This is an optimization exercise on Yosys and OpenROAD, whose aim is small area, not a production implementation. Where RTL was checked, it was by simulation tests only, not by an equivalence proof against the original. The series may have gaps, and a smaller design here may also do less where the tests do not look. Only the layout flow was run in run 10; the RTL was not checked for function there.

**flow/run.sh**
```bash
#!/bin/bash
# synth_recipe.tcl (not shown) runs the flow's synth.tcl, then flattens the netlist and writes it again
# the make line also repeats each setting of config.mk as NAME=value (left out here)
make -C /OpenROAD-flow-scripts/flow DESIGN_CONFIG=/design/flow/config.mk WORK_HOME=/design/flow/orfs CLKGATE_MAP_FILE= SYNTH_SCRIPT=/design/flow/synth_recipe.tcl finish
```
**flow/config.mk**
```make
export PLATFORM = sky130hd
export DESIGN_NAME = color_find
export DESIGN_NICKNAME = color_find
export VERILOG_FILES = /design/flow/design.v
export SDC_FILE = /design/flow/constraint.sdc
export NUM_CORES = 4
export LEC_CHECK = 0
export CAP_MARGIN = 20
export CORE_MARGIN = 2
export CORE_UTILIZATION = 40
export SLEW_MARGIN = 20
```
**flow/constraint.sdc**
```tcl
create_clock -name core_clock -period 160.0 [get_ports {clk}]
set_input_delay 32.0000 -clock core_clock [delete_from_list [all_inputs] [get_ports {clk}]]
set_output_delay 32.0000 -clock core_clock [all_outputs]
set_load 0.01 [all_outputs]
```
**flow/design.v**
```verilog
`timescale 1ns / 1ps
module color_find #(
    DISPLAY_W = 640,
    DISPLAY_H = 480
) (
    input clk,
    input reset,
    input [9:0] x_pixel,
    input [9:0] y_pixel,
    input [3:0] R,
    input [3:0] G,
    input [3:0] B,
    output logic [1:0] USER
);
    reg [31:0] blue_flag_U_count;
    reg [31:0] blue_flag_D_count;
    reg [31:0] red_flag_U_count;
    reg [31:0] red_flag_D_count;
    reg blue_flag, red_flag;
    rgb4_to_color_detect u_rgb_to_color_detect (
        .R      (R),
        .G      (G),
        .B      (B),
        .is_red (red_flag),
        .is_blue(blue_flag)
    );
    always_ff @(posedge clk, posedge reset) begin : COLOR_FIND
        if (reset) begin
            blue_flag_U_count <= 0;
            blue_flag_D_count <= 0;
            red_flag_U_count  <= 0;
            red_flag_D_count  <= 0;
        end else begin
            if (x_pixel == DISPLAY_W && y_pixel == DISPLAY_H) begin
                USER[1] <= (red_flag_D_count < red_flag_U_count);
                USER[0] <= (blue_flag_D_count < blue_flag_U_count);
            end else if (x_pixel == 0 && y_pixel == 0) begin
                blue_flag_U_count <= 0;
                blue_flag_D_count <= 0;
                red_flag_U_count  <= 0;
                red_flag_D_count  <= 0;
            end else begin
                if (blue_flag) begin   
                    if (y_pixel < DISPLAY_H >> 1)   
                        blue_flag_U_count <= blue_flag_U_count + 1;
                    else blue_flag_D_count <= blue_flag_D_count + 1;
                end else if (red_flag) begin   
                    if (y_pixel < DISPLAY_H >> 1)   
                        red_flag_U_count <= red_flag_U_count + 1;
                    else red_flag_D_count <= red_flag_D_count + 1;
                end
            end
        end
    end
endmodule
module rgb4_to_color_detect (
    input  [3:0] R,
    input  [3:0] G,
    input  [3:0] B,
    output       is_red,
    output       is_blue
);
    wire [7:0] R8 = (R * 255) / 15;
    wire [7:0] G8 = (G * 255) / 15;
    wire [7:0] B8 = (B * 255) / 15;
    wire [7:0] Cmax = (R8 > G8) ? ((R8 > B8) ? R8 : B8) : ((G8 > B8) ? G8 : B8);
    wire [7:0] Cmin = (R8 < G8) ? ((R8 < B8) ? R8 : B8) : ((G8 < B8) ? G8 : B8);
    wire [7:0] delta = Cmax - Cmin;
    wire [7:0] V = Cmax;
    wire [15:0] S = (Cmax == 0) ? 0 : (delta * 255) / Cmax;
    reg [15:0] H_raw;
    always @(*) begin
        if (delta == 0) begin
            H_raw = 0;
        end else if (Cmax == R8) begin
            H_raw = (60 * (G8 - B8)) / delta;
            if (H_raw < 0) H_raw = H_raw + 360;
        end else if (Cmax == G8) begin
            H_raw = (60 * (B8 - R8)) / delta + 120;
        end else begin
            H_raw = (60 * (R8 - G8)) / delta + 240;
        end
    end
    wire [8:0] H = H_raw % 360;
    assign is_red  = (S > 50 && V > 50) && (H <= 15 || H >= 345);
    assign is_blue = (S > 50 && V > 50) && (H >= 210 && H <= 270);
endmodule
```
run_1/m1.png
Bar = 100 um.
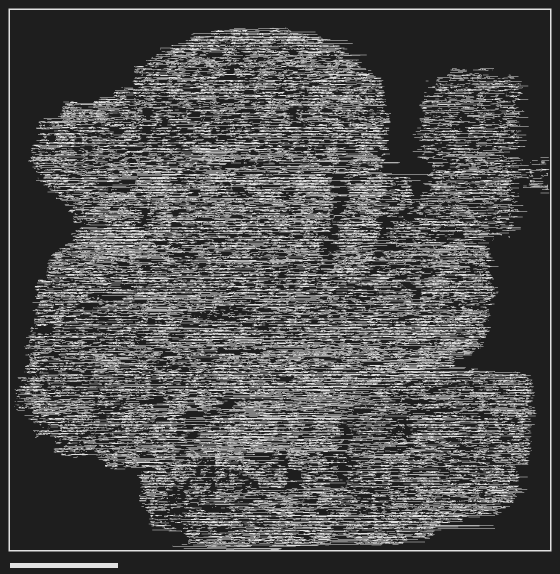
main direction: horizontal
nets with wire on the layer: 14708
share of all routed wire: 50%

run_1/util_map.png
The die is cut into 25 by 25 equal tiles; black is low, pale yellow is high, 0 to 100% covered.
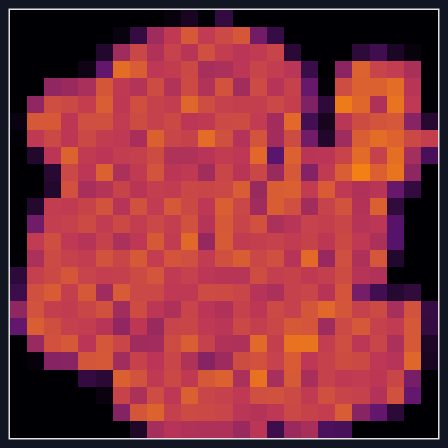
nearly empty tiles: 19%
mean over tiles: 40%
fullest tile: 72%
Initial Util: 40.3%
fin util: 42.1%
core area: 244000 um^2

run_1/pinout.png
Bar = 100 um. Pins as bars across the die edge, other pins in grey.
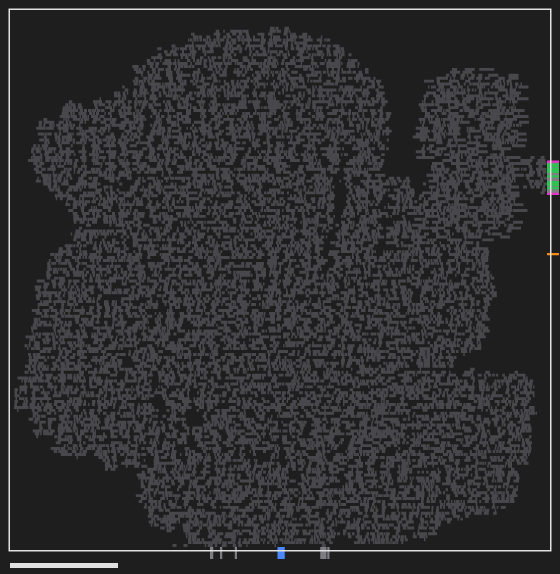
[green] `y_pixel` | pins: 10 | direction: input | edge: east
[blue] `G` | pins: 4 | direction: input | edge: south
[magenta] `USER` | pins: 2 | direction: output | edge: east
[orange] `clk` | pins: 1 | direction: input | edge: east
all pins by edge: 24 east, 12 south

## run 1: synthesized netlist by cell type, types with 183 or more instances
master and number:
ha_1 1155, mux2_2 213, nor2_1 1514, and2_1 187, nand4_1 256, xor2_1 231
nand3_1 441, xnor2_1 596, a21oi_1 874, mux2i_1 183, nor3_1 889, o21a_1 677
nand2_1 1166, clkbuf_1 205, inv_1 622, a211oi_1 197, o31ai_1 290, a21o_1 249
o21ai_0 630
## run 1: final cells by class
| cell class | instances | area, um^2 |
|---|---|---|
| fillers | 25732 | 141000 |
| multi-input cells | 12996 | 91000 |
| well taps | 3202 | 4010 |
| flip-flops and latches | 130 | 3260 |
| inverters | 636 | 2430 |
| repair buffers | 172 | 1380 |
| clock buffers | 23 | 488 |
| clock inverters | 9 | 80.1 |
## run 1: sequential cells by signal, summed over array words and instances, names as in the netlist
| signal | flops |
|---|---|
| red_flag_D_count | 32 |
| USER | 2 |
| red_flag_U_count | 32 |
| blue_flag_U_count | 32 |
| blue_flag_D_count | 32 |
## run 1: metal layers
metal  wire length (um)  GRT usage, %
met1             154000          33.9
met2             135000          38.4
met3              12000          1.19
met4               7390          5.36
met5                  0             0
## run 1: through the flow
step	std cells	area, um^2
after global routing	17168	103000
after detailed placement	17128	102000
after global placement	17128	102000
after CTS	17160	102000
after floorplan	14132	98300
final	17168	103000
## run 1: cell families (layout without fill, tap and decap cells)
group	after synthesis	after routing	share of synthesized area (%)
flip-flops	130	130	3.32
XOR/XNOR	837	837	7.54
adder cells (fa/ha/maj)	1269	1269	16.8
buffers and inverters	1006	840	4.36
other	1	16	0.00382
AO/OA/AOI/OAI	4505	4505	32.5
AND/OR/NAND/NOR	5950	5950	30.9
multiplexers	419	419	4.59
## run 1: worst register-to-register path, delay by kind of cell (launching register included)
kind	cells	cell delay (ns)
AOI/OAI and AO/OA	18	2.89
DFF	1	0.39
adders and majority gates	1	0.29
buffers and inverters	1	0.07
and+or+nand+nor	12	0.81
==> summary.md, run 1 <==
| Metric | Value |
|---|---|
| Status | `timing/DRC/antenna clean` |
| Reg2reg start | `red_flag_U_count[1]$_DFFE_PP0P_` |
| Worst hold start | `red_flag_U_count[24]$_DFFE_PP0P_` |
| TritonCTS clock tree | `done` |
| Fin nets | `15238` |
| Via count | `~100k` |
| Reg2reg end | `USER[1]$_DFFE_PP_` |
| Slowest library cell on the worst path | `fa_1` |
| Startpoint Class | `input port` |
| Crit Path Class | `in -> reg` |
| Htree depth | `4` |
| Max Clock Freq | `6.68 MHz` |
| DIE HEIGHT | `500 um` |
| Cells resized by post-CTS repair | `0` |
| Clk Latency, worst-skew pair | `0.42 ns` |
| Yosys warnings | `2` |
| Fraction of registers with async set or reset after synthesis | `a little over nine tenths` |
| I/O pin cnt | `36` |
| Hold-fix buffers, CTS | `0` |
| # diodes | `0` |
| Post-DP HPWL | `249 mm` |
| # setup viols final | `0` |
| First-pass GRT wire length | `between 500 and 600 mm` |
| WHS Endpoint | `red_flag_U_count[24]$_DFFE_PP0P_` |
| Clock Tree Buf Depth | `2` |
| Port Buffer Count | `35` |
| Cells on worst reg2reg path | `32` |
| First-pass DRT Iterations | `6` |
| # clock sinks | `between 100 and 150` |
| Crit path from | `R[1]` |
| Yosys top cell area share | `14.7%` |
| Endpoint type of the worst setup path | `flip-flop` |
| DRC | `0` |
| Die X | `500 um` |
| Post-layout min period | `149.65 ns` |
| Antenna violations before repair | `1` |
| WL final | `approximately 310 mm` |
| Worst path most repeated cell | `o21a_1` |
| Most used DFF post-synth | `dfrtp_1` |
| Final setup TNS | `0 ns` |
| 1st-iter DRT viols | `7972` |
| DRT antenna net count | `0` |
| Die area | `250000 um^2` |
| Vias in the first global route | `96231` |
run_1/placed.png
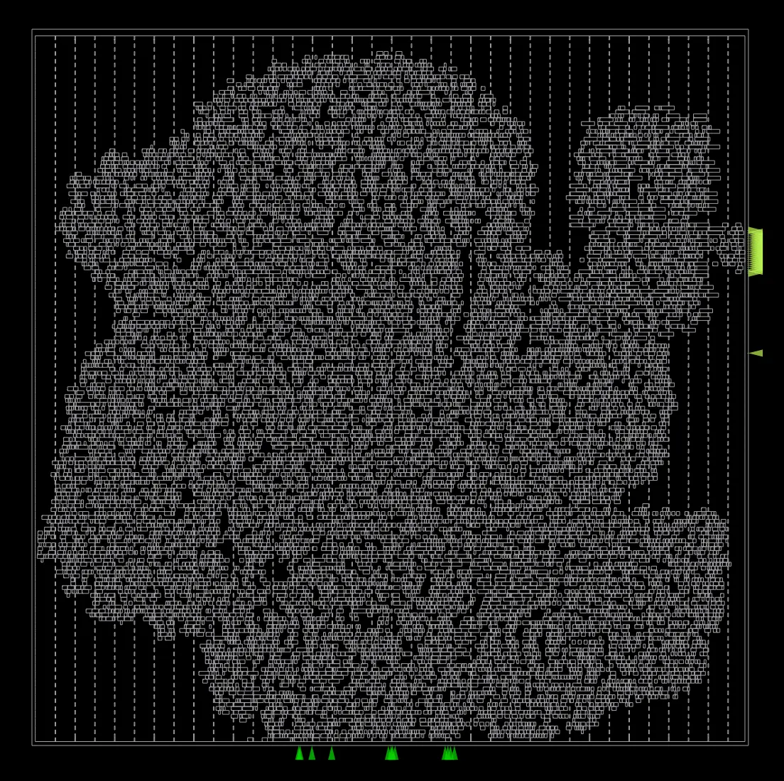

==> run 2: a larger rewrite; changed files in full <==
removed: flow/run.sh
==> flow/design.v <==
`timescale 1ns / 1ps
module color_find #(
    parameter DISPLAY_W = 640,
    parameter DISPLAY_H = 480
) (
    input clk,
    input reset,
    input [9:0] x_pixel,
    input [9:0] y_pixel,
    input [3:0] R,
    input [3:0] G,
    input [3:0] B,
    output logic [1:0] USER
);
    localparam N = 22;
    wire is_red, is_blue;
    color_cls u_cls (
        .r3(R[3]), .r2(R[2]), .r1(R[1]), .r0(R[0]),
        .g3(G[3]), .g2(G[2]), .g1(G[1]), .g0(G[0]),
        .b3(B[3]), .b2(B[2]), .b1(B[1]), .b0(B[0]),
        .red(is_red), .blue(is_blue)
    );
    wire latch_pt = (x_pixel == DISPLAY_W) && (y_pixel == DISPLAY_H);
    wire clear_pt = (x_pixel == 0) && (y_pixel == 0);
    wire upper    = (y_pixel < (DISPLAY_H >> 1));
    wire en_b = is_blue & ~latch_pt;
    wire en_r = is_red & ~latch_pt;
    reg [N-1:0] cnt_b, cnt_r;
    wire [N:0] tb, tr;
    assign tb[0] = en_b;
    assign tr[0] = en_r;
    genvar i;
    generate
        for (i = 0; i < N; i = i + 1) begin : g_cnt
            assign tb[i+1] = tb[i] & (cnt_b[i] ^ upper);
            assign tr[i+1] = tr[i] & (cnt_r[i] ^ upper);
            always_ff @(posedge clk, posedge reset) begin
                if (reset) begin
                    cnt_b[i] <= 1'b0;
                    cnt_r[i] <= 1'b0;
                end else begin
                    cnt_b[i] <= ~clear_pt & (cnt_b[i] ^ tb[i]);
                    cnt_r[i] <= ~clear_pt & (cnt_r[i] ^ tr[i]);
                end
            end
        end
    endgenerate
    always_ff @(posedge clk) begin
        if (latch_pt & ~reset) USER <= {cnt_r[N-1], cnt_b[N-1]};
    end
endmodule
module color_cls ( 
    r3, r2, r1, r0, g3, g2, g1, g0, b3, b2, b1, b0,
    red, blue  );
  input  r3, r2, r1, r0, g3, g2, g1, g0, b3, b2, b1, b0;
  output red, blue;
  wire new_n15, new_n16, new_n17, new_n18, new_n19, new_n20, new_n21,
    new_n22, new_n23, new_n24, new_n25, new_n26, new_n27, new_n28, new_n29,
    new_n30, new_n31, new_n32, new_n33, new_n34, new_n35, new_n36, new_n37,
    new_n38, new_n39, new_n40, new_n41, new_n42, new_n43, new_n44, new_n45,
    new_n46, new_n47, new_n48, new_n49, new_n50, new_n51, new_n52, new_n53,
    new_n54, new_n55, new_n56, new_n57, new_n58, new_n59, new_n60, new_n61,
    new_n62, new_n63, new_n64, new_n65, new_n66, new_n67, new_n68, new_n69,
    new_n70, new_n71, new_n72, new_n73, new_n74, new_n75, new_n76, new_n77,
    new_n78, new_n79, new_n80, new_n81, new_n82, new_n83, new_n84, new_n85,
    new_n86, new_n87, new_n88, new_n89, new_n90, new_n91, new_n92, new_n93,
    new_n94, new_n95, new_n96, new_n97, new_n98, new_n99, new_n100,
    new_n101, new_n102, new_n103, new_n104, new_n105, new_n106, new_n107,
    new_n108, new_n109, new_n110, new_n111, new_n112, new_n113, new_n114,
    new_n115, new_n116, new_n117, new_n118, new_n119, new_n120, new_n121,
    new_n122, new_n123, new_n124, new_n125, new_n126, new_n127, new_n128,
    new_n129, new_n130, new_n131, new_n132, new_n133, new_n134, new_n135,
    new_n136, new_n137, new_n138, new_n139, new_n140, new_n141, new_n142,
    new_n143, new_n144, new_n145, new_n146, new_n147, new_n148, new_n149,
    new_n150, new_n151, new_n152, new_n153, new_n154, new_n155, new_n156,
    new_n157, new_n158, new_n159, new_n160, new_n161, new_n162, new_n163,
    new_n164, new_n165, new_n166, new_n167, new_n168, new_n169, new_n170,
    new_n171, new_n172, new_n173, new_n174, new_n175, new_n176, new_n177,
    new_n178, new_n179, new_n180, new_n181, new_n182, new_n183, new_n184,
    new_n185, new_n186, new_n187, new_n188, new_n189, new_n190, new_n191,
    new_n192, new_n193, new_n194, new_n195, new_n196, new_n197, new_n198,
    new_n199, new_n201, new_n202, new_n203, new_n204, new_n205, new_n206,
    new_n207, new_n208, new_n209, new_n210, new_n211, new_n212, new_n213,
    new_n214, new_n215, new_n216, new_n217, new_n218, new_n219, new_n220,
    new_n221;
  assign new_n15 = g2 & ~b2;
  assign new_n16 = ~g2 & b2;
  assign new_n17 = ~new_n15 & ~new_n16;
  assign new_n18 = ~g1 & b1;
  assign new_n19 = g1 & ~b1;
  assign new_n20 = ~new_n18 & ~new_n19;
  assign new_n21 = ~g0 & b0;
  assign new_n22 = new_n20 & new_n21;
  assign new_n23 = ~new_n18 & ~new_n22;
  assign new_n24 = new_n17 & ~new_n23;
  assign new_n25 = ~new_n17 & new_n23;
  assign new_n26 = ~new_n24 & ~new_n25;
  assign new_n27 = ~r2 & b2;
  assign new_n28 = r2 & ~b2;
  assign new_n29 = ~new_n27 & ~new_n28;
  assign new_n30 = r1 & ~b1;
  assign new_n31 = ~r1 & b1;
  assign new_n32 = ~r0 & b0;
  assign new_n33 = ~new_n31 & ~new_n32;
  assign new_n34 = ~new_n30 & ~new_n33;
  assign new_n35 = new_n29 & new_n34;
  assign new_n36 = ~new_n29 & ~new_n34;
  assign new_n37 = ~new_n35 & ~new_n36;
  assign new_n38 = g0 & ~b0;
  assign new_n39 = ~new_n21 & ~new_n38;
  assign new_n40 = new_n20 & new_n39;
  assign new_n41 = new_n17 & new_n40;
  assign new_n42 = ~g3 & b3;
  assign new_n43 = g3 & ~b3;
  assign new_n44 = ~new_n42 & ~new_n43;
  assign new_n45 = ~new_n16 & ~new_n24;
  assign new_n46 = new_n44 & ~new_n45;
  assign new_n47 = ~new_n44 & new_n45;
  assign new_n48 = ~new_n46 & ~new_n47;
  assign new_n49 = ~new_n41 & ~new_n48;
  assign new_n50 = new_n37 & new_n49;
  assign new_n51 = ~r0 & g0;
  assign new_n52 = ~r1 & g1;
  assign new_n53 = r1 & ~g1;
  assign new_n54 = ~new_n52 & ~new_n53;
  assign new_n55 = new_n51 & new_n54;
  assign new_n56 = ~new_n51 & ~new_n54;
  assign new_n57 = ~new_n55 & ~new_n56;
  assign new_n58 = r0 & ~g0;
  assign new_n59 = ~new_n51 & ~new_n58;
  assign new_n60 = ~new_n39 & ~new_n59;
  assign new_n61 = new_n57 & ~new_n60;
  assign new_n62 = ~new_n30 & ~new_n31;
  assign new_n63 = r0 & ~b0;
  assign new_n64 = ~new_n32 & ~new_n63;
  assign new_n65 = ~new_n62 & new_n64;
  assign new_n66 = ~new_n61 & ~new_n65;
  assign new_n67 = ~new_n37 & ~new_n49;
  assign new_n68 = ~new_n66 & ~new_n67;
  assign new_n69 = ~new_n50 & new_n68;
  assign new_n70 = new_n26 & ~new_n69;
  assign new_n71 = ~new_n52 & ~new_n55;
  assign new_n72 = ~r2 & ~g2;
  assign new_n73 = r2 & g2;
  assign new_n74 = ~new_n72 & ~new_n73;
  assign new_n75 = ~new_n71 & ~new_n74;
  assign new_n76 = new_n71 & new_n74;
  assign new_n77 = ~new_n75 & ~new_n76;
  assign new_n78 = ~new_n49 & new_n77;
  assign new_n79 = ~new_n26 & new_n69;
  assign new_n80 = ~new_n78 & ~new_n79;
  assign new_n81 = ~new_n70 & new_n80;
  assign new_n82 = r3 & ~g3;
  assign new_n83 = ~r3 & g3;
  assign new_n84 = ~new_n82 & ~new_n83;
  assign new_n85 = new_n44 & new_n84;
  assign new_n86 = ~new_n81 & new_n85;
  assign new_n87 = ~r2 & g2;
  assign new_n88 = ~new_n75 & ~new_n87;
  assign new_n89 = new_n84 & ~new_n88;
  assign new_n90 = ~new_n84 & new_n88;
  assign new_n91 = ~new_n89 & ~new_n90;
  assign new_n92 = ~new_n29 & new_n77;
  assign new_n93 = new_n91 & new_n92;
  assign new_n94 = ~new_n86 & ~new_n93;
  assign new_n95 = ~new_n20 & ~new_n21;
  assign new_n96 = ~new_n22 & ~new_n95;
  assign new_n97 = ~new_n26 & ~new_n96;
  assign new_n98 = ~new_n37 & new_n97;
  assign new_n99 = ~new_n29 & ~new_n31;
  assign new_n100 = ~new_n35 & ~new_n63;
  assign new_n101 = ~new_n62 & ~new_n100;
  assign new_n102 = ~new_n99 & ~new_n101;
  assign new_n103 = ~new_n42 & ~new_n46;
  assign new_n104 = new_n102 & new_n103;
  assign new_n105 = ~new_n98 & ~new_n104;
  assign new_n106 = r2 & ~r1;
  assign new_n107 = ~r2 & r1;
  assign new_n108 = ~new_n106 & ~new_n107;
  assign new_n109 = b2 & b1;
  assign new_n110 = ~b2 & ~b1;
  assign new_n111 = ~r3 & ~new_n110;
  assign new_n112 = ~new_n109 & new_n111;
  assign new_n113 = ~new_n108 & new_n112;
  assign new_n114 = ~new_n105 & ~new_n113;
  assign new_n115 = new_n26 & new_n103;
  assign new_n116 = new_n39 & ~new_n115;
  assign new_n117 = new_n26 & ~new_n39;
  assign new_n118 = ~new_n116 & ~new_n117;
  assign new_n119 = new_n57 & new_n118;
  assign new_n120 = ~b2 & ~b0;
  assign new_n121 = new_n72 & new_n120;
  assign new_n122 = g3 & ~new_n121;
  assign new_n123 = ~g3 & new_n121;
  assign new_n124 = ~new_n122 & ~new_n123;
  assign new_n125 = ~new_n119 & new_n124;
  assign new_n126 = new_n114 & ~new_n125;
  assign new_n127 = ~new_n94 & new_n126;
  assign new_n128 = ~r3 & b3;
  assign new_n129 = r3 & ~b3;
  assign new_n130 = ~new_n128 & ~new_n129;
  assign new_n131 = ~new_n27 & ~new_n35;
  assign new_n132 = new_n130 & ~new_n131;
  assign new_n133 = ~new_n128 & ~new_n132;
  assign new_n134 = ~new_n39 & ~new_n96;
  assign new_n135 = new_n26 & new_n77;
  assign new_n136 = ~new_n26 & ~new_n77;
  assign new_n137 = new_n57 & ~new_n136;
  assign new_n138 = new_n91 & ~new_n137;
  assign new_n139 = ~new_n135 & ~new_n138;
  assign new_n140 = new_n134 & ~new_n139;
  assign new_n141 = ~new_n130 & new_n131;
  assign new_n142 = ~new_n132 & ~new_n141;
  assign new_n143 = new_n114 & new_n142;
  assign new_n144 = ~new_n140 & new_n143;
  assign new_n145 = ~new_n57 & ~new_n77;
  assign new_n146 = ~new_n114 & new_n145;
  assign new_n147 = new_n59 & ~new_n146;
  assign new_n148 = ~new_n144 & new_n147;
  assign new_n149 = ~new_n57 & new_n148;
  assign new_n150 = ~new_n39 & new_n148;
  assign new_n151 = new_n57 & new_n91;
  assign new_n152 = ~new_n150 & new_n151;
  assign new_n153 = ~new_n149 & ~new_n152;
  assign new_n154 = ~new_n97 & ~new_n103;
  assign new_n155 = ~new_n153 & new_n154;
  assign new_n156 = ~new_n83 & ~new_n89;
  assign new_n157 = new_n57 & new_n77;
  assign new_n158 = ~new_n39 & new_n145;
  assign new_n159 = ~new_n95 & ~new_n158;
  assign new_n160 = ~new_n134 & ~new_n159;
  assign new_n161 = ~new_n157 & ~new_n160;
  assign new_n162 = ~new_n26 & ~new_n142;
  assign new_n163 = ~new_n98 & ~new_n162;
  assign new_n164 = ~new_n91 & ~new_n163;
  assign new_n165 = ~new_n161 & new_n164;
  assign new_n166 = ~new_n140 & ~new_n165;
  assign new_n167 = ~new_n156 & ~new_n166;
  assign new_n168 = new_n54 & new_n59;
  assign new_n169 = new_n39 & ~new_n168;
  assign new_n170 = new_n37 & ~new_n169;
  assign new_n171 = new_n96 & ~new_n170;
  assign new_n172 = new_n142 & ~new_n171;
  assign new_n173 = new_n37 & new_n134;
  assign new_n174 = new_n26 & ~new_n173;
  assign new_n175 = new_n48 & new_n174;
  assign new_n176 = ~new_n172 & new_n175;
  assign new_n177 = ~new_n167 & ~new_n176;
  assign new_n178 = ~new_n155 & new_n177;
  assign new_n179 = new_n133 & ~new_n178;
  assign new_n180 = ~new_n59 & new_n145;
  assign new_n181 = ~new_n91 & new_n180;
  assign new_n182 = ~new_n37 & ~new_n57;
  assign new_n183 = ~new_n142 & ~new_n182;
  assign new_n184 = ~new_n65 & ~new_n183;
  assign new_n185 = ~new_n102 & ~new_n156;
  assign new_n186 = ~new_n184 & new_n185;
  assign new_n187 = ~new_n181 & new_n186;
  assign new_n188 = ~new_n77 & ~new_n168;
  assign new_n189 = ~new_n48 & new_n188;
  assign new_n190 = new_n91 & ~new_n189;
  assign new_n191 = ~new_n81 & new_n190;
  assign new_n192 = ~new_n187 & ~new_n191;
  assign new_n193 = new_n48 & ~new_n181;
  assign new_n194 = new_n81 & ~new_n193;
  assign new_n195 = new_n64 & ~new_n103;
  assign new_n196 = new_n185 & new_n195;
  assign new_n197 = ~new_n194 & new_n196;
  assign new_n198 = new_n192 & new_n197;
  assign new_n199 = ~new_n179 & ~new_n198;
  assign red = ~new_n127 & ~new_n199;
  assign new_n201 = new_n40 & new_n133;
  assign new_n202 = ~new_n172 & new_n201;
  assign new_n203 = new_n49 & new_n202;
  assign new_n204 = new_n172 & new_n181;
  assign new_n205 = new_n118 & new_n204;
  assign new_n206 = ~new_n203 & ~new_n205;
  assign new_n207 = ~new_n156 & ~new_n206;
  assign new_n208 = ~new_n48 & ~new_n57;
  assign new_n209 = new_n37 & new_n65;
  assign new_n210 = new_n77 & new_n209;
  assign new_n211 = ~new_n182 & ~new_n210;
  assign new_n212 = ~new_n208 & new_n211;
  assign new_n213 = ~new_n91 & ~new_n212;
  assign new_n214 = ~new_n49 & new_n57;
  assign new_n215 = ~new_n59 & ~new_n214;
  assign new_n216 = ~new_n213 & new_n215;
  assign new_n217 = new_n133 & ~new_n216;
  assign new_n218 = ~new_n148 & new_n217;
  assign new_n219 = new_n192 & ~new_n218;
  assign new_n220 = ~new_n103 & ~new_n219;
  assign new_n221 = ~new_n207 & ~new_n220;
  assign blue = ~new_n127 & ~new_n221;
endmodule
==> flow/flow/run.sh <==
#!/bin/bash
# Standard ORFS layout with two changes:
#  - synthesis maps with flow/abc_area.script (area-oriented ABC mapping, no
#    ABC buffering/upsizing); everything else in synthesis is the standard flow's own
#    standard synthesis (synth_recipe.tcl), so registers are unchanged;
#  - port buffers are buf_1 cells (flow/extra.mk).
set -euo pipefail
rm -rf scripts_mod
cp -r "$FLOW_HOME/scripts" scripts_mod
cp flow/abc_area.script scripts_mod/abc_area.script
cat flow/extra.mk >> config.mk
export SCRIPTS_DIR="$PWD/scripts_mod"
bash standard.sh > standard.log 2>&1
==> flow/flow/abc_area.script <==
strash
dch
amap
topo
==> flow/flow/extra.mk <==
# small buffers on the ports (the standard flow picks clkdlybuf4s50_1)
export BUFFER_PORTS_ARGS = -buffer_cell sky130_fd_sc_hd__buf_1
==> flow/standard.sh <==
#!/bin/bash
# synth_recipe.tcl (not shown) runs the flow's synth.tcl, then flattens the netlist and writes it again
# the make line also repeats each setting of config.mk as NAME=value (left out here)
make -C /OpenROAD-flow-scripts/flow DESIGN_CONFIG=/design/flow/config.mk WORK_HOME=/design/flow/orfs CLKGATE_MAP_FILE= SYNTH_SCRIPT=/design/flow/synth_recipe.tcl "${@:-finish}"
==> flow/config.mk <==
export PLATFORM = sky130hd
export DESIGN_NAME = color_find
export DESIGN_NICKNAME = color_find
export VERILOG_FILES = /design/flow/design.v
export SDC_FILE = /design/flow/constraint.sdc
export NUM_CORES = 4
export LEC_CHECK = 0
export ABC_AREA = 1
export CAP_MARGIN = 20
export CORE_MARGIN = 2
export CORE_UTILIZATION = 40
export SLEW_MARGIN = 20
# small buffers on the ports (the standard flow picks clkdlybuf4s50_1)
export BUFFER_PORTS_ARGS = -buffer_cell sky130_fd_sc_hd__buf_1
run_2/placed.png
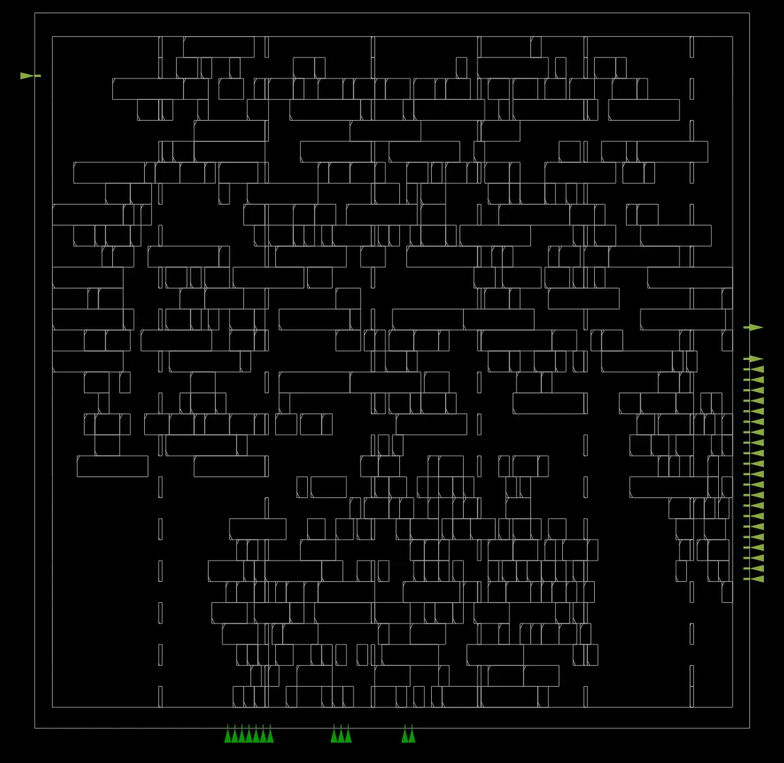
row count: 32
fraction of area in registers: 32.8%

run_2/class_map.png
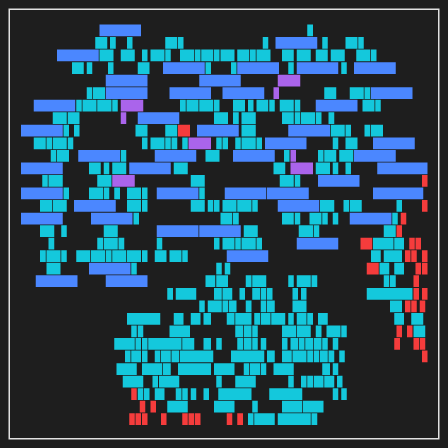
[red] remaining buffers and delay cells | cells: 38 | share of their area: 4.5%
[cyan] remaining logic cells | cells: 316 | share of their area: 59%
[purple] clock drivers and dummy loads | cells: 8 | share of their area: 2.3%
[blue] registers | cells: 46 | share of their area: 34%

==> run 2 against run 1 <==
  * Sequential share of layout area up 30 points
  * Non-clock buffer count decreased by 134
  * Still clean
  * Sequential cell count shrank 84
  * Clock skew decreased by 0.0016 ns
  * Fmax rose to 3.6 times the previous value
  * Largest cell class unchanged
  * Cell count fell by 97%
  * Core utilization is 3.9 points higher
  * Global-route usage fell by 7.3 points
  * Worst hold slack worse by 0.068 ns
==> summary.md, run 2 <==
| Metric | Value |
|---|---|
| Status | `timing/DRC/antenna clean` |
| Post-Layout Cell Count | `510 (-97%)` |
| Port Buffer Count | `35 (unchanged)` |
| Cells resized by post-CTS repair | `0 (unchanged)` |
| Yosys top cell area share | `34.9% (+20 points)` |
| Post-layout min period | `41.55 ns (-108.10 ns)` |
| M1 GR Usage | `24.2% (-9.7 points)` |
| Via count | `2870 (-97%)` |
| Post-DP HPWL | `4.73 mm (-98%)` |
| Antenna violations before repair | `0 (-1)` |
| Htree depth | `2 (-2)` |
| Slowest library cell on the worst path | `fa_1` |
| Yosys warnings | `1 (-1)` |
| Sequential Area | `1160 um^2 (-64%)` |
| Slew Viols, Final | `0` |
| WL final | `6.65 mm (-98%)` |
| Post-Place Cell Area | `3460 um^2 (-97%)` |
| Initial Util | `41.0% (+0.72 points)` |
| Fraction of registers with async set or reset after synthesis | `95.7% (-2.8 points)` |
| Multi-input logic area | `1700 um^2 (-98%)` |
| Placed Cells | `502 (-97%)` |
| # setup viols final | `0 (unchanged)` |
| DRT antenna net count | `0 (unchanged)` |
| Die area | `8620 um^2 (-97%)` |
| Vias in the first global route | `2612 (-97%)` |
| Endpoint type of the worst setup path | `flip-flop` |
| Fin area | `3540 um^2 (-97%)` |
| TritonCTS clock tree | `done` |
| Top flop regs | `cnt_b (22), cnt_r (22), USER (2)` |
| Leading area contributor after synthesis | `dfrtp_1` |
| Core area | `7690 um^2 (-97%)` |
| Hold-fix buffers, CTS | `0 (unchanged)` |
| I/O pin cnt | `36 (unchanged)` |
| M1 WL | `3.30 mm (-98%)` |
| # clock sinks | `46 (-65%)` |
| Die X | `92.8 um (-81%)` |
| Most used DFF post-synth | `dfrtp_1` |
| Top cells by count, synth | `85 x clkinv_1, 57 x nor2_1, 44 x dfrtp_1` |
| Highest routed metal layer | `met4` |
| DRC | `0 (unchanged)` |
| Startpoint Class | `input port` |
| Largest net degree at the start of global routing | `46` |
| GR Util met2 | `24.8% (-14 points)` |
| Met2 wire len | `2.88 mm (-98%)` |
| Worst path most repeated cell | `o221ai_1` |
| Met3 usage | `2.69% (+1.5 points)` |
| Max Clock Freq | `24.1 MHz (+260%)` |
| Final setup TNS | `0 ns (unchanged)` |
| Busiest layer in global routing | `met2` |
| Layout area overhead | `12.3%` |
| Clock Tree Buf Depth | `2 (unchanged)` |
| Final period utilization | `26.0%` |
| Clock slew seen by the registers of the worst setup and hold paths | `0.08 ns` |
| DIE HEIGHT | `92.8 um (-81%)` |
==> run 2: changes by cell type in the layout (fill, tap and decap cells not counted), moves of 230 or more <==
| cell | before | now |
|---|---|---|
| nand4_1 | 256 | 0 |
| xor2_1 | 230 | 0 |
| ha_1 | 1154 | 15 |
| xnor2_1 | 595 | 0 |
| inv_1 | 614 | 0 |
| nor2_1 | 1510 | 57 |
| nand2_1 | 1165 | 9 |
| o31ai_1 | 290 | 1 |
| nor3_1 | 879 | 5 |
| a21o_1 | 248 | 0 |
| nand3_1 | 439 | 4 |
| o21a_1 | 677 | 1 |
| a21oi_1 | 871 | 6 |
| o21ai_0 | 629 | 3 |
==> run 2: final timing paths <==
kind                                          start                   to  depth (start not counted)
max in group asynchronous                     reset  cnt_b[10]$_DFF_PP0_                          2
min in group asynchronous                     reset  cnt_r[21]$_DFF_PP0_                          2
worst max-delay path                           G[0]  cnt_b[21]$_DFF_PP0_                         43
worst min register to register  cnt_r[21]$_DFF_PP0_  cnt_r[21]$_DFF_PP0_                          1
worst max register to register   cnt_b[0]$_DFF_PP0_  cnt_b[21]$_DFF_PP0_                         29
worst min-delay path            cnt_r[21]$_DFF_PP0_  cnt_r[21]$_DFF_PP0_                          1
==> run 2: logic make-up (layout without fill, tap and decap cells) <==
kind of cell	Yosys count	count (layout)	synth area share, %
DFF	46	46	36.8
adders and majority gates	23	23	11.0
buffers and inverters	85	131	10.1
AOI/OAI and AO/OA	117	117	29.3
and+or+nand+nor	91	91	12.8
==> run 2: worst max-delay path: cells and delay by family <==
kind | cells | cell delay, ns
AOI/OAI and AO/OA | 27 | 7.00
adders and majority gates | 4 | 1.48
buffers and inverters | 9 | 0.94
and+or+nand+nor | 3 | 0.32
==> run 2: through the flow <==
step	worst slack, ns	util [%]
global placement	118.21	45.0
global route	116.85	46.1
detailed placement	118.13	45.0
finish	118.45	46.1
floorplan	118.06	-
CTS	118.40	46.1
==> run 2: cell type report <==
cell class	count	area share, %
repair buffers	38	4.34
multi-input cells	231	48.0
inverters	85	9.01
flip-flops and latches	46	32.8
clock buffers	8	2.26
well taps	102	3.60
run_2/pinout.png
Bar = 20 um. Pins as bars across the die edge, other pins in grey.
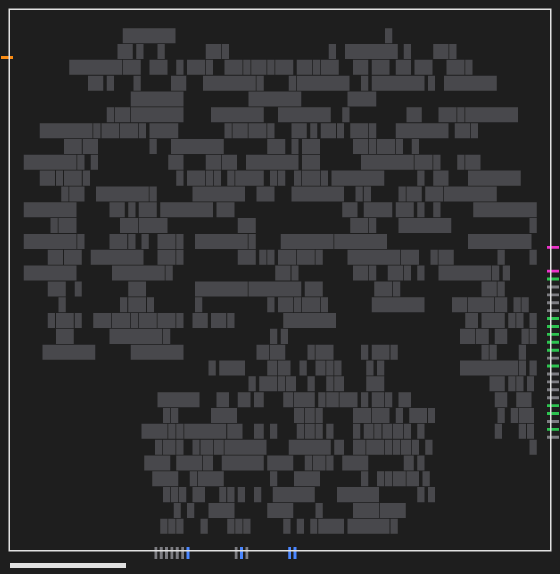

==> run 2 -> run 3 <==
==> flow/run.sh (new file) <==
#!/bin/bash
# synth_recipe.tcl (not shown) runs the flow's synth.tcl, then flattens the netlist and writes it again
# the make line also repeats each setting of config.mk as NAME=value (left out here)
make -C /OpenROAD-flow-scripts/flow DESIGN_CONFIG=/design/flow/config.mk WORK_HOME=/design/flow/orfs CLKGATE_MAP_FILE= SYNTH_SCRIPT=/design/flow/synth_recipe.tcl finish
--- a/flow/config.mk
+++ b/flow/config.mk
@@ -10,5 +10,3 @@
 export CORE_MARGIN = 2
 export CORE_UTILIZATION = 40
 export SLEW_MARGIN = 20
-# small buffers on the ports (the standard flow picks clkdlybuf4s50_1)
-export BUFFER_PORTS_ARGS = -buffer_cell sky130_fd_sc_hd__buf_1
removed: flow/flow/run.sh
removed: flow/flow/abc_area.script
removed: flow/flow/extra.mk
removed: flow/standard.sh
run_3/pinout.png
Bar = 20 um. Pins as bars across the die edge, other pins in grey.
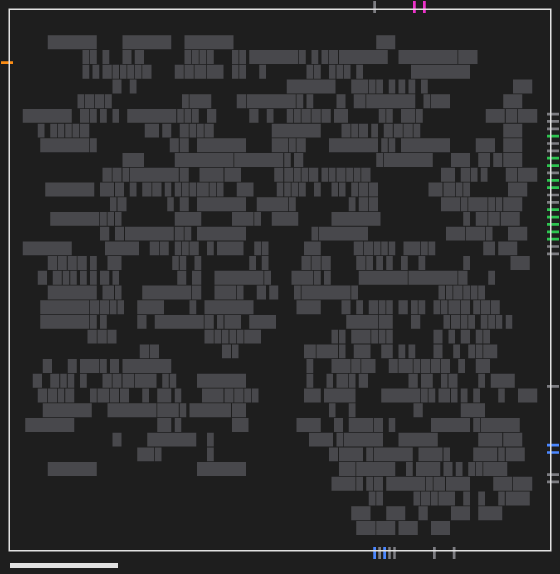
[orange] `clk` | pins: 1 | direction: input | edge: west
[green] `y_pixel` | pins: 10 | direction: input | edge: east
[blue] `G` | pins: 4 | direction: input | edge: 2 east, 2 south
[magenta] `USER` | pins: 2 | direction: output | edge: north
all pins by edge: 25 east, 7 south, 3 north, 1 west
Port Buffer Count: 35
Die X: 99.8 um
DIE HEIGHT: 99.8 um

==> run 3 against run 2 <==
  * Still clean
  * Fmax grew 16%
  * Sequential share of layout area shrank 5.5 points
  * Global-route usage grew 1.5 points
  * Worst setup slack gained 5.6 ns
  * Cell count grew 29%
  * Area after synthesis grew 16%
  * Synthesized cell count grew 42%
  * Non-clock buffer count is the same
  * Count of clock-buffer cells in the layout shrank 3
  * Die area grew 16%
==> summary.md, run 3 <==
| Metric | Value |
|---|---|
| # clock sinks | `46 (unchanged)` |
| Core area | `8810 um^2 (+15%)` |
| Slowest library cell on the worst path | `clkdlybuf4s50_1` |
| Leading area contributor after synthesis | `dfrtp_1` |
| Vias in the first global route | `3292 (+26%)` |
| Clock Tree Buf Depth | `2 (unchanged)` |
| Post-DP HPWL | `6.10 mm (+29%)` |
| Via count | `3339 (+16%)` |
| Initial Util | `41.7% (+0.65 points)` |
| Final setup TNS | `0 ns (unchanged)` |
| Yosys top cell area share | `30.0% (-4.9 points)` |
| Die area | `9960 um^2 (+16%)` |
| Top cells by count, synth | `105 x nand2_1, 83 x inv_1, 54 x nor2_1` |
| Startpoint Class | `input port` |
| Max Clock Freq | `27.8 MHz (+16%)` |
| Endpoint type of the worst setup path | `flip-flop` |
| Slew Viols, Final | `0 (unchanged)` |
| Cells resized by post-CTS repair | `0 (unchanged)` |
| DRC | `0 (unchanged)` |
| Dpl ws | `123.72 ns (+5.59 ns)` |
| Fraction of registers with async set or reset after synthesis | `95.7% (unchanged)` |
| Hold-fix buffers, CTS | `0 (unchanged)` |
| CP top delay family | `simple AND/OR/NAND/NOR gates` |
| Most used DFF post-synth | `dfrtp_1` |
| Status | `timing/DRC/antenna clean` |
| TritonCTS clock tree | `done` |
run_3/util_map.png
The die is cut into 10 by 10 equal tiles; black is low, pale yellow is high, 0 to 100% covered.
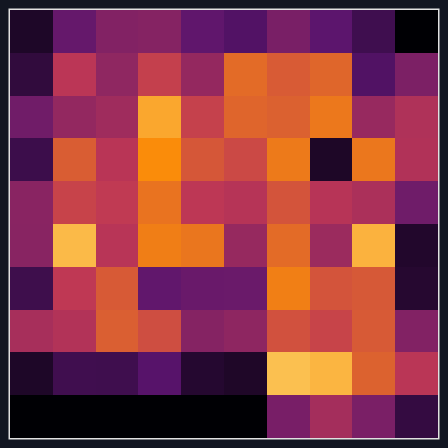
emptiest ninth of the die: south-west
tiles over 75% full: 5.0%
densest ninth of the die: centre

run 3: cell count changes after synthesis, moves of 27 or more:
cell,before,now
o21ai_0,3,49
a221oi_1,30,0
inv_1,0,83
a211oi_1,32,1
a21oi_1,6,38
clkinv_1,85,0
nand3_1,4,31
nand2_1,9,105
run 3: worst paths after layout:
| kind | startpoint | to | slack (ns) | cells after the start |
|---|---|---|---|---|
| setup / recovery | G[0] | cnt_b[21]$_DFF_PP0_ | 124.03 | 25 |
| hold / removal | cnt_b[21]$_DFF_PP0_ | USER[0]$_DFFE_PP_ | 0.46 | 0 |
| setup reg to reg | cnt_b[0]$_DFF_PP0_ | cnt_b[21]$_DFF_PP0_ | 157.97 | 12 |
| hold reg to reg | cnt_b[21]$_DFF_PP0_ | USER[0]$_DFFE_PP_ | 0.46 | 0 |
| max in group asynchronous | reset | cnt_b[5]$_DFF_PP0_ | 127.29 | 3 |
| min in group asynchronous | reset | cnt_b[17]$_DFF_PP0_ | 31.96 | 2 |
run 3: kinds of logic (layout without fill, tap and decap cells):
| logic type | Yosys count | count (layout) | share of synthesized area (%) |
|---|---|---|---|
| AND/OR/NAND/NOR | 228 | 228 | 28.9 |
| AO/OA/AOI/OAI | 106 | 106 | 16.2 |
| buffers and inverters | 94 | 131 | 9.68 |
| flip-flops | 46 | 46 | 31.6 |
| adder cells (fa/ha/maj) | 23 | 23 | 9.47 |
| XOR/XNOR | 11 | 11 | 2.62 |
| multiplexers | 5 | 5 | 1.53 |
run 3: per-stage QoR:
stage	instance area (um^2)	std cells	hold slack, ns
6_report	4260	658	0.458
5_1_grt	4260	658	0.486
4_1_cts	4260	658	0.462
3_5_place_dp	4150	650	0.438
3_3_place_gp	4150	650	0.431
2_1_floorplan	3670	513	0.425
run 3: area by class of cell:
cell class,count,area share [%]
Multi-Input combinational cell,373,50.7
Sequential cell,46,27.3
Timing Repair Buffer,38,8.75
Inverter,85,7.52
Tap cell,108,3.17
Clock buffer,5,1.62
Clock inverter,3,1.03
run 3: layer usage:
layer	vias up	share of wire, %	GRT usage [%]
met5	-	0	0
met4	0	0.49	2.95
met3	4	5.1	2.65
met2	87	46	30.8
met1	1520	49	24.1
li1	1728	-	-
--- run 4 (changed files replaced; the others as in run 3) ---
removed: flow/run.sh
==> flow/design.v <==
`timescale 1ns / 1ps
module color_find #(
    parameter DISPLAY_W = 640,
    parameter DISPLAY_H = 480
) (
    input clk,
    input reset,
    input [9:0] x_pixel,
    input [9:0] y_pixel,
    input [3:0] R,
    input [3:0] G,
    input [3:0] B,
    output logic [1:0] USER
);
    localparam N = 22;
    wire is_red, is_blue;
    color_cls u_cls (
        .r3(R[3]), .r2(R[2]), .r1(R[1]), .r0(R[0]),
        .g3(G[3]), .g2(G[2]), .g1(G[1]), .g0(G[0]),
        .b3(B[3]), .b2(B[2]), .b1(B[1]), .b0(B[0]),
        .red(is_red), .blue(is_blue)
    );
    wire latch_pt = (x_pixel == DISPLAY_W) && (y_pixel == DISPLAY_H);
    wire clear_pt = (x_pixel == 0) && (y_pixel == 0);
    wire upper    = (y_pixel < (DISPLAY_H >> 1));
    reg zero;
    always_ff @(posedge clk, posedge reset) begin
        if (reset) zero <= 1'b1;
        else zero <= clear_pt | (zero & latch_pt);
    end
    wire en_b = is_blue & ~latch_pt;
    wire en_r = is_red & ~latch_pt;
    wire n_s0_b = ~(zero & en_b);
    wire n_s1_b = ~(zero & en_b & upper);
    wire n_s0_r = ~(zero & en_r);
    wire n_s1_r = ~(zero & en_r & upper);
    reg  [N-1:0] cnt_b, cnt_r;
    wire [N-1:0] nx_b, nx_r;
    cnt_next u_nb (.c(cnt_b), .en(en_b), .dn(upper), .n_keep(zero),
                   .n_s0(n_s0_b), .n_s1(n_s1_b), .d(nx_b));
    cnt_next u_nr (.c(cnt_r), .en(en_r), .dn(upper), .n_keep(zero),
                   .n_s0(n_s0_r), .n_s1(n_s1_r), .d(nx_r));
    always_ff @(posedge clk) begin
        cnt_b <= nx_b;
        cnt_r <= nx_r;
    end
    always_ff @(posedge clk) begin
        if (latch_pt & ~reset) USER <= {cnt_r[N-1] & ~zero, cnt_b[N-1] & ~zero};
    end
endmodule
module cnt_next (
    input  [21:0] c,
    input         en,
    input         dn,
    input         n_keep,
    input         n_s0,
    input         n_s1,
    output [21:0] d
);
    wire [21:0] t;   
    wire [21:0] nx;  
    assign t[0] = en;
    genvar i;
    generate
        for (i = 0; i < 22; i = i + 1) begin : g_bit
            if (i % 2 == 0) begin : g_even
                g_xnor2 u_x (.A(c[i]), .B(t[i]), .Y(nx[i]));
                if (i < 21) begin : g_ch
                    wire p;
                    g_xor2  u_p (.A(c[i]), .B(dn), .X(p));
                    g_nand2 u_t (.A(t[i]), .B(p), .Y(t[i+1]));
                end
            end else begin : g_odd
                g_xor2 u_x (.A(c[i]), .B(t[i]), .X(nx[i]));
                if (i < 21) begin : g_ch
                    wire np;
                    g_xnor2 u_p (.A(c[i]), .B(dn), .Y(np));
                    g_nor2  u_t (.A(t[i]), .B(np), .Y(t[i+1]));
                end
            end
            g_o21ai u_d (.A1(nx[i]), .A2(n_keep), .B1(i == 0 ? n_s0 : n_s1), .Y(d[i]));
        end
    endgenerate
endmodule
module color_cls (input r3, r2, r1, r0, g3, g2, g1, g0, b3, b2, b1, b0, output red, blue);
  wire new_n15, new_n16, new_n17, new_n18, new_n19, new_n20, new_n21, new_n22, new_n23, new_n24, new_n25, new_n26, new_n27, new_n28, new_n29, new_n30, new_n31, new_n32, new_n33, new_n34, new_n35, new_n36, new_n37, new_n38, new_n39, new_n40, new_n41, new_n42, new_n43, new_n44, new_n45, new_n46, new_n47, new_n48, new_n49, new_n50, new_n51, new_n52, new_n53, new_n54, new_n55, new_n56, new_n57, new_n58, new_n59, new_n60, new_n61, new_n62, new_n63, new_n64, new_n65, new_n66, new_n67, new_n68, new_n69, new_n70, new_n71, new_n72, new_n73, new_n74, new_n75, new_n76, new_n77, new_n78, new_n79, new_n80, new_n81, new_n82, new_n83, new_n84, new_n85, new_n86, new_n87, new_n88, new_n89, new_n90, new_n91, new_n92, new_n93, new_n94, new_n95, new_n96, new_n97, new_n98, new_n99, new_n100, new_n101, new_n102, new_n103, new_n104, new_n105, new_n106, new_n107, new_n108, new_n109, new_n110, new_n111, new_n112, new_n113, new_n114, new_n115, new_n116, new_n117, new_n118, new_n119, new_n120, new_n121, new_n122, new_n123, new_n124, new_n125, new_n126, new_n127, new_n128, new_n129, new_n130, new_n131, new_n132, new_n133, new_n134, new_n135, new_n136, new_n137, new_n138, new_n139, new_n140, new_n141, new_n143, new_n144, new_n145, new_n146, new_n147, new_n148, new_n149, new_n150;
  g_clkinv u_0 (.A(r2), .Y(new_n15));
  g_nor2 u_1 (.A(new_n15), .B(b2), .Y(new_n16));
  g_a21oi u_2 (.A1(new_n15), .A2(b2), .B1(new_n16), .Y(new_n17));
  g_clkinv u_3 (.A(g1), .Y(new_n18));
  g_clkinv u_4 (.A(g0), .Y(new_n19));
  g_nor2 u_5 (.A(r0), .B(new_n19), .Y(new_n20));
  g_clkinv u_6 (.A(r1), .Y(new_n21));
  g_a22oi u_7 (.A1(new_n21), .A2(g1), .B1(r1), .B2(new_n18), .Y(new_n22));
  g_nand2 u_8 (.A(new_n20), .B(new_n22), .Y(new_n23));
  g_o21ai u_9 (.A1(r1), .A2(new_n18), .B1(new_n23), .Y(new_n24));
  g_clkinv u_10 (.A(g2), .Y(new_n25));
  g_a22oi u_11 (.A1(new_n15), .A2(g2), .B1(r2), .B2(new_n25), .Y(new_n26));
  g_nand2 u_12 (.A(new_n24), .B(new_n26), .Y(new_n27));
  g_o21ai u_13 (.A1(new_n24), .A2(new_n26), .B1(new_n27), .Y(new_n28));
  g_o21ai u_14 (.A1(r2), .A2(new_n25), .B1(new_n27), .Y(new_n29));
  g_clkinv u_15 (.A(g3), .Y(new_n30));
  g_clkinv u_16 (.A(r3), .Y(new_n31));
  g_a22oi u_17 (.A1(r3), .A2(new_n30), .B1(new_n31), .B2(g3), .Y(new_n32));
  g_nand2 u_18 (.A(new_n29), .B(new_n32), .Y(new_n33));
  g_o21ai u_19 (.A1(new_n29), .A2(new_n32), .B1(new_n33), .Y(new_n34));
  g_clkinv u_20 (.A(b2), .Y(new_n35));
  g_o22ai u_21 (.A1(g2), .A2(new_n35), .B1(new_n25), .B2(b2), .Y(new_n36));
  g_clkinv u_22 (.A(new_n36), .Y(new_n37));
  g_clkinv u_23 (.A(b1), .Y(new_n38));
  g_clkinv u_24 (.A(b0), .Y(new_n39));
  g_nor2 u_25 (.A(g0), .B(new_n39), .Y(new_n40));
  g_a22oi u_26 (.A1(new_n18), .A2(b1), .B1(g1), .B2(new_n38), .Y(new_n41));
  g_nand2 u_27 (.A(new_n40), .B(new_n41), .Y(new_n42));
  g_o21ai u_28 (.A1(g1), .A2(new_n38), .B1(new_n42), .Y(new_n43));
  g_nand2 u_29 (.A(new_n37), .B(new_n43), .Y(new_n44));
  g_o21ai u_30 (.A1(new_n37), .A2(new_n43), .B1(new_n44), .Y(new_n45));
  g_a21oi u_31 (.A1(g0), .A2(new_n39), .B1(new_n40), .Y(new_n46));
  g_nand2 u_32 (.A(new_n41), .B(new_n46), .Y(new_n47));
  g_clkinv u_33 (.A(b3), .Y(new_n48));
  g_a22oi u_34 (.A1(new_n30), .A2(b3), .B1(g3), .B2(new_n48), .Y(new_n49));
  g_o21ai u_35 (.A1(g2), .A2(new_n35), .B1(new_n44), .Y(new_n50));
  g_nand2 u_36 (.A(new_n49), .B(new_n50), .Y(new_n51));
  g_o21ai u_37 (.A1(new_n49), .A2(new_n50), .B1(new_n51), .Y(new_n52));
  g_o21ai u_38 (.A1(new_n36), .A2(new_n47), .B1(new_n52), .Y(new_n53));
  g_clkinv u_39 (.A(new_n53), .Y(new_n54));
  g_nor2 u_40 (.A(new_n21), .B(b1), .Y(new_n55));
  g_clkinv u_41 (.A(r0), .Y(new_n56));
  g_nand2 u_42 (.A(new_n56), .B(b0), .Y(new_n57));
  g_nor2 u_43 (.A(r1), .B(new_n38), .Y(new_n58));
  g_clkinv u_44 (.A(new_n58), .Y(new_n59));
  g_o21ai u_45 (.A1(new_n55), .A2(new_n57), .B1(new_n59), .Y(new_n60));
  g_nand2 u_46 (.A(new_n17), .B(new_n60), .Y(new_n61));
  g_o21ai u_47 (.A1(new_n17), .A2(new_n60), .B1(new_n61), .Y(new_n62));
  g_clkinv u_48 (.A(new_n62), .Y(new_n63));
  g_nor2 u_49 (.A(new_n55), .B(new_n58), .Y(new_n64));
  g_o21ai u_50 (.A1(new_n56), .A2(b0), .B1(new_n57), .Y(new_n65));
  g_nor2 u_51 (.A(new_n64), .B(new_n65), .Y(new_n66));
  g_clkinv u_52 (.A(new_n46), .Y(new_n67));
  g_a21oi u_53 (.A1(r0), .A2(new_n19), .B1(new_n20), .Y(new_n68));
  g_clkinv u_54 (.A(new_n68), .Y(new_n69));
  g_o21ai u_55 (.A1(new_n20), .A2(new_n22), .B1(new_n23), .Y(new_n70));
  g_a21oi u_56 (.A1(new_n67), .A2(new_n69), .B1(new_n70), .Y(new_n71));
  g_nor2 u_57 (.A(new_n66), .B(new_n71), .Y(new_n72));
  g_a221oi u_58 (.A1(new_n54), .A2(new_n63), .B1(new_n53), .B2(new_n62), .C1(new_n72), .Y(new_n73));
  g_clkinv u_59 (.A(new_n28), .Y(new_n74));
  g_nor2 u_60 (.A(new_n45), .B(new_n73), .Y(new_n75));
  g_a221oi u_61 (.A1(new_n45), .A2(new_n73), .B1(new_n53), .B2(new_n74), .C1(new_n75), .Y(new_n76));
  g_a22oi u_62 (.A1(new_n31), .A2(b3), .B1(r3), .B2(new_n48), .Y(new_n77));
  g_nand2 u_63 (.A(new_n49), .B(new_n77), .Y(new_n78));
  g_o32a u_64 (.A1(new_n17), .A2(new_n28), .A3(new_n34), .B1(new_n76), .B2(new_n78), .X(new_n79));
  g_o21ai u_65 (.A1(new_n40), .A2(new_n41), .B1(new_n42), .Y(new_n80));
  g_a22oi u_66 (.A1(r0), .A2(new_n39), .B1(new_n17), .B2(new_n60), .Y(new_n81));
  g_o22a u_67 (.A1(new_n58), .A2(new_n17), .B1(new_n64), .B2(new_n81), .X(new_n82));
  g_o21ai u_68 (.A1(g3), .A2(new_n48), .B1(new_n51), .Y(new_n83));
  g_clkinv u_69 (.A(new_n83), .Y(new_n84));
  g_clkinv u_70 (.A(new_n45), .Y(new_n85));
  g_clkinv u_71 (.A(new_n80), .Y(new_n86));
  g_nor2 u_72 (.A(new_n85), .B(new_n86), .Y(new_n87));
  g_nand2 u_73 (.A(r2), .B(r1), .Y(new_n88));
  g_nand2 u_74 (.A(new_n35), .B(new_n38), .Y(new_n89));
  g_o2111ai u_75 (.A1(new_n59), .A2(new_n16), .B1(new_n31), .C1(new_n88), .D1(new_n89), .Y(new_n90));
  g_o221ai u_76 (.A1(new_n80), .A2(new_n82), .B1(new_n84), .B2(new_n87), .C1(new_n90), .Y(new_n91));
  g_nor4 u_77 (.A(g2), .B(b2), .C(r2), .D(b0), .Y(new_n92));
  g_o22ai u_78 (.A1(new_n45), .A2(new_n46), .B1(new_n85), .B2(new_n67), .Y(new_n93));
  g_nand2 u_79 (.A(new_n30), .B(new_n92), .Y(new_n94));
  g_o221a u_80 (.A1(new_n30), .A2(new_n92), .B1(new_n70), .B2(new_n93), .C1(new_n94), .X(new_n95));
  g_nor3 u_81 (.A(new_n79), .B(new_n91), .C(new_n95), .Y(new_n96));
  g_clkinv u_82 (.A(new_n65), .Y(new_n97));
  g_o21ai u_83 (.A1(r3), .A2(new_n30), .B1(new_n33), .Y(new_n98));
  g_nor2b u_84 (.A(new_n82), .B_N(new_n98), .Y(new_n99));
  g_clkinv u_85 (.A(new_n52), .Y(new_n100));
  g_nand4 u_86 (.A(new_n70), .B(new_n28), .C(new_n34), .D(new_n69), .Y(new_n101));
  g_nand2 u_87 (.A(new_n100), .B(new_n101), .Y(new_n102));
  g_nand3 u_88 (.A(new_n70), .B(new_n28), .C(new_n91), .Y(new_n103));
  g_nand2 u_89 (.A(new_n68), .B(new_n103), .Y(new_n104));
  g_nand2 u_90 (.A(new_n67), .B(new_n80), .Y(new_n105));
  g_a21oi u_91 (.A1(new_n45), .A2(new_n28), .B1(new_n70), .Y(new_n106));
  g_nor2 u_92 (.A(new_n34), .B(new_n106), .Y(new_n107));
  g_a21oi u_93 (.A1(new_n85), .A2(new_n74), .B1(new_n107), .Y(new_n108));
  g_nor2 u_94 (.A(new_n105), .B(new_n108), .Y(new_n109));
  g_o21ai u_95 (.A1(r2), .A2(new_n35), .B1(new_n61), .Y(new_n110));
  g_nand2 u_96 (.A(new_n77), .B(new_n110), .Y(new_n111));
  g_o21ai u_97 (.A1(new_n77), .A2(new_n110), .B1(new_n111), .Y(new_n112));
  g_clkinv u_98 (.A(new_n112), .Y(new_n113));
  g_clkinv u_99 (.A(new_n87), .Y(new_n114));
  g_o22ai u_100 (.A1(new_n85), .A2(new_n113), .B1(new_n63), .B2(new_n114), .Y(new_n115));
  g_o21ai u_101 (.A1(new_n84), .A2(new_n115), .B1(new_n113), .Y(new_n116));
  g_nor2 u_102 (.A(new_n109), .B(new_n116), .Y(new_n117));
  g_nor2 u_103 (.A(new_n104), .B(new_n117), .Y(new_n118));
  g_nor3 u_104 (.A(new_n100), .B(new_n74), .C(new_n118), .Y(new_n119));
  g_nor2b u_105 (.A(new_n63), .B_N(new_n70), .Y(new_n120));
  g_clkinv u_106 (.A(new_n66), .Y(new_n121));
  g_o21ai u_107 (.A1(new_n113), .A2(new_n120), .B1(new_n121), .Y(new_n122));
  g_nand3 u_108 (.A(new_n122), .B(new_n99), .C(new_n101), .Y(new_n123));
  g_o31ai u_109 (.A1(new_n34), .A2(new_n119), .A3(new_n76), .B1(new_n123), .Y(new_n124));
  g_a21oi u_110 (.A1(new_n76), .A2(new_n102), .B1(new_n124), .Y(new_n125));
  g_nor2 u_111 (.A(new_n62), .B(new_n105), .Y(new_n126));
  g_a21oi u_112 (.A1(new_n64), .A2(new_n97), .B1(new_n47), .Y(new_n127));
  g_a211oi u_113 (.A1(new_n62), .A2(new_n86), .B1(new_n112), .C1(new_n127), .Y(new_n128));
  g_or4 u_114 (.A(new_n45), .B(new_n126), .C(new_n128), .D(new_n52), .X(new_n129));
  g_clkinv u_115 (.A(new_n34), .Y(new_n130));
  g_a31oi u_116 (.A1(new_n70), .A2(new_n28), .A3(new_n67), .B1(new_n80), .Y(new_n131));
  g_o21ai u_117 (.A1(new_n105), .A2(new_n106), .B1(new_n115), .Y(new_n132));
  g_nor3 u_118 (.A(new_n130), .B(new_n131), .C(new_n132), .Y(new_n133));
  g_o21ai u_119 (.A1(new_n109), .A2(new_n133), .B1(new_n98), .Y(new_n134));
  g_nor2 u_120 (.A(new_n22), .B(new_n104), .Y(new_n135));
  g_nor2 u_121 (.A(new_n46), .B(new_n104), .Y(new_n136));
  g_nor3 u_122 (.A(new_n70), .B(new_n34), .C(new_n136), .Y(new_n137));
  g_o211ai u_123 (.A1(new_n135), .A2(new_n137), .B1(new_n83), .C1(new_n114), .Y(new_n138));
  g_o21ai u_124 (.A1(r3), .A2(new_n48), .B1(new_n111), .Y(new_n139));
  g_a31oi u_125 (.A1(new_n129), .A2(new_n134), .A3(new_n138), .B1(new_n139), .Y(new_n140));
  g_a41oi u_126 (.A1(new_n97), .A2(new_n83), .A3(new_n99), .A4(new_n125), .B1(new_n140), .Y(new_n141));
  g_nor2 u_127 (.A(new_n96), .B(new_n141), .Y(red));
  g_or4 u_128 (.A(new_n93), .B(new_n86), .C(new_n101), .D(new_n116), .X(new_n143));
  g_nor4 u_129 (.A(new_n47), .B(new_n139), .C(new_n53), .D(new_n128), .Y(new_n144));
  g_nand2 u_130 (.A(new_n98), .B(new_n144), .Y(new_n145));
  g_nor2 u_131 (.A(new_n121), .B(new_n62), .Y(new_n146));
  g_a221oi u_132 (.A1(new_n70), .A2(new_n52), .B1(new_n74), .B2(new_n146), .C1(new_n120), .Y(new_n147));
  g_o221a u_133 (.A1(new_n70), .A2(new_n54), .B1(new_n130), .B2(new_n147), .C1(new_n69), .X(new_n148));
  g_nor3 u_134 (.A(new_n139), .B(new_n148), .C(new_n118), .Y(new_n149));
  g_o21ai u_135 (.A1(new_n124), .A2(new_n149), .B1(new_n83), .Y(new_n150));
  g_a31oi u_136 (.A1(new_n143), .A2(new_n145), .A3(new_n150), .B1(new_n96), .Y(blue));
endmodule
module g_a211oi (input A1, input A2, input B1, input C1, output Y);
  assign Y = (~A1&~B1&~C1) | (~A2&~B1&~C1);
endmodule
module g_a21oi (input A1, input A2, input B1, output Y);
  assign Y = (~A1&~B1) | (~A2&~B1);
endmodule
module g_a221oi (input A1, input A2, input B1, input B2, input C1, output Y);
  assign Y = (~A1&~B1&~C1) | (~A1&~B2&~C1) | (~A2&~B1&~C1) | (~A2&~B2&~C1);
endmodule
module g_a22oi (input A1, input A2, input B1, input B2, output Y);
  assign Y = (~A1&~B1) | (~A1&~B2) | (~A2&~B1) | (~A2&~B2);
endmodule
module g_a31oi (input A1, input A2, input A3, input B1, output Y);
  assign Y = (~A1&~B1) | (~A2&~B1) | (~A3&~B1);
endmodule
module g_a41oi (input A1, input A2, input A3, input A4, input B1, output Y);
  assign Y = (~A1&~B1) | (~A2&~B1) | (~A3&~B1) | (~A4&~B1);
endmodule
module g_clkinv (input A, output Y);
  assign Y = (~A);
endmodule
module g_nand2 (input A, input B, output Y);
  assign Y = (~A) | (~B);
endmodule
module g_nand3 (input A, input B, input C, output Y);
  assign Y = (~A) | (~B) | (~C);
endmodule
module g_nand4 (input A, input B, input C, input D, output Y);
  assign Y = (~A) | (~B) | (~C) | (~D);
endmodule
module g_nor2 (input A, input B, output Y);
  assign Y = (~A&~B);
endmodule
module g_nor2b (input A, input B_N, output Y);
  assign Y = (~A&B_N);
endmodule
module g_nor3 (input A, input B, input C, output Y);
  assign Y = (~A&~B&~C);
endmodule
module g_nor4 (input A, input B, input C, input D, output Y);
  assign Y = (~A&~B&~C&~D);
endmodule
module g_o2111ai (input A1, input A2, input B1, input C1, input D1, output Y);
  assign Y = (~A1&~A2) | (~B1) | (~C1) | (~D1);
endmodule
module g_o211ai (input A1, input A2, input B1, input C1, output Y);
  assign Y = (~A1&~A2) | (~B1) | (~C1);
endmodule
module g_o21ai (input A1, input A2, input B1, output Y);
  assign Y = (~A1&~A2) | (~B1);
endmodule
module g_o221a (input A1, input A2, input B1, input B2, input C1, output X);
  assign X = (A1&B1&C1) | (A2&B1&C1) | (A1&B2&C1) | (A2&B2&C1);
endmodule
module g_o221ai (input A1, input A2, input B1, input B2, input C1, output Y);
  assign Y = (~B1&~B2) | (~A1&~A2) | (~C1);
endmodule
module g_o22a (input A1, input A2, input B1, input B2, output X);
  assign X = (A1&B1) | (A2&B1) | (A1&B2) | (A2&B2);
endmodule
module g_o22ai (input A1, input A2, input B1, input B2, output Y);
  assign Y = (~B1&~B2) | (~A1&~A2);
endmodule
module g_o31ai (input A1, input A2, input A3, input B1, output Y);
  assign Y = (~A1&~A2&~A3) | (~B1);
endmodule
module g_o32a (input A1, input A2, input A3, input B1, input B2, output X);
  assign X = (A1&B1) | (A1&B2) | (A2&B1) | (A3&B1) | (A2&B2) | (A3&B2);
endmodule
module g_or4 (input A, input B, input C, input D, output X);
  assign X = (A) | (B) | (C) | (D);
endmodule
module g_xnor2 (input A, input B, output Y);
  assign Y = (~A&~B) | (A&B);
endmodule
module g_xor2 (input A, input B, output X);
  assign X = (A&~B) | (~A&B);
endmodule
==> flow/flow/run.sh <==
#!/bin/bash
# Standard ORFS layout with two changes:
#  - synthesis maps with flow/abc_area.script (area-oriented ABC mapping, no
#    ABC buffering/upsizing); everything else in synthesis is the standard flow's own
#    standard synthesis (synth_recipe.tcl), so registers are unchanged;
#  - no full-adder extraction, buf_1 port buffers and a smaller clock
#    tree (flow/extra.mk).
set -euo pipefail
rm -rf scripts_mod
cp -r "$FLOW_HOME/scripts" scripts_mod
cp flow/abc_area.script scripts_mod/abc_area.script
cat flow/extra.mk >> config.mk
export SCRIPTS_DIR="$PWD/scripts_mod"
bash standard.sh > standard.log 2>&1
==> flow/flow/abc_area.script <==
strash
dch
amap
topo
==> flow/flow/extra.mk <==
# no full-adder extraction: ABC maps all logic
export ADDER_MAP_FILE =
# small buffers on the ports (the standard flow picks clkdlybuf4s50_1)
export BUFFER_PORTS_ARGS = -buffer_cell sky130_fd_sc_hd__buf_1
# smaller clock tree, no dummy loads
export CTS_ARGS = -sink_clustering_enable -repair_clock_nets -dont_use_dummy_load -buf_list sky130_fd_sc_hd__clkbuf_16 -root_buf sky130_fd_sc_hd__clkbuf_16 -sink_clustering_size 50 -sink_clustering_max_diameter 500
==> flow/standard.sh <==
#!/bin/bash
# synth_recipe.tcl (not shown) runs the flow's synth.tcl, then flattens the netlist and writes it again
# the make line also repeats each setting of config.mk as NAME=value (left out here)
make -C /OpenROAD-flow-scripts/flow DESIGN_CONFIG=/design/flow/config.mk WORK_HOME=/design/flow/orfs CLKGATE_MAP_FILE= SYNTH_SCRIPT=/design/flow/synth_recipe.tcl "${@:-finish}"
==> flow/config.mk <==
export PLATFORM = sky130hd
export DESIGN_NAME = color_find
export DESIGN_NICKNAME = color_find
export VERILOG_FILES = /design/flow/design.v
export SDC_FILE = /design/flow/constraint.sdc
export NUM_CORES = 4
export LEC_CHECK = 0
export ABC_AREA = 1
export CAP_MARGIN = 20
export CORE_MARGIN = 2
export CORE_UTILIZATION = 40
export SLEW_MARGIN = 20
export SYNTH_HIERARCHICAL = 1
export SYNTH_MINIMUM_KEEP_SIZE = 0
# no full-adder extraction: ABC maps all logic
export ADDER_MAP_FILE =
# small buffers on the ports (the standard flow picks clkdlybuf4s50_1)
export BUFFER_PORTS_ARGS = -buffer_cell sky130_fd_sc_hd__buf_1
# smaller clock tree, no dummy loads
export CTS_ARGS = -sink_clustering_enable -repair_clock_nets -dont_use_dummy_load -buf_list sky130_fd_sc_hd__clkbuf_16 -root_buf sky130_fd_sc_hd__clkbuf_16 -sink_clustering_size 50 -sink_clustering_max_diameter 500
==> run 4 against run 3 <==
  * Cell count is 7.3% lower
  * Die area decreased by 19%
  * Sequential cell count rose by 1
  * Critical path depth rose by 17
  * Sequential share of layout area up 1.6 points
  * Wire length fell by 20%
  * Area after synthesis decreased by 20%
  * Clock skew rose by 0.011 ns
  * Critical endpoint is now cnt_r[21]$_DFF_P_
  * Highest routed layer unchanged
==> summary.md, run 4 <==
| Metric | Value |
|---|---|
| Dpl ws | `121.32 ns (-2.40 ns)` |
| Yosys top cell area share | `30.0% (about the same)` |
| Cells resized by post-CTS repair | `0 (unchanged)` |
| Slew Viols, Final | `0 (unchanged)` |
| Core area | `7180 um^2 (-19%)` |
| Top cells by count, synth | `110 x o21ai_0, 89 x nor2_1, 84 x nand2_1` |
| Post-DP HPWL | `4.84 mm (-21%)` |
| Multi-input gates | `392 (+5.1%)` |
| DRC | `0 (unchanged)` |
| Met3 usage | `2.74% (+0.096 points)` |
| Met3 routed WL | `249 um (-42%)` |
| FFs & Latches | `47 (+2.2%)` |
| Met2 wire len | `2.95 mm (-23%)` |
| Largest net degree at the start of global routing | `87` |
| CTS Buf Count | `5` |
| Busiest layer in global routing | `met2` |
| Initial Util | `40.9% (-0.78 points)` |
| Via density | `5.12` |
| Clk Latency, worst-skew pair | `0.28 ns` |
| Final clock-cell share | `3.74% (+1.1 points)` |
| Buffer share of cell area | `4.37% (-4.4 points)` |
| M1 WL | `3.32 mm (-18%)` |
| Vias in the first global route | `2491 (-24%)` |
| Port Buffer Count | `35 (unchanged)` |
| Signal inverters | `30 (-65%)` |
| Most used DFF post-synth | `dfxtp_1` |
| Hold-fix buffers, CTS | `0 (unchanged)` |
| TritonCTS clock tree | `done` |
| Fraction of area in registers | `28.9% (+1.6 points)` |
| Clkbuf count | `5 (unchanged)` |
| # diodes | `0` |
| Largest cell class | `multi-input combinational cells` |
| Tapcell count | `99 (-8.3%)` |
| CP top delay family | `simple AND/OR/NAND/NOR gates` |
| Fraction of registers with async set or reset after synthesis | `2.13% (-94 points)` |
| Via count | `3123 (-6.5%)` |
| Leading area contributor after synthesis | `dfxtp_1` |
| Status | `timing/DRC/antenna clean` |
| Cells on worst reg2reg path | `26 (+14)` |
| GR Util met2 | `27.9% (-2.9 points)` |
| Non-clk bufs | `37 (-2.6%)` |
| Die area | `8040 um^2 (-19%)` |
| WP depth | `42 (+68%)` |
| M1 GR Usage | `21.8% (-2.3 points)` |
| Clock Tree Buf Depth | `2 (unchanged)` |
| Max Clock Freq | `26.0 MHz (-6.5%)` |
| Slowest library cell on the worst path | `a221oi_1` |
| Post-synth EDFFs | `2` |
| Slew headroom | `44.9%` |
| Worst hold stages | `2 (+2)` |
| Endpoint type of the worst setup path | `flip-flop` |
| # clock sinks | `47 (+2.2%)` |
| Highest routed metal layer | `met4` |
## run 4: cell count changes after synthesis, moves of 14 or more
cell	change
dfrtp_1	-44
nand3_1	-25
inv_1	-83
dfxtp_1	+44
clkinv_1	+30
a21oi_1	+14
o21ai_0	+61
nand2_1	-21
ha_1	-15
nor2_1	+35
## run 4: cell families (layout without fill, tap and decap cells)
kind of cell / count (synthesis) / in the layout / synth area share (%)
AND/OR/NAND/NOR: 202 / 202 / 28.1
AO/OA/AOI/OAI: 190 / 190 / 35.2
flip-flops: 47 / 47 / 32.9
buffers and inverters: 30 / 72 / 3.83
## run 4: path summary, 6_finish.rpt
| path | to | start | slack (ns) |
|---|---|---|---|
| worst max-delay path | cnt_r[21]$_DFF_P_ | B[1] | 121.53 |
| worst min-delay path | cnt_b[21]$_DFF_P_ | cnt_b[21]$_DFF_P_ | 0.56 |
| worst max register to register | cnt_r[21]$_DFF_P_ | cnt_r[0]$_DFF_P_ | 156.13 |
| worst min register to register | cnt_b[21]$_DFF_P_ | cnt_b[21]$_DFF_P_ | 0.56 |
| max in group asynchronous | zero$_DFF_PP1_ | reset | 128.29 |
| min in group asynchronous | zero$_DFF_PP1_ | reset | 31.69 |
## run 4: through the flow
step	utilization [%]	std cells	instance area, um^2	hold slack (ns)
global route	46.6	610	3350	0.598
finish	46.6	610	3350	0.563
detailed placement	44.9	605	3220	0.557
CTS	46.6	610	3350	0.566
global placement	44.9	605	3220	0.544
floorplan	-	469	2940	0.526
## run 4: per-module statistics from Yosys (local to each module, per instance), excerpt
module / flops+latches / copies in the design
g_a21oi: 0 / 8
g_o2111ai: 0 / 1
g_o221a: 0 / 2
g_nor3: 0 / 5
g_or4: 0 / 2
g_nor2b: 0 / 2
g_a31oi: 0 / 3
g_o221ai: 0 / 1
g_o211ai: 0 / 1
g_a41oi: 0 / 1
g_a211oi: 0 / 1
g_o22ai: 0 / 3
g_a221oi: 0 / 3
g_xor2: 0 / 44
g_nand4: 0 / 1
run_4/pinout.png
Bar = 20 um. Pins as bars across the die edge, other pins in grey.
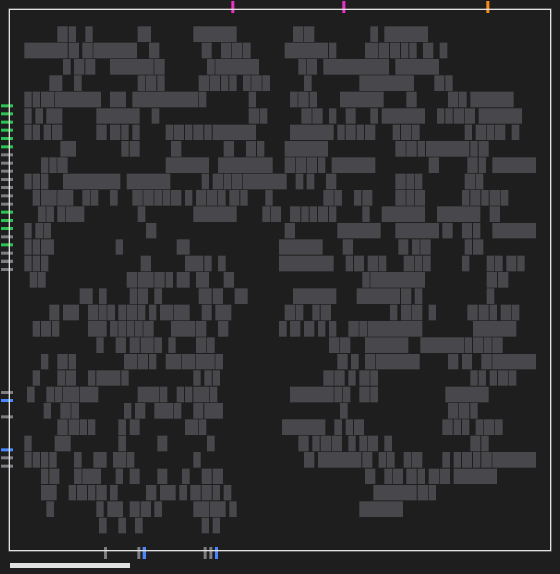
[blue] `G` | pins: 4 | direction: input | edge: 2 west, 2 south
[green] `y_pixel` | pins: 10 | direction: input | edge: west
[orange] `clk` | pins: 1 | direction: input | edge: north
[magenta] `USER` | pins: 2 | direction: output | edge: north
Die X: 89.7 um
DIE HEIGHT: 89.7 um

run_4/class_map.png
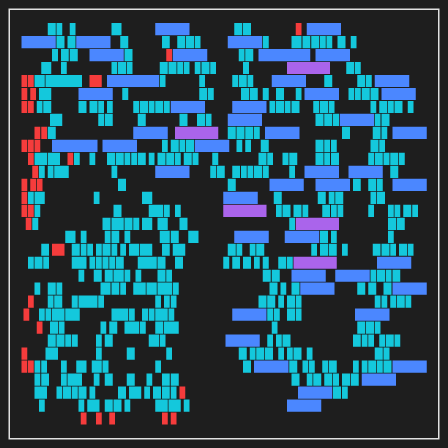
[cyan] remaining logic cells | cells: 422 | share of their area: 62%
[purple] clock-net drivers | cells: 5 | share of their area: 3.9%
[red] remaining buffers and delay cells | cells: 37 | share of their area: 4.5%
[blue] registers | cells: 47 | share of their area: 30%

==> run 4 -> run 5 <==
==> flow/flow/extra.mk (replaced) <==
# no full-adder extraction: ABC maps all logic
export ADDER_MAP_FILE =
# small buffers on the ports (the standard flow picks clkdlybuf4s50_1)
export BUFFER_PORTS_ARGS = -buffer_cell sky130_fd_sc_hd__buf_1
# smaller clock tree, no dummy loads
export CTS_ARGS = -repair_clock_nets -dont_use_dummy_load -buf_list sky130_fd_sc_hd__clkbuf_8 -root_buf sky130_fd_sc_hd__clkbuf_8
--- a/flow/config.mk
+++ b/flow/config.mk
@@ -17,4 +17,4 @@
 # small buffers on the ports (the standard flow picks clkdlybuf4s50_1)
 export BUFFER_PORTS_ARGS = -buffer_cell sky130_fd_sc_hd__buf_1
 # smaller clock tree, no dummy loads
-export CTS_ARGS = -sink_clustering_enable -repair_clock_nets -dont_use_dummy_load -buf_list sky130_fd_sc_hd__clkbuf_16 -root_buf sky130_fd_sc_hd__clkbuf_16 -sink_clustering_size 50 -sink_clustering_max_diameter 500
+export CTS_ARGS = -repair_clock_nets -dont_use_dummy_load -buf_list sky130_fd_sc_hd__clkbuf_8 -root_buf sky130_fd_sc_hd__clkbuf_8
run_5/placed.png
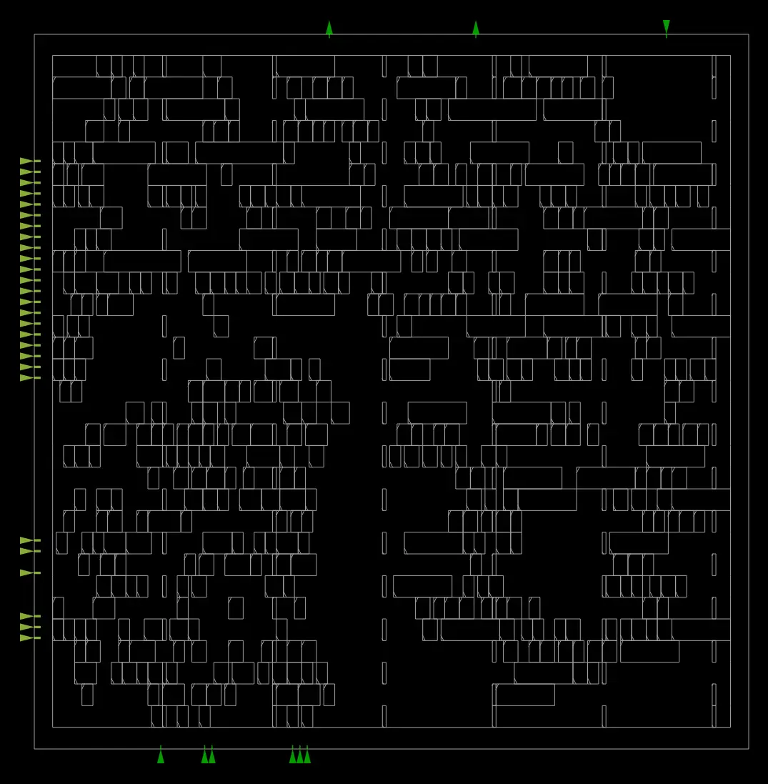
Filler cells: 768
row count: 31
Post-Layout Cell Count: 610
FFs & Latches: 47
tapcell count: 99

run_5/util_map.png
The die is cut into 9 by 9 equal tiles; black is low, pale yellow is high, 0 to 100% covered.
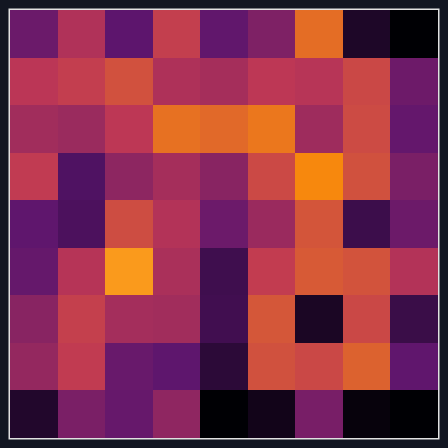
fullest tile: 78%
tiles over 75% full: 1.2%
mean over tiles: 39%
nearly empty tiles: 4.9%
fin util: 45.9%
Initial Util: 40.9%

==> run 5 against run 4 <==
  * Clock skew rose by 0.0053 ns
  * Core utilization fell by 0.78 points
  * Still clean
  * Sequential cell count did not move
  * Worst hold slack improved by 0.0035 ns
  * Cell count did not move
  * Critical path depth did not move
  * Register-to-register slack improved by 0.02 ns
==> summary.md, run 5 <==
| Metric | Value |
|---|---|
| Status | `timing/DRC/antenna clean` |
| Core area | `7180 um^2 (unchanged)` |
| Post-DP HPWL | `4.84 mm (unchanged)` |
| DIE HEIGHT | `89.7 um (unchanged)` |
| Highest routed metal layer | `met4` |
| Dpl ws | `121.32 ns (unchanged)` |
| Largest net degree at the start of global routing | `87 (unchanged)` |
| TritonCTS clock tree | `done` |
| Reg2reg end | `cnt_r[21]$_DFF_P_` |
| Met2 wire len | `2.98 mm (+0.95%)` |
| Vias in the first global route | `2496 (+0.20%)` |
| Cells on worst reg2reg path | `26 (unchanged)` |
| GR Util met2 | `28.2% (+0.33 points)` |
| # diodes | `0 (unchanged)` |
| Reg2reg start | `cnt_r[0]$_DFF_P_` |
| Fin area | `3290 um^2 (-1.7%)` |
| Busiest layer in global routing | `met2` |
| Worst slew pin tran | `between 0.7 and 0.8 ns` |
| Clk Latency, worst-skew pair | `0.29 ns (about the same)` |
| Slew Viols, Final | `0 (unchanged)` |
| Via count | `3145 (+0.70%)` |
| Post-synth EDFFs | `2 (unchanged)` |
| CP endpoint | `cnt_r[21]$_DFF_P_` |
| Met3 usage | `2.47% (-0.27 points)` |
| DRC | `0 (unchanged)` |
| Clock Tree Buf Depth | `2 (unchanged)` |
| # clock sinks | `47 (unchanged)` |
| Hold-fix buffers, CTS | `0 (unchanged)` |
| M1 GR Usage | `21.5% (-0.28 points)` |
| Port Buffer Count | `35 (unchanged)` |
| Endpoint type of the worst setup path | `flip-flop` |
| WL final | `6.67 mm` |
| Cells resized by post-CTS repair | `0 (unchanged)` |
| Slew headroom | `46.3% (+1.4 points)` |
| Fraction of registers with async set or reset after synthesis | `2.13% (unchanged)` |
| Crit path from | `B[1]` |
| Die area | `8040 um^2 (unchanged)` |
| Most used DFF post-synth | `dfxtp_1` |
| Met3 routed WL | `257 um (+3.2%)` |
| CTS Buf Count | `5 (unchanged)` |
| Placed Cells | `605 (unchanged)` |
| Slowest library cell on the worst path | `a221oi_1` |
| Post-Place Cell Area | `3220 um^2 (unchanged)` |
| Register-to-register setup slack | `156.15 ns (+0.02 ns)` |
-- run 5: changes by cell type in the layout (fill, tap and decap cells not counted) --
cell and change:
clkbuf_16 -5, clkbuf_8 +5
-- run 5: cell type report --
type | instances | area, um^2 | area share [%]
Clock buffer | 5 | 68.8 | 2.09
Inverter | 30 | 113 | 3.42
Multi-Input combinational cell | 392 | 1870 | 56.9
Sequential cell | 47 | 967 | 29.4
Tap cell | 99 | 124 | 3.76
Timing Repair Buffer | 37 | 146 | 4.45
-- run 5: through the flow --
step / hold slack [ns]
2_1_floorplan: 0.526
3_3_place_gp: 0.544
3_5_place_dp: 0.557
4_1_cts: 0.570
5_1_grt: 0.602
6_report: 0.567
-- run 5: modules after synthesis (local to each module, per instance), excerpt --
module | flops+latches | copies in the design | cells inside
g_nor2 | 0 | 39 | 1
g_o22ai | 0 | 3 | 1
g_o32a | 0 | 1 | 1
g_a221oi | 0 | 3 | 1
g_o221ai | 0 | 1 | 1
g_a31oi | 0 | 3 | 1
g_a211oi | 0 | 1 | 1
g_nor4 | 0 | 2 | 1
g_a21oi | 0 | 8 | 1
g_o221a | 0 | 2 | 1
g_o2111ai | 0 | 1 | 1
g_clkinv | 0 | 28 | 1
-- run 5: kinds of logic (layout without fill, tap and decap cells) --
logic type             after synthesis  after routing  share of synthesized area [%]
buffers and inverters               30             72                           3.83
and+or+nand+nor                    202            202                           28.1
DFF                                 47             47                           32.9
AOI/OAI and AO/OA                  190            190                           35.2
-- run 5: worst max-delay path: cells and delay by family --
kind / cells / cell delay (ns)
AOI/OAI and AO/OA: 12 / 2.47
and+or+nand+nor: 27 / 3.73
buffers and inverters: 3 / 0.43
-- run 5: how the worst min path moves through the flow --
stage                              to  slack (ns)  cells after the start
global placement    cnt_r[21]$_DFF_P_        0.54                      2
finish              cnt_b[21]$_DFF_P_        0.57                      2
global route         cnt_r[2]$_DFF_P_        0.60                      2
detailed placement  cnt_b[21]$_DFF_P_        0.56                      2
CTS                 cnt_b[21]$_DFF_P_        0.57                      2
floorplan           cnt_b[21]$_DFF_P_        0.53                      2
==> run 5 -> run 6 <==
==> flow/flow/extra.mk (replaced) <==
# no full-adder extraction: ABC maps all logic
export ADDER_MAP_FILE =
# small buffers on the ports (the standard flow picks clkdlybuf4s50_1)
export BUFFER_PORTS_ARGS = -buffer_cell sky130_fd_sc_hd__buf_1
# smaller clock tree, no dummy loads
export CTS_ARGS = -sink_clustering_enable -repair_clock_nets -dont_use_dummy_load -buf_list sky130_fd_sc_hd__clkbuf_8 -root_buf sky130_fd_sc_hd__clkbuf_8
==> flow/config.mk (replaced) <==
export PLATFORM = sky130hd
export DESIGN_NAME = color_find
export DESIGN_NICKNAME = color_find
export VERILOG_FILES = /design/flow/design.v
export SDC_FILE = /design/flow/constraint.sdc
export NUM_CORES = 4
export LEC_CHECK = 0
export ABC_AREA = 1
export CAP_MARGIN = 0
export CORE_MARGIN = 2
export CORE_UTILIZATION = 40
export SLEW_MARGIN = 0
export SYNTH_HIERARCHICAL = 1
export SYNTH_MINIMUM_KEEP_SIZE = 0
# no full-adder extraction: ABC maps all logic
export ADDER_MAP_FILE =
# small buffers on the ports (the standard flow picks clkdlybuf4s50_1)
export BUFFER_PORTS_ARGS = -buffer_cell sky130_fd_sc_hd__buf_1
# smaller clock tree, no dummy loads
export CTS_ARGS = -sink_clustering_enable -repair_clock_nets -dont_use_dummy_load -buf_list sky130_fd_sc_hd__clkbuf_8 -root_buf sky130_fd_sc_hd__clkbuf_8
run_6/class_map.png
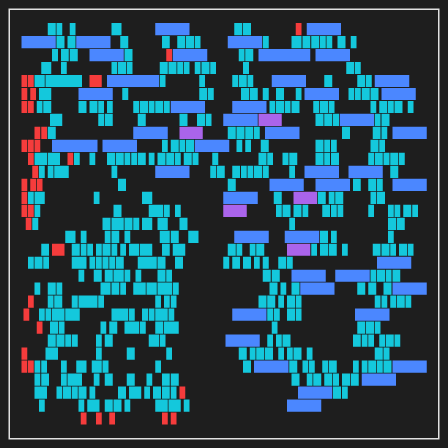
[blue] registers | cells: 47 | share of their area: 31%
[cyan] remaining logic cells | cells: 422 | share of their area: 63%
[red] remaining buffers and delay cells | cells: 37 | share of their area: 4.6%
[purple] clock-net drivers | cells: 5 | share of their area: 2.2%
core area: 7180 um^2
fin area: 3290 um^2

==> run 6 against run 5 <==
  * Largest cell class unchanged
  * First-iteration DRC count unchanged
  * Synthesized cell count unchanged
  * Still clean on timing, DRC and antenna
  * Critical endpoint unchanged
==> summary.md, run 6 <==
| Metric | Value |
|---|---|
| Status | `timing/DRC/antenna clean` |
| Post-Layout Cell Count | `610 (unchanged)` |
| Cells on worst reg2reg path | `26 (unchanged)` |
| Slew headroom | `46.3% (unchanged)` |
| Most used DFF post-synth | `dfxtp_1` |
| Slowest library cell on the worst path | `a221oi_1` |
| Worst slew pin tran | `0.798 ns (unchanged)` |
| Endpoint type of the worst setup path | `flip-flop` |
| Most common cell in the netlist | `o21ai_0` |
| Vias in the first global route | `2496 (unchanged)` |
| Initial Util | `40.9% (unchanged)` |
| # clock sinks | `47 (unchanged)` |
| Post-DP HPWL | `4.84 mm (unchanged)` |
| DRC | `0 (unchanged)` |
| Reg2reg end | `cnt_r[21]$_DFF_P_` |
| DIE HEIGHT | `89.7 um (unchanged)` |
| Slew Viols, Final | `0 (unchanged)` |
| Clk Latency, worst-skew pair | `0.29 ns (about the same)` |
| Dpl ws | `121.32 ns (unchanged)` |
| Register-to-register setup slack | `156.15 ns (about the same)` |
| Largest net degree at the start of global routing | `87 (unchanged)` |
| Port Buffer Count | `35 (unchanged)` |
| Filler cells | `768 (unchanged)` |
| Worst hold stages | `2 (unchanged)` |
| Post-synth EDFFs | `2 (unchanged)` |
| WHS Endpoint | `cnt_b[21]$_DFF_P_` |
| # diodes | `0 (unchanged)` |
| Reg2reg start | `cnt_r[0]$_DFF_P_` |
| TritonCTS clock tree | `done` |
| Crit Path Class | `in -> reg` |
| Fin util | `45.9% (unchanged)` |
| Hold-fix buffers, CTS | `0 (unchanged)` |
| Cells resized by post-CTS repair | `0 (unchanged)` |
| Clock Tree Buf Depth | `2 (unchanged)` |
| Row count | `31 (unchanged)` |
| Multi-input logic area | `1870 um^2 (unchanged)` |
| Worst Hold Slack | `0.567 ns (unchanged)` |
| Via count | `3145 (unchanged)` |
| Fraction of registers with async set or reset after synthesis | `2.13% (unchanged)` |
| Placed Cells | `605 (unchanged)` |
run_6/m1.png
Bar = 20 um.
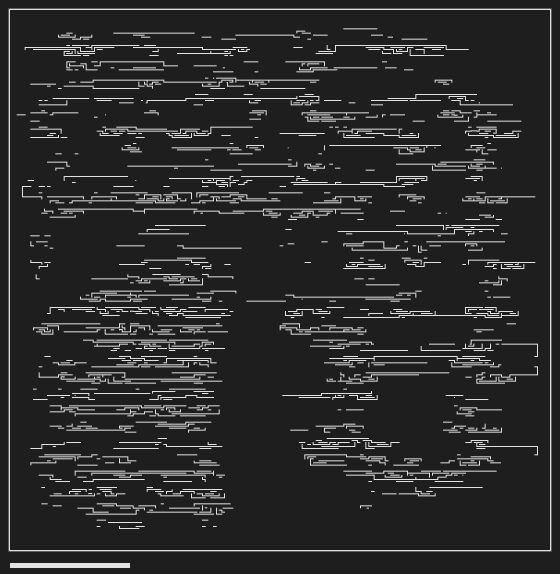
main direction: horizontal
longest straight run: 18.4 um
share of all routed wire: 49%
nets with wire on the layer: 499
WL final: 6.67 mm
M1 GR Usage: 21.5%

==> run 6: cell counts after synthesis <==
Identical to the previous run, type by type.
==> run 6: logic make-up (layout without fill, tap and decap cells) <==
logic type,after synthesis,in the layout,share of synthesized area [%]
AND/OR/NAND/NOR,202,202,28.1
AO/OA/AOI/OAI,190,190,35.2
flip-flops,47,47,32.9
buffers and inverters,30,72,3.83
==> run 6: per-module statistics from Yosys (local to each module, per instance), a selection <==
| module | cells | flip-flops and latches |
|---|---|---|
| g_a31oi | 1 | 0 |
| g_a41oi | 1 | 0 |
| g_o21ai | 1 | 0 |
| g_o221a | 1 | 0 |
| g_o22a | 1 | 0 |
| g_xnor2 | 2 | 0 |
==> run 6: how the worst max path moves through the flow <==
stage,cells after the start,start,end,slack (ns)
after floorplan,25,y_pixel[4],cnt_b[21]$_DFF_P_,121.47
after global placement,42,B[1],cnt_r[21]$_DFF_P_,121.33
after detailed placement,42,B[1],cnt_r[21]$_DFF_P_,121.32
after CTS,42,B[1],cnt_r[21]$_DFF_P_,121.59
after global routing,42,B[1],cnt_r[21]$_DFF_P_,120.48
final,42,B[1],cnt_r[21]$_DFF_P_,121.57
==> run 6: worst max-delay path: cells and delay by family <==
kind	cells	cell delay, ns
AOI/OAI and AO/OA	12	2.47
buffers and inverters	3	0.43
and+or+nand+nor	27	3.73
==> run 6: final cells by class <==
cell class                 instances  area share, %
timing repair buffer              37           4.45
multi-input combinational        392           56.9
clock buffer                       5           2.09
tap                               99           3.76
sequential                        47           29.4
inverter                          30           3.42
==> run 6: stage by stage <==
step           cell area (um^2)
6_report                   3290
5_1_grt                    3290
4_1_cts                    3290
3_5_place_dp               3220
3_3_place_gp               3220
2_1_floorplan              2940
==> run 6: metal layers <==
layer	vias up	global-route usage, %	wire length (um)
met1	1309	21.5	3300
li1	1750	-	-
met3	11	2.47	257
met5	-	0	0
met2	75	28.2	2980
met4	0	5.29	134
==> run 6 -> run 7 <==
--- a/flow/config.mk
+++ b/flow/config.mk
@@ -6,10 +6,10 @@
 export NUM_CORES = 4
 export LEC_CHECK = 0
 export ABC_AREA = 1
-export CAP_MARGIN = 0
+export CAP_MARGIN = 20
 export CORE_MARGIN = 2
 export CORE_UTILIZATION = 40
-export SLEW_MARGIN = 0
+export SLEW_MARGIN = 20
 export SYNTH_HIERARCHICAL = 1
 export SYNTH_MINIMUM_KEEP_SIZE = 0
 # no full-adder extraction: ABC maps all logic
run_7/pinout.png
Bar = 20 um. Pins as bars across the die edge, other pins in grey.
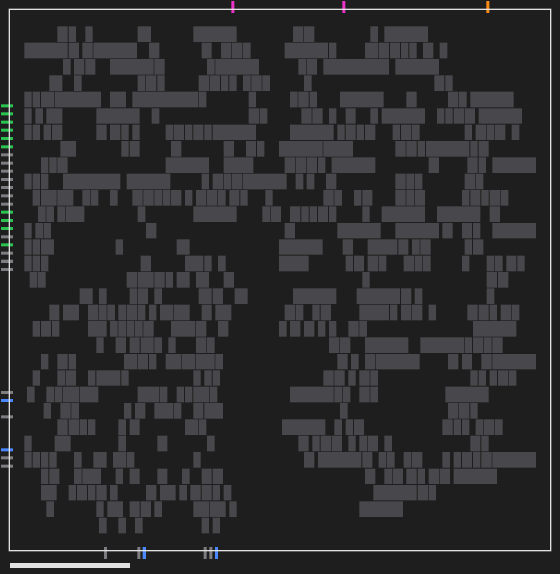
[magenta] `USER` | pins: 2 | direction: output | edge: north
[blue] `G` | pins: 4 | direction: input | edge: 2 west, 2 south
[green] `y_pixel` | pins: 10 | direction: input | edge: west
[orange] `clk` | pins: 1 | direction: input | edge: north
all pins by edge: 27 west, 6 south, 3 north

==> run 7 against run 6 <==
  * Core utilization stayed put
  * Wire length unchanged
  * Sequential cell count did not move
  * Design area is the same
  * Cell count unchanged
==> summary.md, run 7 <==
| Metric | Value |
|---|---|
| Most used DFF post-synth | `dfxtp_1` |
| Clock Tree Buf Depth | `2 (unchanged)` |
| Via count | `3145 (unchanged)` |
| Most common cell in the netlist | `o21ai_0` |
| M1 WL | `3.30 mm (unchanged)` |
| TritonCTS clock tree | `done` |
| CP Buf/Inv Count | `3 (unchanged)` |
| Row count | `31 (unchanged)` |
| Multi-input logic area | `1870 um^2 (unchanged)` |
| WL final | `6.67 mm (unchanged)` |
| CP top delay family | `simple AND/OR/NAND/NOR gates` |
| Crit Path Class | `in -> reg` |
| # clock sinks | `47 (unchanged)` |
| Cells resized by post-CTS repair | `0 (unchanged)` |
| Vias in the first global route | `2496 (unchanged)` |
| Met2 wire len | `2.98 mm (unchanged)` |
| Met3 routed WL | `257 um (unchanged)` |
| Filler cells | `768 (unchanged)` |
| Slew Viols, Final | `0 (unchanged)` |
| Worst slew pin tran | `0.798 ns (unchanged)` |
| Endpoint type of the worst setup path | `flip-flop` |
| Largest net degree at the start of global routing | `87 (unchanged)` |
| Port Buffer Count | `35 (unchanged)` |
| Core area | `7180 um^2 (unchanged)` |
| Fraction of registers with async set or reset after synthesis | `2.13% (unchanged)` |
| Dpl ws | `121.32 ns (unchanged)` |
| Slew headroom | `46.3% (unchanged)` |
| Slowest library cell on the worst path | `a221oi_1` |
| Clk Latency, worst-skew pair | `0.29 ns (about the same)` |
| DIE HEIGHT | `89.7 um (unchanged)` |
| Status | `timing/DRC/antenna clean` |
| # diodes | `0 (unchanged)` |
| Initial Util | `40.9% (unchanged)` |
| Hold-fix buffers, CTS | `0 (unchanged)` |
| Startpoint Class | `input port` |
## run 7: cell counts in the layout (fill, tap and decap cells not counted)
Identical to the previous run, type by type.
## run 7: kinds of logic (layout without fill, tap and decap cells)
family          after synthesis  after routing  share of synthesized area (%)
buf+inv                      30             72                           3.83
simple gates                202            202                           28.1
compound gates              190            190                           35.2
flops                        47             47                           32.9
## run 7: worst paths after layout
kind	from	endpoint	slack [ns]	cells after the start
setup / recovery	B[1]	cnt_r[21]$_DFF_P_	121.57	42
hold / removal	cnt_b[21]$_DFF_P_	cnt_b[21]$_DFF_P_	0.57	2
setup reg to reg	cnt_r[0]$_DFF_P_	cnt_r[21]$_DFF_P_	156.15	26
hold reg to reg	cnt_b[21]$_DFF_P_	cnt_b[21]$_DFF_P_	0.57	2
max in group asynchronous	reset	zero$_DFF_PP1_	128.31	2
min in group asynchronous	reset	zero$_DFF_PP1_	31.67	2
## run 7: tightest hold or removal path, delay by kind of cell (launching register included)
| kind | cells | cell delay [ns] |
|---|---|---|
| AO/OA/AOI/OAI | 2 | 0.20 |
| flip-flops | 1 | 0.33 |
## run 7: final cells by class
type,instances,share of cell area (%)
Clock buffer,5,2.09
Inverter,30,3.42
Multi-Input combinational cell,392,56.9
Sequential cell,47,29.4
Tap cell,99,3.76
Timing Repair Buffer,37,4.45
## run 7: routing by layer
metal	vias up	track usage, %
met4	0	5.29
met1	1309	21.5
met5	-	0
li1	1750	-
met2	75	28.2
met3	11	2.47
## run 7: through the flow
stage / instance area [um^2] / hold WS (ns) / util (%) / instances
global route: 3290 / 0.602 / 45.9 / 610
global placement: 3220 / 0.544 / 44.9 / 605
finish: 3290 / 0.567 / 45.9 / 610
CTS: 3290 / 0.570 / 45.9 / 610
floorplan: 2940 / 0.526 / - / 469
detailed placement: 3220 / 0.557 / 44.9 / 605
==> run 8: too many edits to list; what changed since run 7 <==
flow/design.v: 302 -> 293 lines; modules unchanged: 17
  color_find: edited, 49 -> 49 lines
  gcnt_next: new, 33 lines
  color_cls: edited, 140 -> 135 lines
  g_a222oi: new, 3 lines
  g_a31o: new, 3 lines
  g_o21a: new, 3 lines
  g_o21bai: new, 3 lines
  g_o311a: new, 3 lines
  g_o31a: new, 3 lines
  g_o32ai: new, 3 lines
  g_or3: new, 3 lines
  removed: cnt_next, g_a211oi, g_a41oi, g_nand3, g_nand4, g_o2111ai, g_o221a, g_o221ai, g_o22a, g_or4
==> module g_a222oi as of run 8 <==
module g_a222oi (input A1, input A2, input B1, input B2, input C1, input C2, output Y);
  assign Y = (~A1&~B1&~C1) | (~A1&~B1&~C2) | (~A1&~B2&~C1) | (~A2&~B1&~C1) | (~A1&~B2&~C2) | (~A2&~B1&~C2) | (~A2&~B2&~C1) | (~A2&~B2&~C2);
endmodule
==> module color_find as of run 8 <==
module color_find #(
    parameter DISPLAY_W = 640,
    parameter DISPLAY_H = 480
) (
    input clk,
    input reset,
    input [9:0] x_pixel,
    input [9:0] y_pixel,
    input [3:0] R,
    input [3:0] G,
    input [3:0] B,
    output logic [1:0] USER
);
    localparam N = 22;
    wire is_red, is_blue;
    color_cls u_cls (
        .r3(R[3]), .r2(R[2]), .r1(R[1]), .r0(R[0]),
        .g3(G[3]), .g2(G[2]), .g1(G[1]), .g0(G[0]),
        .b3(B[3]), .b2(B[2]), .b1(B[1]), .b0(B[0]),
        .red(is_red), .blue(is_blue)
    );
    wire latch_pt = (x_pixel == DISPLAY_W) && (y_pixel == DISPLAY_H);
    wire clear_pt = (x_pixel == 0) && (y_pixel == 0);
    wire upper    = (y_pixel < (DISPLAY_H >> 1));
    reg zero;
    always_ff @(posedge clk, posedge reset) begin
        if (reset) zero <= 1'b1;
        else zero <= clear_pt | (zero & latch_pt);
    end
    wire en_b = is_blue & ~latch_pt;
    wire en_r = is_red & ~latch_pt;
    reg  [N-1:0] cnt_b, cnt_r;   
    reg          par_b, par_r;   
    wire [N-1:0] nx_b, nx_r;
    wire         npar_b, npar_r;
    gcnt_next u_nb (.c(cnt_b), .par(par_b), .en(en_b), .dn(upper), .zero(zero),
                    .d(nx_b), .npar(npar_b));
    gcnt_next u_nr (.c(cnt_r), .par(par_r), .en(en_r), .dn(upper), .zero(zero),
                    .d(nx_r), .npar(npar_r));
    always_ff @(posedge clk) begin
        cnt_b <= nx_b;
        cnt_r <= nx_r;
        par_b <= npar_b;
        par_r <= npar_r;
    end
    always_ff @(posedge clk) begin
        if (latch_pt & ~reset) USER <= {cnt_r[N-1] & ~zero, cnt_b[N-1] & ~zero};
    end
endmodule
==> module gcnt_next as of run 8 <==
module gcnt_next (
    input  [21:0] c,
    input         par,
    input         en,
    input         dn,
    input         zero,
    output [21:0] d,
    output        npar
);
    wire m = par ^ dn;
    wire [20:0] w;
    wire [20:1] fl;
    assign w[0] = en & m;
    genvar i;
    generate
        for (i = 1; i <= 20; i = i + 1) begin : g_bit
            wire nx;   
            if (i % 2 == 1) begin : g_odd
                g_nand2 u_f (.A(w[i-1]), .B(c[i-1]), .Y(fl[i]));
                g_nand2 u_w (.A(w[i-1]), .B(fl[i]), .Y(w[i]));
                g_xor2  u_x (.A(c[i]), .B(fl[i]), .X(nx));
            end else begin : g_even
                g_nor2  u_w (.A(w[i-1]), .B(c[i-1]), .Y(w[i]));
                g_nor2  u_f (.A(w[i-1]), .B(w[i]), .Y(fl[i]));
                g_xnor2 u_x (.A(c[i]), .B(fl[i]), .Y(nx));
            end
            g_nor2 u_d (.A(zero), .B(nx), .Y(d[i]));
        end
    endgenerate
    assign d[0]  = zero ? (en & ~dn) : (c[0] ^ (en & ~m));
    assign d[21] = zero ? (en & dn) : (c[21] ^ w[20]);
    assign npar  = zero ? en : (par ^ en);
endmodule
==> module g_a31o as of run 8 <==
module g_a31o (input A1, input A2, input A3, input B1, output X);
  assign X = (A1&A2&A3) | (B1);
endmodule
==> module g_or3 as of run 8 <==
module g_or3 (input A, input B, input C, output X);
  assign X = (A) | (B) | (C);
endmodule
==> module g_o311a as of run 8 <==
module g_o311a (input A1, input A2, input A3, input B1, input C1, output X);
  assign X = (A1&B1&C1) | (A2&B1&C1) | (A3&B1&C1);
endmodule
==> module g_o32ai as of run 8 <==
module g_o32ai (input A1, input A2, input A3, input B1, input B2, output Y);
  assign Y = (~A1&~A2&~A3) | (~B1&~B2);
endmodule
==> module g_o21a as of run 8 <==
module g_o21a (input A1, input A2, input B1, output X);
  assign X = (A1&B1) | (A2&B1);
endmodule
==> module g_o31a as of run 8 <==
module g_o31a (input A1, input A2, input A3, input B1, output X);
  assign X = (A1&B1) | (A2&B1) | (A3&B1);
endmodule
==> module g_o21bai as of run 8 <==
module g_o21bai (input A1, input A2, input B1_N, output Y);
  assign Y = (~A1&~A2) | (B1_N);
endmodule
--- a/flow/config.mk
+++ b/flow/config.mk
@@ -9,5 +9,5 @@
 export CAP_MARGIN = 20
 export CORE_MARGIN = 2
-export CORE_UTILIZATION = 40
+export CORE_UTILIZATION = 70
 export SLEW_MARGIN = 20
 export SYNTH_HIERARCHICAL = 1
run_8/class_map.png
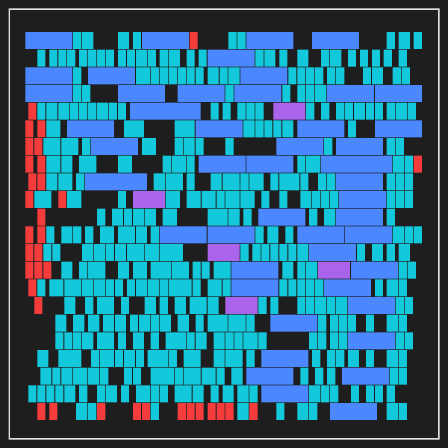
[red] remaining buffers and delay cells | cells: 35 | share of their area: 4.6%
[blue] registers | cells: 47 | share of their area: 34%
[cyan] remaining logic cells | cells: 373 | share of their area: 60%
[purple] clock-net drivers | cells: 5 | share of their area: 2.4%
fin area: 2940 um^2
fraction of area in registers: 32.9%

run_8/pinout.png
Bar = 20 um. Pins as bars across the die edge, other pins in grey.
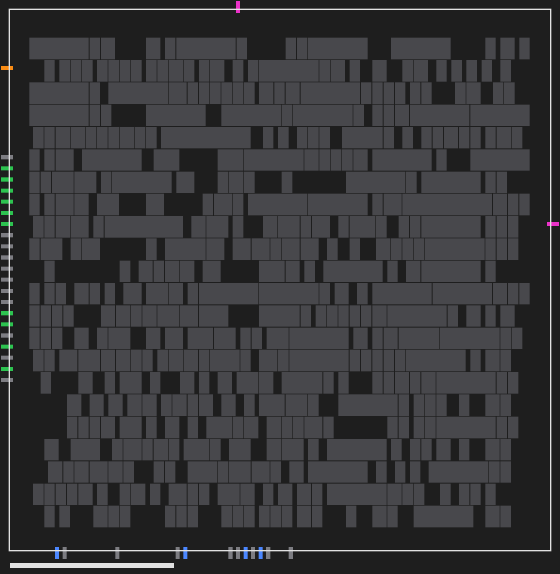
[orange] `clk` | pins: 1 | direction: input | edge: west
[green] `y_pixel` | pins: 10 | direction: input | edge: west
[blue] `G` | pins: 4 | direction: input | edge: south
[magenta] `USER` | pins: 2 | direction: output | edge: 1 north, 1 east
all pins by edge: 22 west, 12 south, 1 north, 1 east

==> run 8 against run 7 <==
  * Count of clock-buffer cells in the layout stayed put
  * Sequential share of layout area is 3.5 points higher
  * Design area is 11% lower
  * Global-route usage is 11 points higher
  * Die area is 46% lower
  * Still clean
  * Fmax is 1.2% lower
  * Worst setup slack worse by 0.47 ns
  * Clock skew is 0.0048 ns lower
  * Cell count is 17% lower
  * Area after synthesis is 8.6% lower
==> summary.md, run 8 <==
| Metric | Value |
|---|---|
| Status | `timing/DRC/antenna clean` |
| Reg2reg end | `cnt_b[21]$_DFF_P_` |
| Filler cells | `267 (-65%)` |
| Crit Path Class | `in -> reg` |
| DIE HEIGHT | `65.9 um (-27%)` |
| Dpl ws | `120.99 ns (-0.335 ns)` |
| Largest net degree at the start of global routing | `50 (-43%)` |
| Register-to-register setup slack | `155.80 ns (-0.35 ns)` |
| # clock sinks | `47 (unchanged)` |
| Slew Viols, Final | `0 (unchanged)` |
| Cells resized by post-CTS repair | `0 (unchanged)` |
| WL final | `5.72 mm (-14%)` |
| Fin util | `80.4% (+35 points)` |
| Cells on worst reg2reg path | `35 (+35%)` |
| Core area | `3660 um^2 (-49%)` |
| TritonCTS clock tree | `done` |
| Port Buffer Count | `35 (unchanged)` |
| Initial Util | `73.3% (+32 points)` |
| Row count | `22 (-29%)` |
| Slew headroom | `43.5% (-2.7 points)` |
| # diodes | `0 (unchanged)` |
| Slowest library cell on the worst path | `o21ai_0` |
| Reg2reg start | `par_b$_DFF_P_` |
| Clock Tree Buf Depth | `2 (unchanged)` |
| Worst slew pin tran | `0.838 ns (+0.0405 ns)` |
| Crit path from | `B[1]` |
| Hold-fix buffers, CTS | `0 (unchanged)` |
| Clk Latency, worst-skew pair | `0.29 ns (about the same)` |
| CP endpoint | `cnt_b[21]$_DFF_P_` |
| Post-Place Cell Area | `2870 um^2 (-11%)` |
| Startpoint Class | `input port` |
==> run 8: area by class of cell <==
type | count | area [um^2] | area share, %
flip-flops and latches | 47 | 967 | 32.9
inverters | 31 | 116 | 3.95
clock buffers | 5 | 68.8 | 2.34
well taps | 48 | 60.1 | 2.04
repair buffers | 35 | 131 | 4.46
multi-input cells | 342 | 1600 | 54.3
==> run 8: per-stage QoR <==
step                instances  hold slack (ns)
finish                    508            0.528
global route              508            0.559
detailed placement        503            0.517
CTS                       508            0.535
global placement          503            0.507
floorplan                 420            0.494
==> run 8: per-layer routing <==
layer | GRT usage (%) | vias up | share of wire [%]
met5 | 0 | - | 0
met4 | 10.4 | 0 | 1.6
met3 | 5.28 | 11 | 6.6
met2 | 48.0 | 120 | 47
met1 | 34.2 | 1221 | 45
li1 | - | 1519 | -
==> run 8: worst min-delay path by stage <==
stage                                  from                end  slack, ns
after floorplan           cnt_b[21]$_DFF_P_  cnt_b[21]$_DFF_P_       0.49
after global placement    cnt_b[19]$_DFF_P_  cnt_b[19]$_DFF_P_       0.51
after detailed placement  cnt_r[11]$_DFF_P_  cnt_r[11]$_DFF_P_       0.52
after CTS                 cnt_r[11]$_DFF_P_  cnt_r[11]$_DFF_P_       0.53
after global routing      cnt_r[12]$_DFF_P_  cnt_r[12]$_DFF_P_       0.56
final                     cnt_r[13]$_DFF_P_  cnt_r[13]$_DFF_P_       0.53
==> run 8: critical path: cells and delay by family <==
family	cells	cell delay [ns]
buffers and inverters	4	0.70
xor gates and xnor gates	1	0.14
and+or+nand+nor	36	4.19
AOI/OAI and AO/OA	8	1.99
==> run 8 -> run 9 <==
--- a/flow/config.mk
+++ b/flow/config.mk
@@ -8,7 +8,7 @@
 export ABC_AREA = 1
 export CAP_MARGIN = 20
 export CORE_MARGIN = 2
-export CORE_UTILIZATION = 70
+export CORE_UTILIZATION = 40
 export SLEW_MARGIN = 20
 export SYNTH_HIERARCHICAL = 1
 export SYNTH_MINIMUM_KEEP_SIZE = 0
run_9/m1.png
Bar = 20 um.
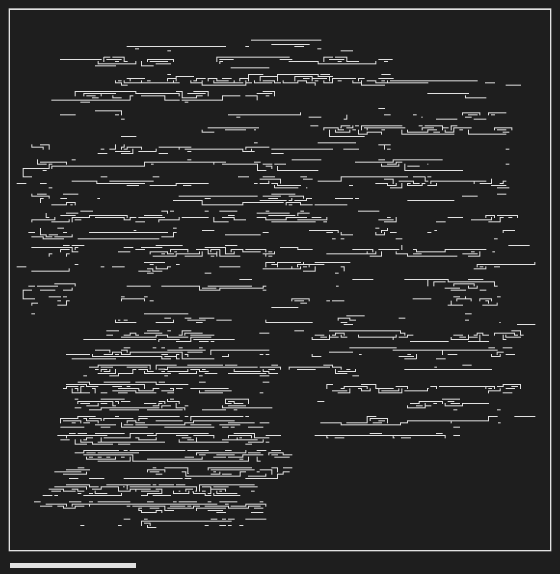
nets with wire on the layer: 462
wire length on this layer: 2750 um
longest straight run: 23.0 um
main direction: horizontal
share of all routed wire: 50%
via count: 2736
WL final: 5.46 mm
M1 GR Usage: 19.7%

run_9/pinout.png
Bar = 20 um. Pins as bars across the die edge, other pins in grey.
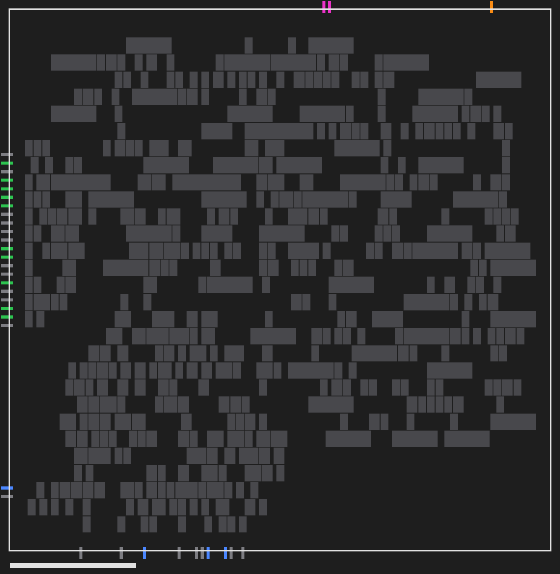
[green] `y_pixel` | pins: 10 | direction: input | edge: west
[magenta] `USER` | pins: 2 | direction: output | edge: north
[blue] `G` | pins: 4 | direction: input | edge: 3 south, 1 west
[orange] `clk` | pins: 1 | direction: input | edge: north
all pins by edge: 23 west, 10 south, 3 north

==> run 9 against run 8 <==
  * Non-clock buffer count rose by 1
  * Fmax rose by 0.59%
  * Via count fell by 4.7%
  * Critical path depth increased by 1
  * Register-to-register slack improved by 0.08 ns
  * Global-route usage decreased by 12 points
  * Critical path type unchanged
  * Largest cell class unchanged
==> summary.md, run 9 <==
| Metric | Value |
|---|---|
| Status | `timing/DRC/antenna clean` |
| Crit Path Class | `in -> reg` |
| Largest net degree at the start of global routing | `50 (unchanged)` |
| Crit path from | `R[1]` |
| Die X | `85.9 um` |
| Slew Viols, Final | `0 (unchanged)` |
| CP max stage delay | `0.59 ns` |
| Row count | `29 (+32%)` |
| Worst hold start | `cnt_r[3]$_DFF_P_` |
| DRT antenna net count | `0` |
| Path category of the worst min-delay check | `reg -> reg` |
| Post-layout min period | `38.67 ns` |
| Syn Inst Count | `420` |
| Worst path required time | `160.14 ns` |
| Initial Util | `41.8% (-32 points)` |
| TritonCTS clock tree | `done` |
| Dpl ws | `121.13 ns (+0.144 ns)` |
| CTS Buf Count | `5` |
| DIE HEIGHT | `85.9 um (+30%)` |
| DRC | `0` |
| Cells resized by post-CTS repair | `0 (unchanged)` |
| GR Util All Layers | `15.5%` |
| Hold-fix buffers, CTS | `0 (unchanged)` |
| Register-to-register setup slack | `155.88 ns (+0.08 ns)` |
| Clk Latency, worst-skew pair | `0.29 ns (about the same)` |
| Slowest library cell on the worst path | `o21ai_0` |
| Worst slew pin tran | `0.872 ns (+0.0335 ns)` |
| # diodes | `0 (unchanged)` |
| Startpoint Class | `input port` |
| Endpoint type of the worst setup path | `flip-flop` |
| Clock Tree Buf Depth | `2 (unchanged)` |
| Filler cells | `669 (+150%)` |
| Port Buffer Count | `35 (unchanged)` |
| RSZ-0062 raised after global routing | `no` |
| 1st-iter DRT viols | `106` |
| Core area | `6420 um^2 (+75%)` |
| Final setup TNS | `0 ns` |
| Slew headroom | `41.9% (-1.6 points)` |
| # clock sinks | `47 (unchanged)` |
| Via density | `around 5.1` |
| # setup viols final | `0` |
| Reg2reg start | `par_r$_DFF_P_` |
| First-pass DRT Iterations | `4` |
## run 9: path summary, 6_finish.rpt
path,cells past startpoint,end
min reg2reg,2,cnt_r[3]$_DFF_P_
max,50,cnt_r[21]$_DFF_P_
max reg2reg,35,cnt_r[21]$_DFF_P_
max in group asynchronous,2,zero$_DFF_PP1_
min,2,cnt_r[3]$_DFF_P_
min in group asynchronous,2,zero$_DFF_PP1_
## run 9: cell type report
| class | instances | area (um^2) | area share [%] |
|---|---|---|---|
| clock buffer | 5 | 68.8 | 2.30 |
| tap | 77 | 96.3 | 3.23 |
| inverter | 31 | 116 | 3.90 |
| sequential | 47 | 967 | 32.4 |
| multi-input combinational | 342 | 1600 | 53.5 |
| timing repair buffer | 36 | 139 | 4.65 |
## run 9: per-stage QoR
step / cell area [um^2] / util, % / instances / hold WS, ns
global placement: 2920 / 45.4 / 533 / 0.507
global route: 2990 / 46.5 / 538 / 0.569
floorplan: 2680 / - / 420 / 0.494
CTS: 2990 / 46.5 / 538 / 0.538
detailed placement: 2920 / 45.4 / 533 / 0.516
finish: 2990 / 46.5 / 538 / 0.532
## run 9: metal layers
metal  up-vias  share of wire (%)  global-route usage (%)  wire (um)
met3         7                5.1                    3.18        280
met5         -                  0                       0          0
li1       1529                  -                       -          -
met2        73                 43                    25.8       2360
met1      1127                 50                    19.7       2750
met4         0                1.4                    5.92         74
## run 9: worst max-delay path, delay by kind of cell
kind / cells / cell delay [ns]
and+or+nand+nor: 38 / 4.24
AOI/OAI and AO/OA: 8 / 1.96
buffers and inverters: 3 / 0.49
xor gates and xnor gates: 1 / 0.13
==> run 9 -> run 10 <==
--- a/flow/design.v
+++ b/flow/design.v
@@ -20,19 +20,34 @@
         .b3(B[3]), .b2(B[2]), .b1(B[1]), .b0(B[0]),
         .red(is_red), .blue(is_blue)
     );
-    wire latch_pt = (x_pixel == DISPLAY_W) && (y_pixel == DISPLAY_H);
-    wire clear_pt = (x_pixel == 0) && (y_pixel == 0);
-    wire upper    = (y_pixel < (DISPLAY_H >> 1));
+    wire [9:0] x = x_pixel, y = y_pixel;
+    wire z0, z1, z2, lo_n, pt_n, y5_8_n, x79_n, y5_8_z, y4_7_n;
+    wire latch_pt, clear_pt, upper;
+    g_nor4  u_z0 (.A(x[0]), .B(x[1]), .C(x[2]), .D(x[3]), .Y(z0));
+    g_nor4  u_z1 (.A(x[4]), .B(x[5]), .C(x[6]), .D(y[0]), .Y(z1));
+    g_nor4  u_z2 (.A(y[1]), .B(y[2]), .C(y[3]), .D(y[4]), .Y(z2));
+    g_nor2  u_lo (.A(x[8]), .B(y[9]), .Y(lo_n));
+    g_nand4 u_pt (.A(z0), .B(z1), .C(z2), .D(lo_n), .Y(pt_n));
+    g_nand4 u_y5 (.A(y[8]), .B(y[7]), .C(y[6]), .D(y[5]), .Y(y5_8_n));
+    g_nand2 u_x7 (.A(x[9]), .B(x[7]), .Y(x79_n));
+    g_nor3  u_lt (.A(pt_n), .B(y5_8_n), .C(x79_n), .Y(latch_pt));
+    g_nor4  u_yz (.A(y[8]), .B(y[7]), .C(y[6]), .D(y[5]), .Y(y5_8_z));
+    g_nor4b u_cl (.A(pt_n), .B(x[9]), .C(x[7]), .D_N(y5_8_z), .Y(clear_pt));
+    g_nand4 u_y4 (.A(y[7]), .B(y[6]), .C(y[5]), .D(y[4]), .Y(y4_7_n));
+    g_nor3b u_up (.A(y[9]), .B(y[8]), .C_N(y4_7_n), .Y(upper));
     reg zero;
+    wire zero_d;
+    g_a21o u_zd (.A1(zero), .A2(latch_pt), .B1(clear_pt), .X(zero_d));
     always_ff @(posedge clk, posedge reset) begin
         if (reset) zero <= 1'b1;
-        else zero <= clear_pt | (zero & latch_pt);
+        else zero <= zero_d;
     end
-    wire en_b = is_blue & ~latch_pt;
-    wire en_r = is_red & ~latch_pt;
-    reg  [N-1:0] cnt_b, cnt_r;   
+    wire en_b, en_r;
+    g_nor2b u_eb (.A(latch_pt), .B_N(is_blue), .Y(en_b));
+    g_nor2b u_er (.A(latch_pt), .B_N(is_red), .Y(en_r));
+    reg  [N-2:0] cnt_b, cnt_r;   
     reg          par_b, par_r;   
-    wire [N-1:0] nx_b, nx_r;
+    wire [N-2:0] nx_b, nx_r;
     wire         npar_b, npar_r;
     gcnt_next u_nb (.c(cnt_b), .par(par_b), .en(en_b), .dn(upper), .zero(zero),
                     .d(nx_b), .npar(npar_b));
@@ -44,41 +59,53 @@
         par_b <= npar_b;
         par_r <= npar_r;
     end
+    wire user_en;
+    wire [1:0] user_d;
+    g_nor2b u_ue (.A(reset), .B_N(latch_pt), .Y(user_en));
+    g_nor2b u_u0 (.A(zero), .B_N(cnt_b[N-2]), .Y(user_d[0]));
+    g_nor2b u_u1 (.A(zero), .B_N(cnt_r[N-2]), .Y(user_d[1]));
     always_ff @(posedge clk) begin
-        if (latch_pt & ~reset) USER <= {cnt_r[N-1] & ~zero, cnt_b[N-1] & ~zero};
+        if (user_en) USER <= user_d;
     end
 endmodule
 module gcnt_next (
-    input  [21:0] c,
+    input  [20:0] c,
     input         par,
     input         en,
     input         dn,
     input         zero,
-    output [21:0] d,
+    output [20:0] d,
     output        npar
 );
     wire m = par ^ dn;
     wire [20:0] w;
-    wire [20:1] fl;
+    wire [19:1] fl;
     assign w[0] = en & m;
     genvar i;
     generate
         for (i = 1; i <= 20; i = i + 1) begin : g_bit
-            wire nx;   
             if (i % 2 == 1) begin : g_odd
                 g_nand2 u_f (.A(w[i-1]), .B(c[i-1]), .Y(fl[i]));
                 g_nand2 u_w (.A(w[i-1]), .B(fl[i]), .Y(w[i]));
-                g_xor2  u_x (.A(c[i]), .B(fl[i]), .X(nx));
             end else begin : g_even
                 g_nor2  u_w (.A(w[i-1]), .B(c[i-1]), .Y(w[i]));
-                g_nor2  u_f (.A(w[i-1]), .B(w[i]), .Y(fl[i]));
-                g_xnor2 u_x (.A(c[i]), .B(fl[i]), .Y(nx));
+                if (i < 20) begin : g_f
+                    g_nor2 u_f (.A(w[i-1]), .B(w[i]), .Y(fl[i]));
+                end
+            end
+            if (i < 20) begin : g_d
+                wire nx;   
+                if (i % 2 == 1) begin : g_x
+                    g_xor2  u_x (.A(c[i]), .B(fl[i]), .X(nx));
+                end else begin : g_x
+                    g_xnor2 u_x (.A(c[i]), .B(fl[i]), .Y(nx));
+                end
+                g_nor2 u_d (.A(zero), .B(nx), .Y(d[i]));
             end
-            g_nor2 u_d (.A(zero), .B(nx), .Y(d[i]));
         end
     endgenerate
     assign d[0]  = zero ? (en & ~dn) : (c[0] ^ (en & ~m));
-    assign d[21] = zero ? (en & dn) : (c[21] ^ w[20]);
+    assign d[20] = zero ? (en & dn) : (c[20] ^ w[20]);
     assign npar  = zero ? en : (par ^ en);
 endmodule
 module color_cls (input r3, r2, r1, r0, g3, g2, g1, g0, b3, b2, b1, b0, output red, blue);
@@ -216,6 +243,9 @@
   g_o32a u_130 (.A1(new_n114), .A2(new_n139), .A3(new_n140), .B1(new_n38), .B2(new_n144), .X(new_n145));
   g_nor2 u_131 (.A(new_n106), .B(new_n145), .Y(blue));
 endmodule
+module g_a21o (input A1, input A2, input B1, output X);
+  assign X = (A1&A2) | (B1);
+endmodule
 module g_a21oi (input A1, input A2, input B1, output Y);
   assign Y = (~A1&~B1) | (~A2&~B1);
 endmodule
@@ -240,6 +270,9 @@
 module g_nand2 (input A, input B, output Y);
   assign Y = (~A) | (~B);
 endmodule
+module g_nand4 (input A, input B, input C, input D, output Y);
+  assign Y = (~A) | (~B) | (~C) | (~D);
+endmodule
 module g_nor2 (input A, input B, output Y);
   assign Y = (~A&~B);
 endmodule
@@ -249,9 +282,15 @@
 module g_nor3 (input A, input B, input C, output Y);
   assign Y = (~A&~B&~C);
 endmodule
+module g_nor3b (input A, input B, input C_N, output Y);
+  assign Y = (~A&~B&C_N);
+endmodule
 module g_nor4 (input A, input B, input C, input D, output Y);
   assign Y = (~A&~B&~C&~D);
 endmodule
+module g_nor4b (input A, input B, input C, input D_N, output Y);
+  assign Y = (~A&~B&~C&D_N);
+endmodule
 module g_o211ai (input A1, input A2, input B1, input C1, output Y);
   assign Y = (~A1&~A2) | (~B1) | (~C1);
 endmodule
--- a/flow/config.mk
+++ b/flow/config.mk
@@ -8,7 +8,7 @@
 export ABC_AREA = 1
 export CAP_MARGIN = 20
 export CORE_MARGIN = 2
-export CORE_UTILIZATION = 40
+export CORE_UTILIZATION = 70
 export SLEW_MARGIN = 20
 export SYNTH_HIERARCHICAL = 1
 export SYNTH_MINIMUM_KEEP_SIZE = 0
==> run 10 against run 9 <==
  * Global-route usage rose by 14 points
  * Non-clock buffer count fell by 1
  * Via count rose by 4.1%
  * Register-to-register slack got worse by 0.21 ns
  * Still clean on timing, DRC and antenna
  * Design area fell by 1.9%
  * Clock skew rose by 0.0023 ns
  * Critical path depth fell by 2
  * Highest routed layer unchanged
  * Count of clock-buffer cells in the layout did not move
==> summary.md, run 10 <==
| Metric | Value |
|---|---|
| Worst path required time | `160.15 ns (about the same)` |
| RSZ-0062 raised after global routing | `no` |
| GR Util All Layers | `29.1% (+14 points)` |
| WHS Endpoint | `cnt_b[15]$_DFF_P_` |
| Endpoint type of the worst setup path | `flip-flop` |
| Crit Path Class | `in -> reg` |
| Slew Viols, Final | `0 (unchanged)` |
| Syn Inst Count | `416 (-0.95%)` |
| Post-Place Cell Area | `2860 um^2 (-2.0%)` |
| WP depth | `48 (-4.0%)` |
| Filler cells | `270 (-60%)` |
| Cells on worst reg2reg path | `35 (unchanged)` |
| Reg2reg end | `cnt_r[20]$_DFF_P_` |
| Post-Layout Cell Count | `504 (-6.3%)` |
| Worst hold stages | `2 (unchanged)` |
| CP max stage delay | `0.74 ns (+0.15 ns)` |
| Multi-input logic area | `1590 um^2 (-0.86%)` |
| First-pass DRT Iterations | `4 (unchanged)` |
| TritonCTS clock tree | `done` |
| # setup viols final | `0 (unchanged)` |
| CP top delay family | `simple AND/OR/NAND/NOR gates` |
| Via density | `5.65 (+11%)` |
| Port Buffer Count | `35 (unchanged)` |
| Path category of the worst min-delay check | `reg -> reg` |
| Cells resized by post-CTS repair | `0 (unchanged)` |
| Post-layout min period | `38.81 ns (+0.135 ns)` |
| Slowest library cell on the worst path | `o21ai_0` |
| 1st-iter DRT viols | `206 (+94%)` |
| Status | `timing/DRC/antenna clean` |
| Die X | `65.7 um (-23%)` |
| DIE HEIGHT | `65.7 um (-23%)` |
| Worst slew pin tran | `0.894 ns (+0.0229 ns)` |
[run 10: layer usage]
metal	track usage (%)	routed length [um]	vias up
met1	35.7	2570	1233
met2	50.8	2870	91
met3	6.16	381	8
li1	-	-	1516
met4	8.85	70	0
met5	0	0	-
[run 10: modules after synthesis (local to each module, per instance), a selection]
module     flip-flops and latches  cells  cell area (um^2)  copies in the design
g_a31o                          0      1              8.76                     1
g_a221oi                        0      1              8.76                     1
gcnt_next                       0     13              72.6                     2
g_nand2                         0      1              3.75                    55
g_clkinv                        0      1              3.75                    24
g_xor2                          0      2              8.76                    20
g_a22oi                         0      1              7.51                     4
[run 10: how the worst max path moves through the flow]
| stage | startpoint | end |
|---|---|---|
| 2_1_floorplan | B[1] | cnt_b[20]$_DFF_P_ |
| 3_3_place_gp | B[1] | cnt_r[20]$_DFF_P_ |
| 3_5_place_dp | B[1] | cnt_r[20]$_DFF_P_ |
| 4_1_cts | B[1] | cnt_r[20]$_DFF_P_ |
| 5_1_grt | R[1] | cnt_r[20]$_DFF_P_ |
| 6_report | R[1] | cnt_r[20]$_DFF_P_ |
[run 10: cell families after synthesis]
logic type / after synthesis / share of synthesized area [%]
AND/OR/NAND/NOR: 218 / 32.9
buffers and inverters: 31 / 4.36
XOR/XNOR: 2 / 0.656
AO/OA/AOI/OAI: 118 / 25.8
flip-flops: 47 / 36.2
[run 10: layout make-up]
class	count	share of cell area [%]
Tap cell	48	2.05
Sequential cell	47	33.0
Multi-Input combinational cell	338	54.1
Clock buffer	5	2.35
Timing Repair Buffer	35	4.49
Inverter	31	3.97
[run 10: tightest hold or removal path, stage by stage, from the launching register on]
cell     delay, ns
dfxtp_1       0.35
a21oi_1       0.07
nor2_1        0.08
[run 10: through the flow]
stage	utilization (%)	setup WS, ns	hold WS [ns]
detailed placement	78.1	121.13	0.515
global route	80.0	120.20	0.550
global placement	78.1	121.39	0.507
CTS	80.0	121.42	0.535
finish	80.0	121.20	0.532
floorplan	-	122.38	0.494
run_10/class_map.png
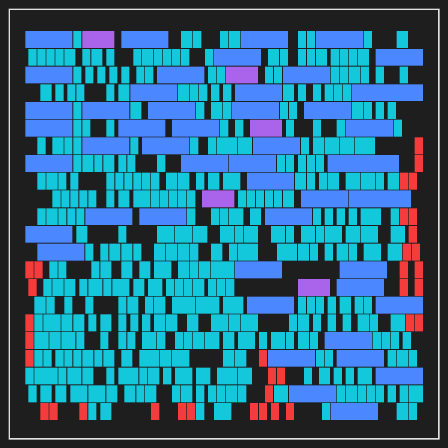
[blue] registers | cells: 47 | share of their area: 34%
[purple] clock-net drivers | cells: 5 | share of their area: 2.4%
[red] remaining buffers and delay cells | cells: 35 | share of their area: 4.6%
[cyan] remaining logic cells | cells: 369 | share of their area: 59%

run_10/util_map.png
The die is cut into 7 by 7 equal tiles; black is low, pale yellow is high, 0 to 100% covered.
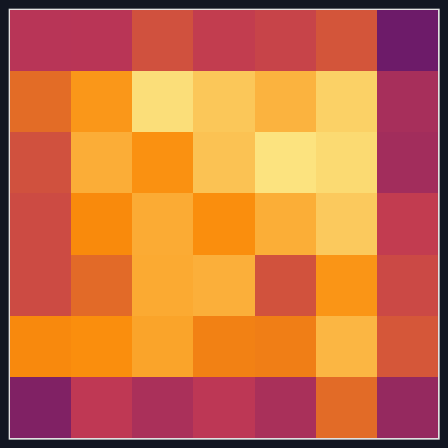
mean over tiles: 66%
densest ninth of the die: centre
tiles over 75% full: 41%
core area: 3660 um^2
Initial Util: 72.9%
fin util: 80.0%

re-timing with driven ports:
Ports are ideal in the flow. The routed layouts listed here were re-timed in OpenROAD. Step 1 sets driving cells, clkbuf_16 on the clock port and buf_2 on the other inputs (assumed; they add their load-dependent delay and slew). Step 2 times the ports against the registers' clock, not the clock port: input delays grow and output delays shrink by t, the midpoint of the rising clock arrivals with the driver on. a / b / c = ideal ports / drivers / drivers and shift; a / b = the first two.
run | t (ns) | setup WS [ns] | latest minus earliest clock arrival (ns)
run 1 | 0.466 | 10.347 / 10.341 / 9.875 | 0.010 / 0.010
run 2 | 0.317 | 118.447 / 118.452 / 118.135 | 0.009 / 0.009
run 3 | 0.328 | 124.025 / 124.029 / 123.702 | 0.008 / 0.009
run 4 | 0.307 | 121.526 / 121.538 / 121.231 | 0.019 / 0.020
run 5 | 0.307 | 121.573 / 121.580 / 121.273 | 0.025 / 0.025
run 6 | 0.307 | 121.573 / 121.580 / 121.273 | 0.025 / 0.025
run 7 | 0.307 | 121.573 / 121.580 / 121.273 | 0.025 / 0.025
run 8 | 0.310 | 121.101 / 121.107 / 120.797 | 0.020 / 0.020
run 9 | 0.309 | 121.330 / 121.336 / 121.027 | 0.015 / 0.016
run 10 | 0.317 | 121.195 / 121.199 / 120.882 | 0.017 / 0.017
After both steps every run listed still meets setup and hold. The setup slack of run 1, which loses most, moves by -0.006 ns with the drivers and by -0.472 ns with both steps.
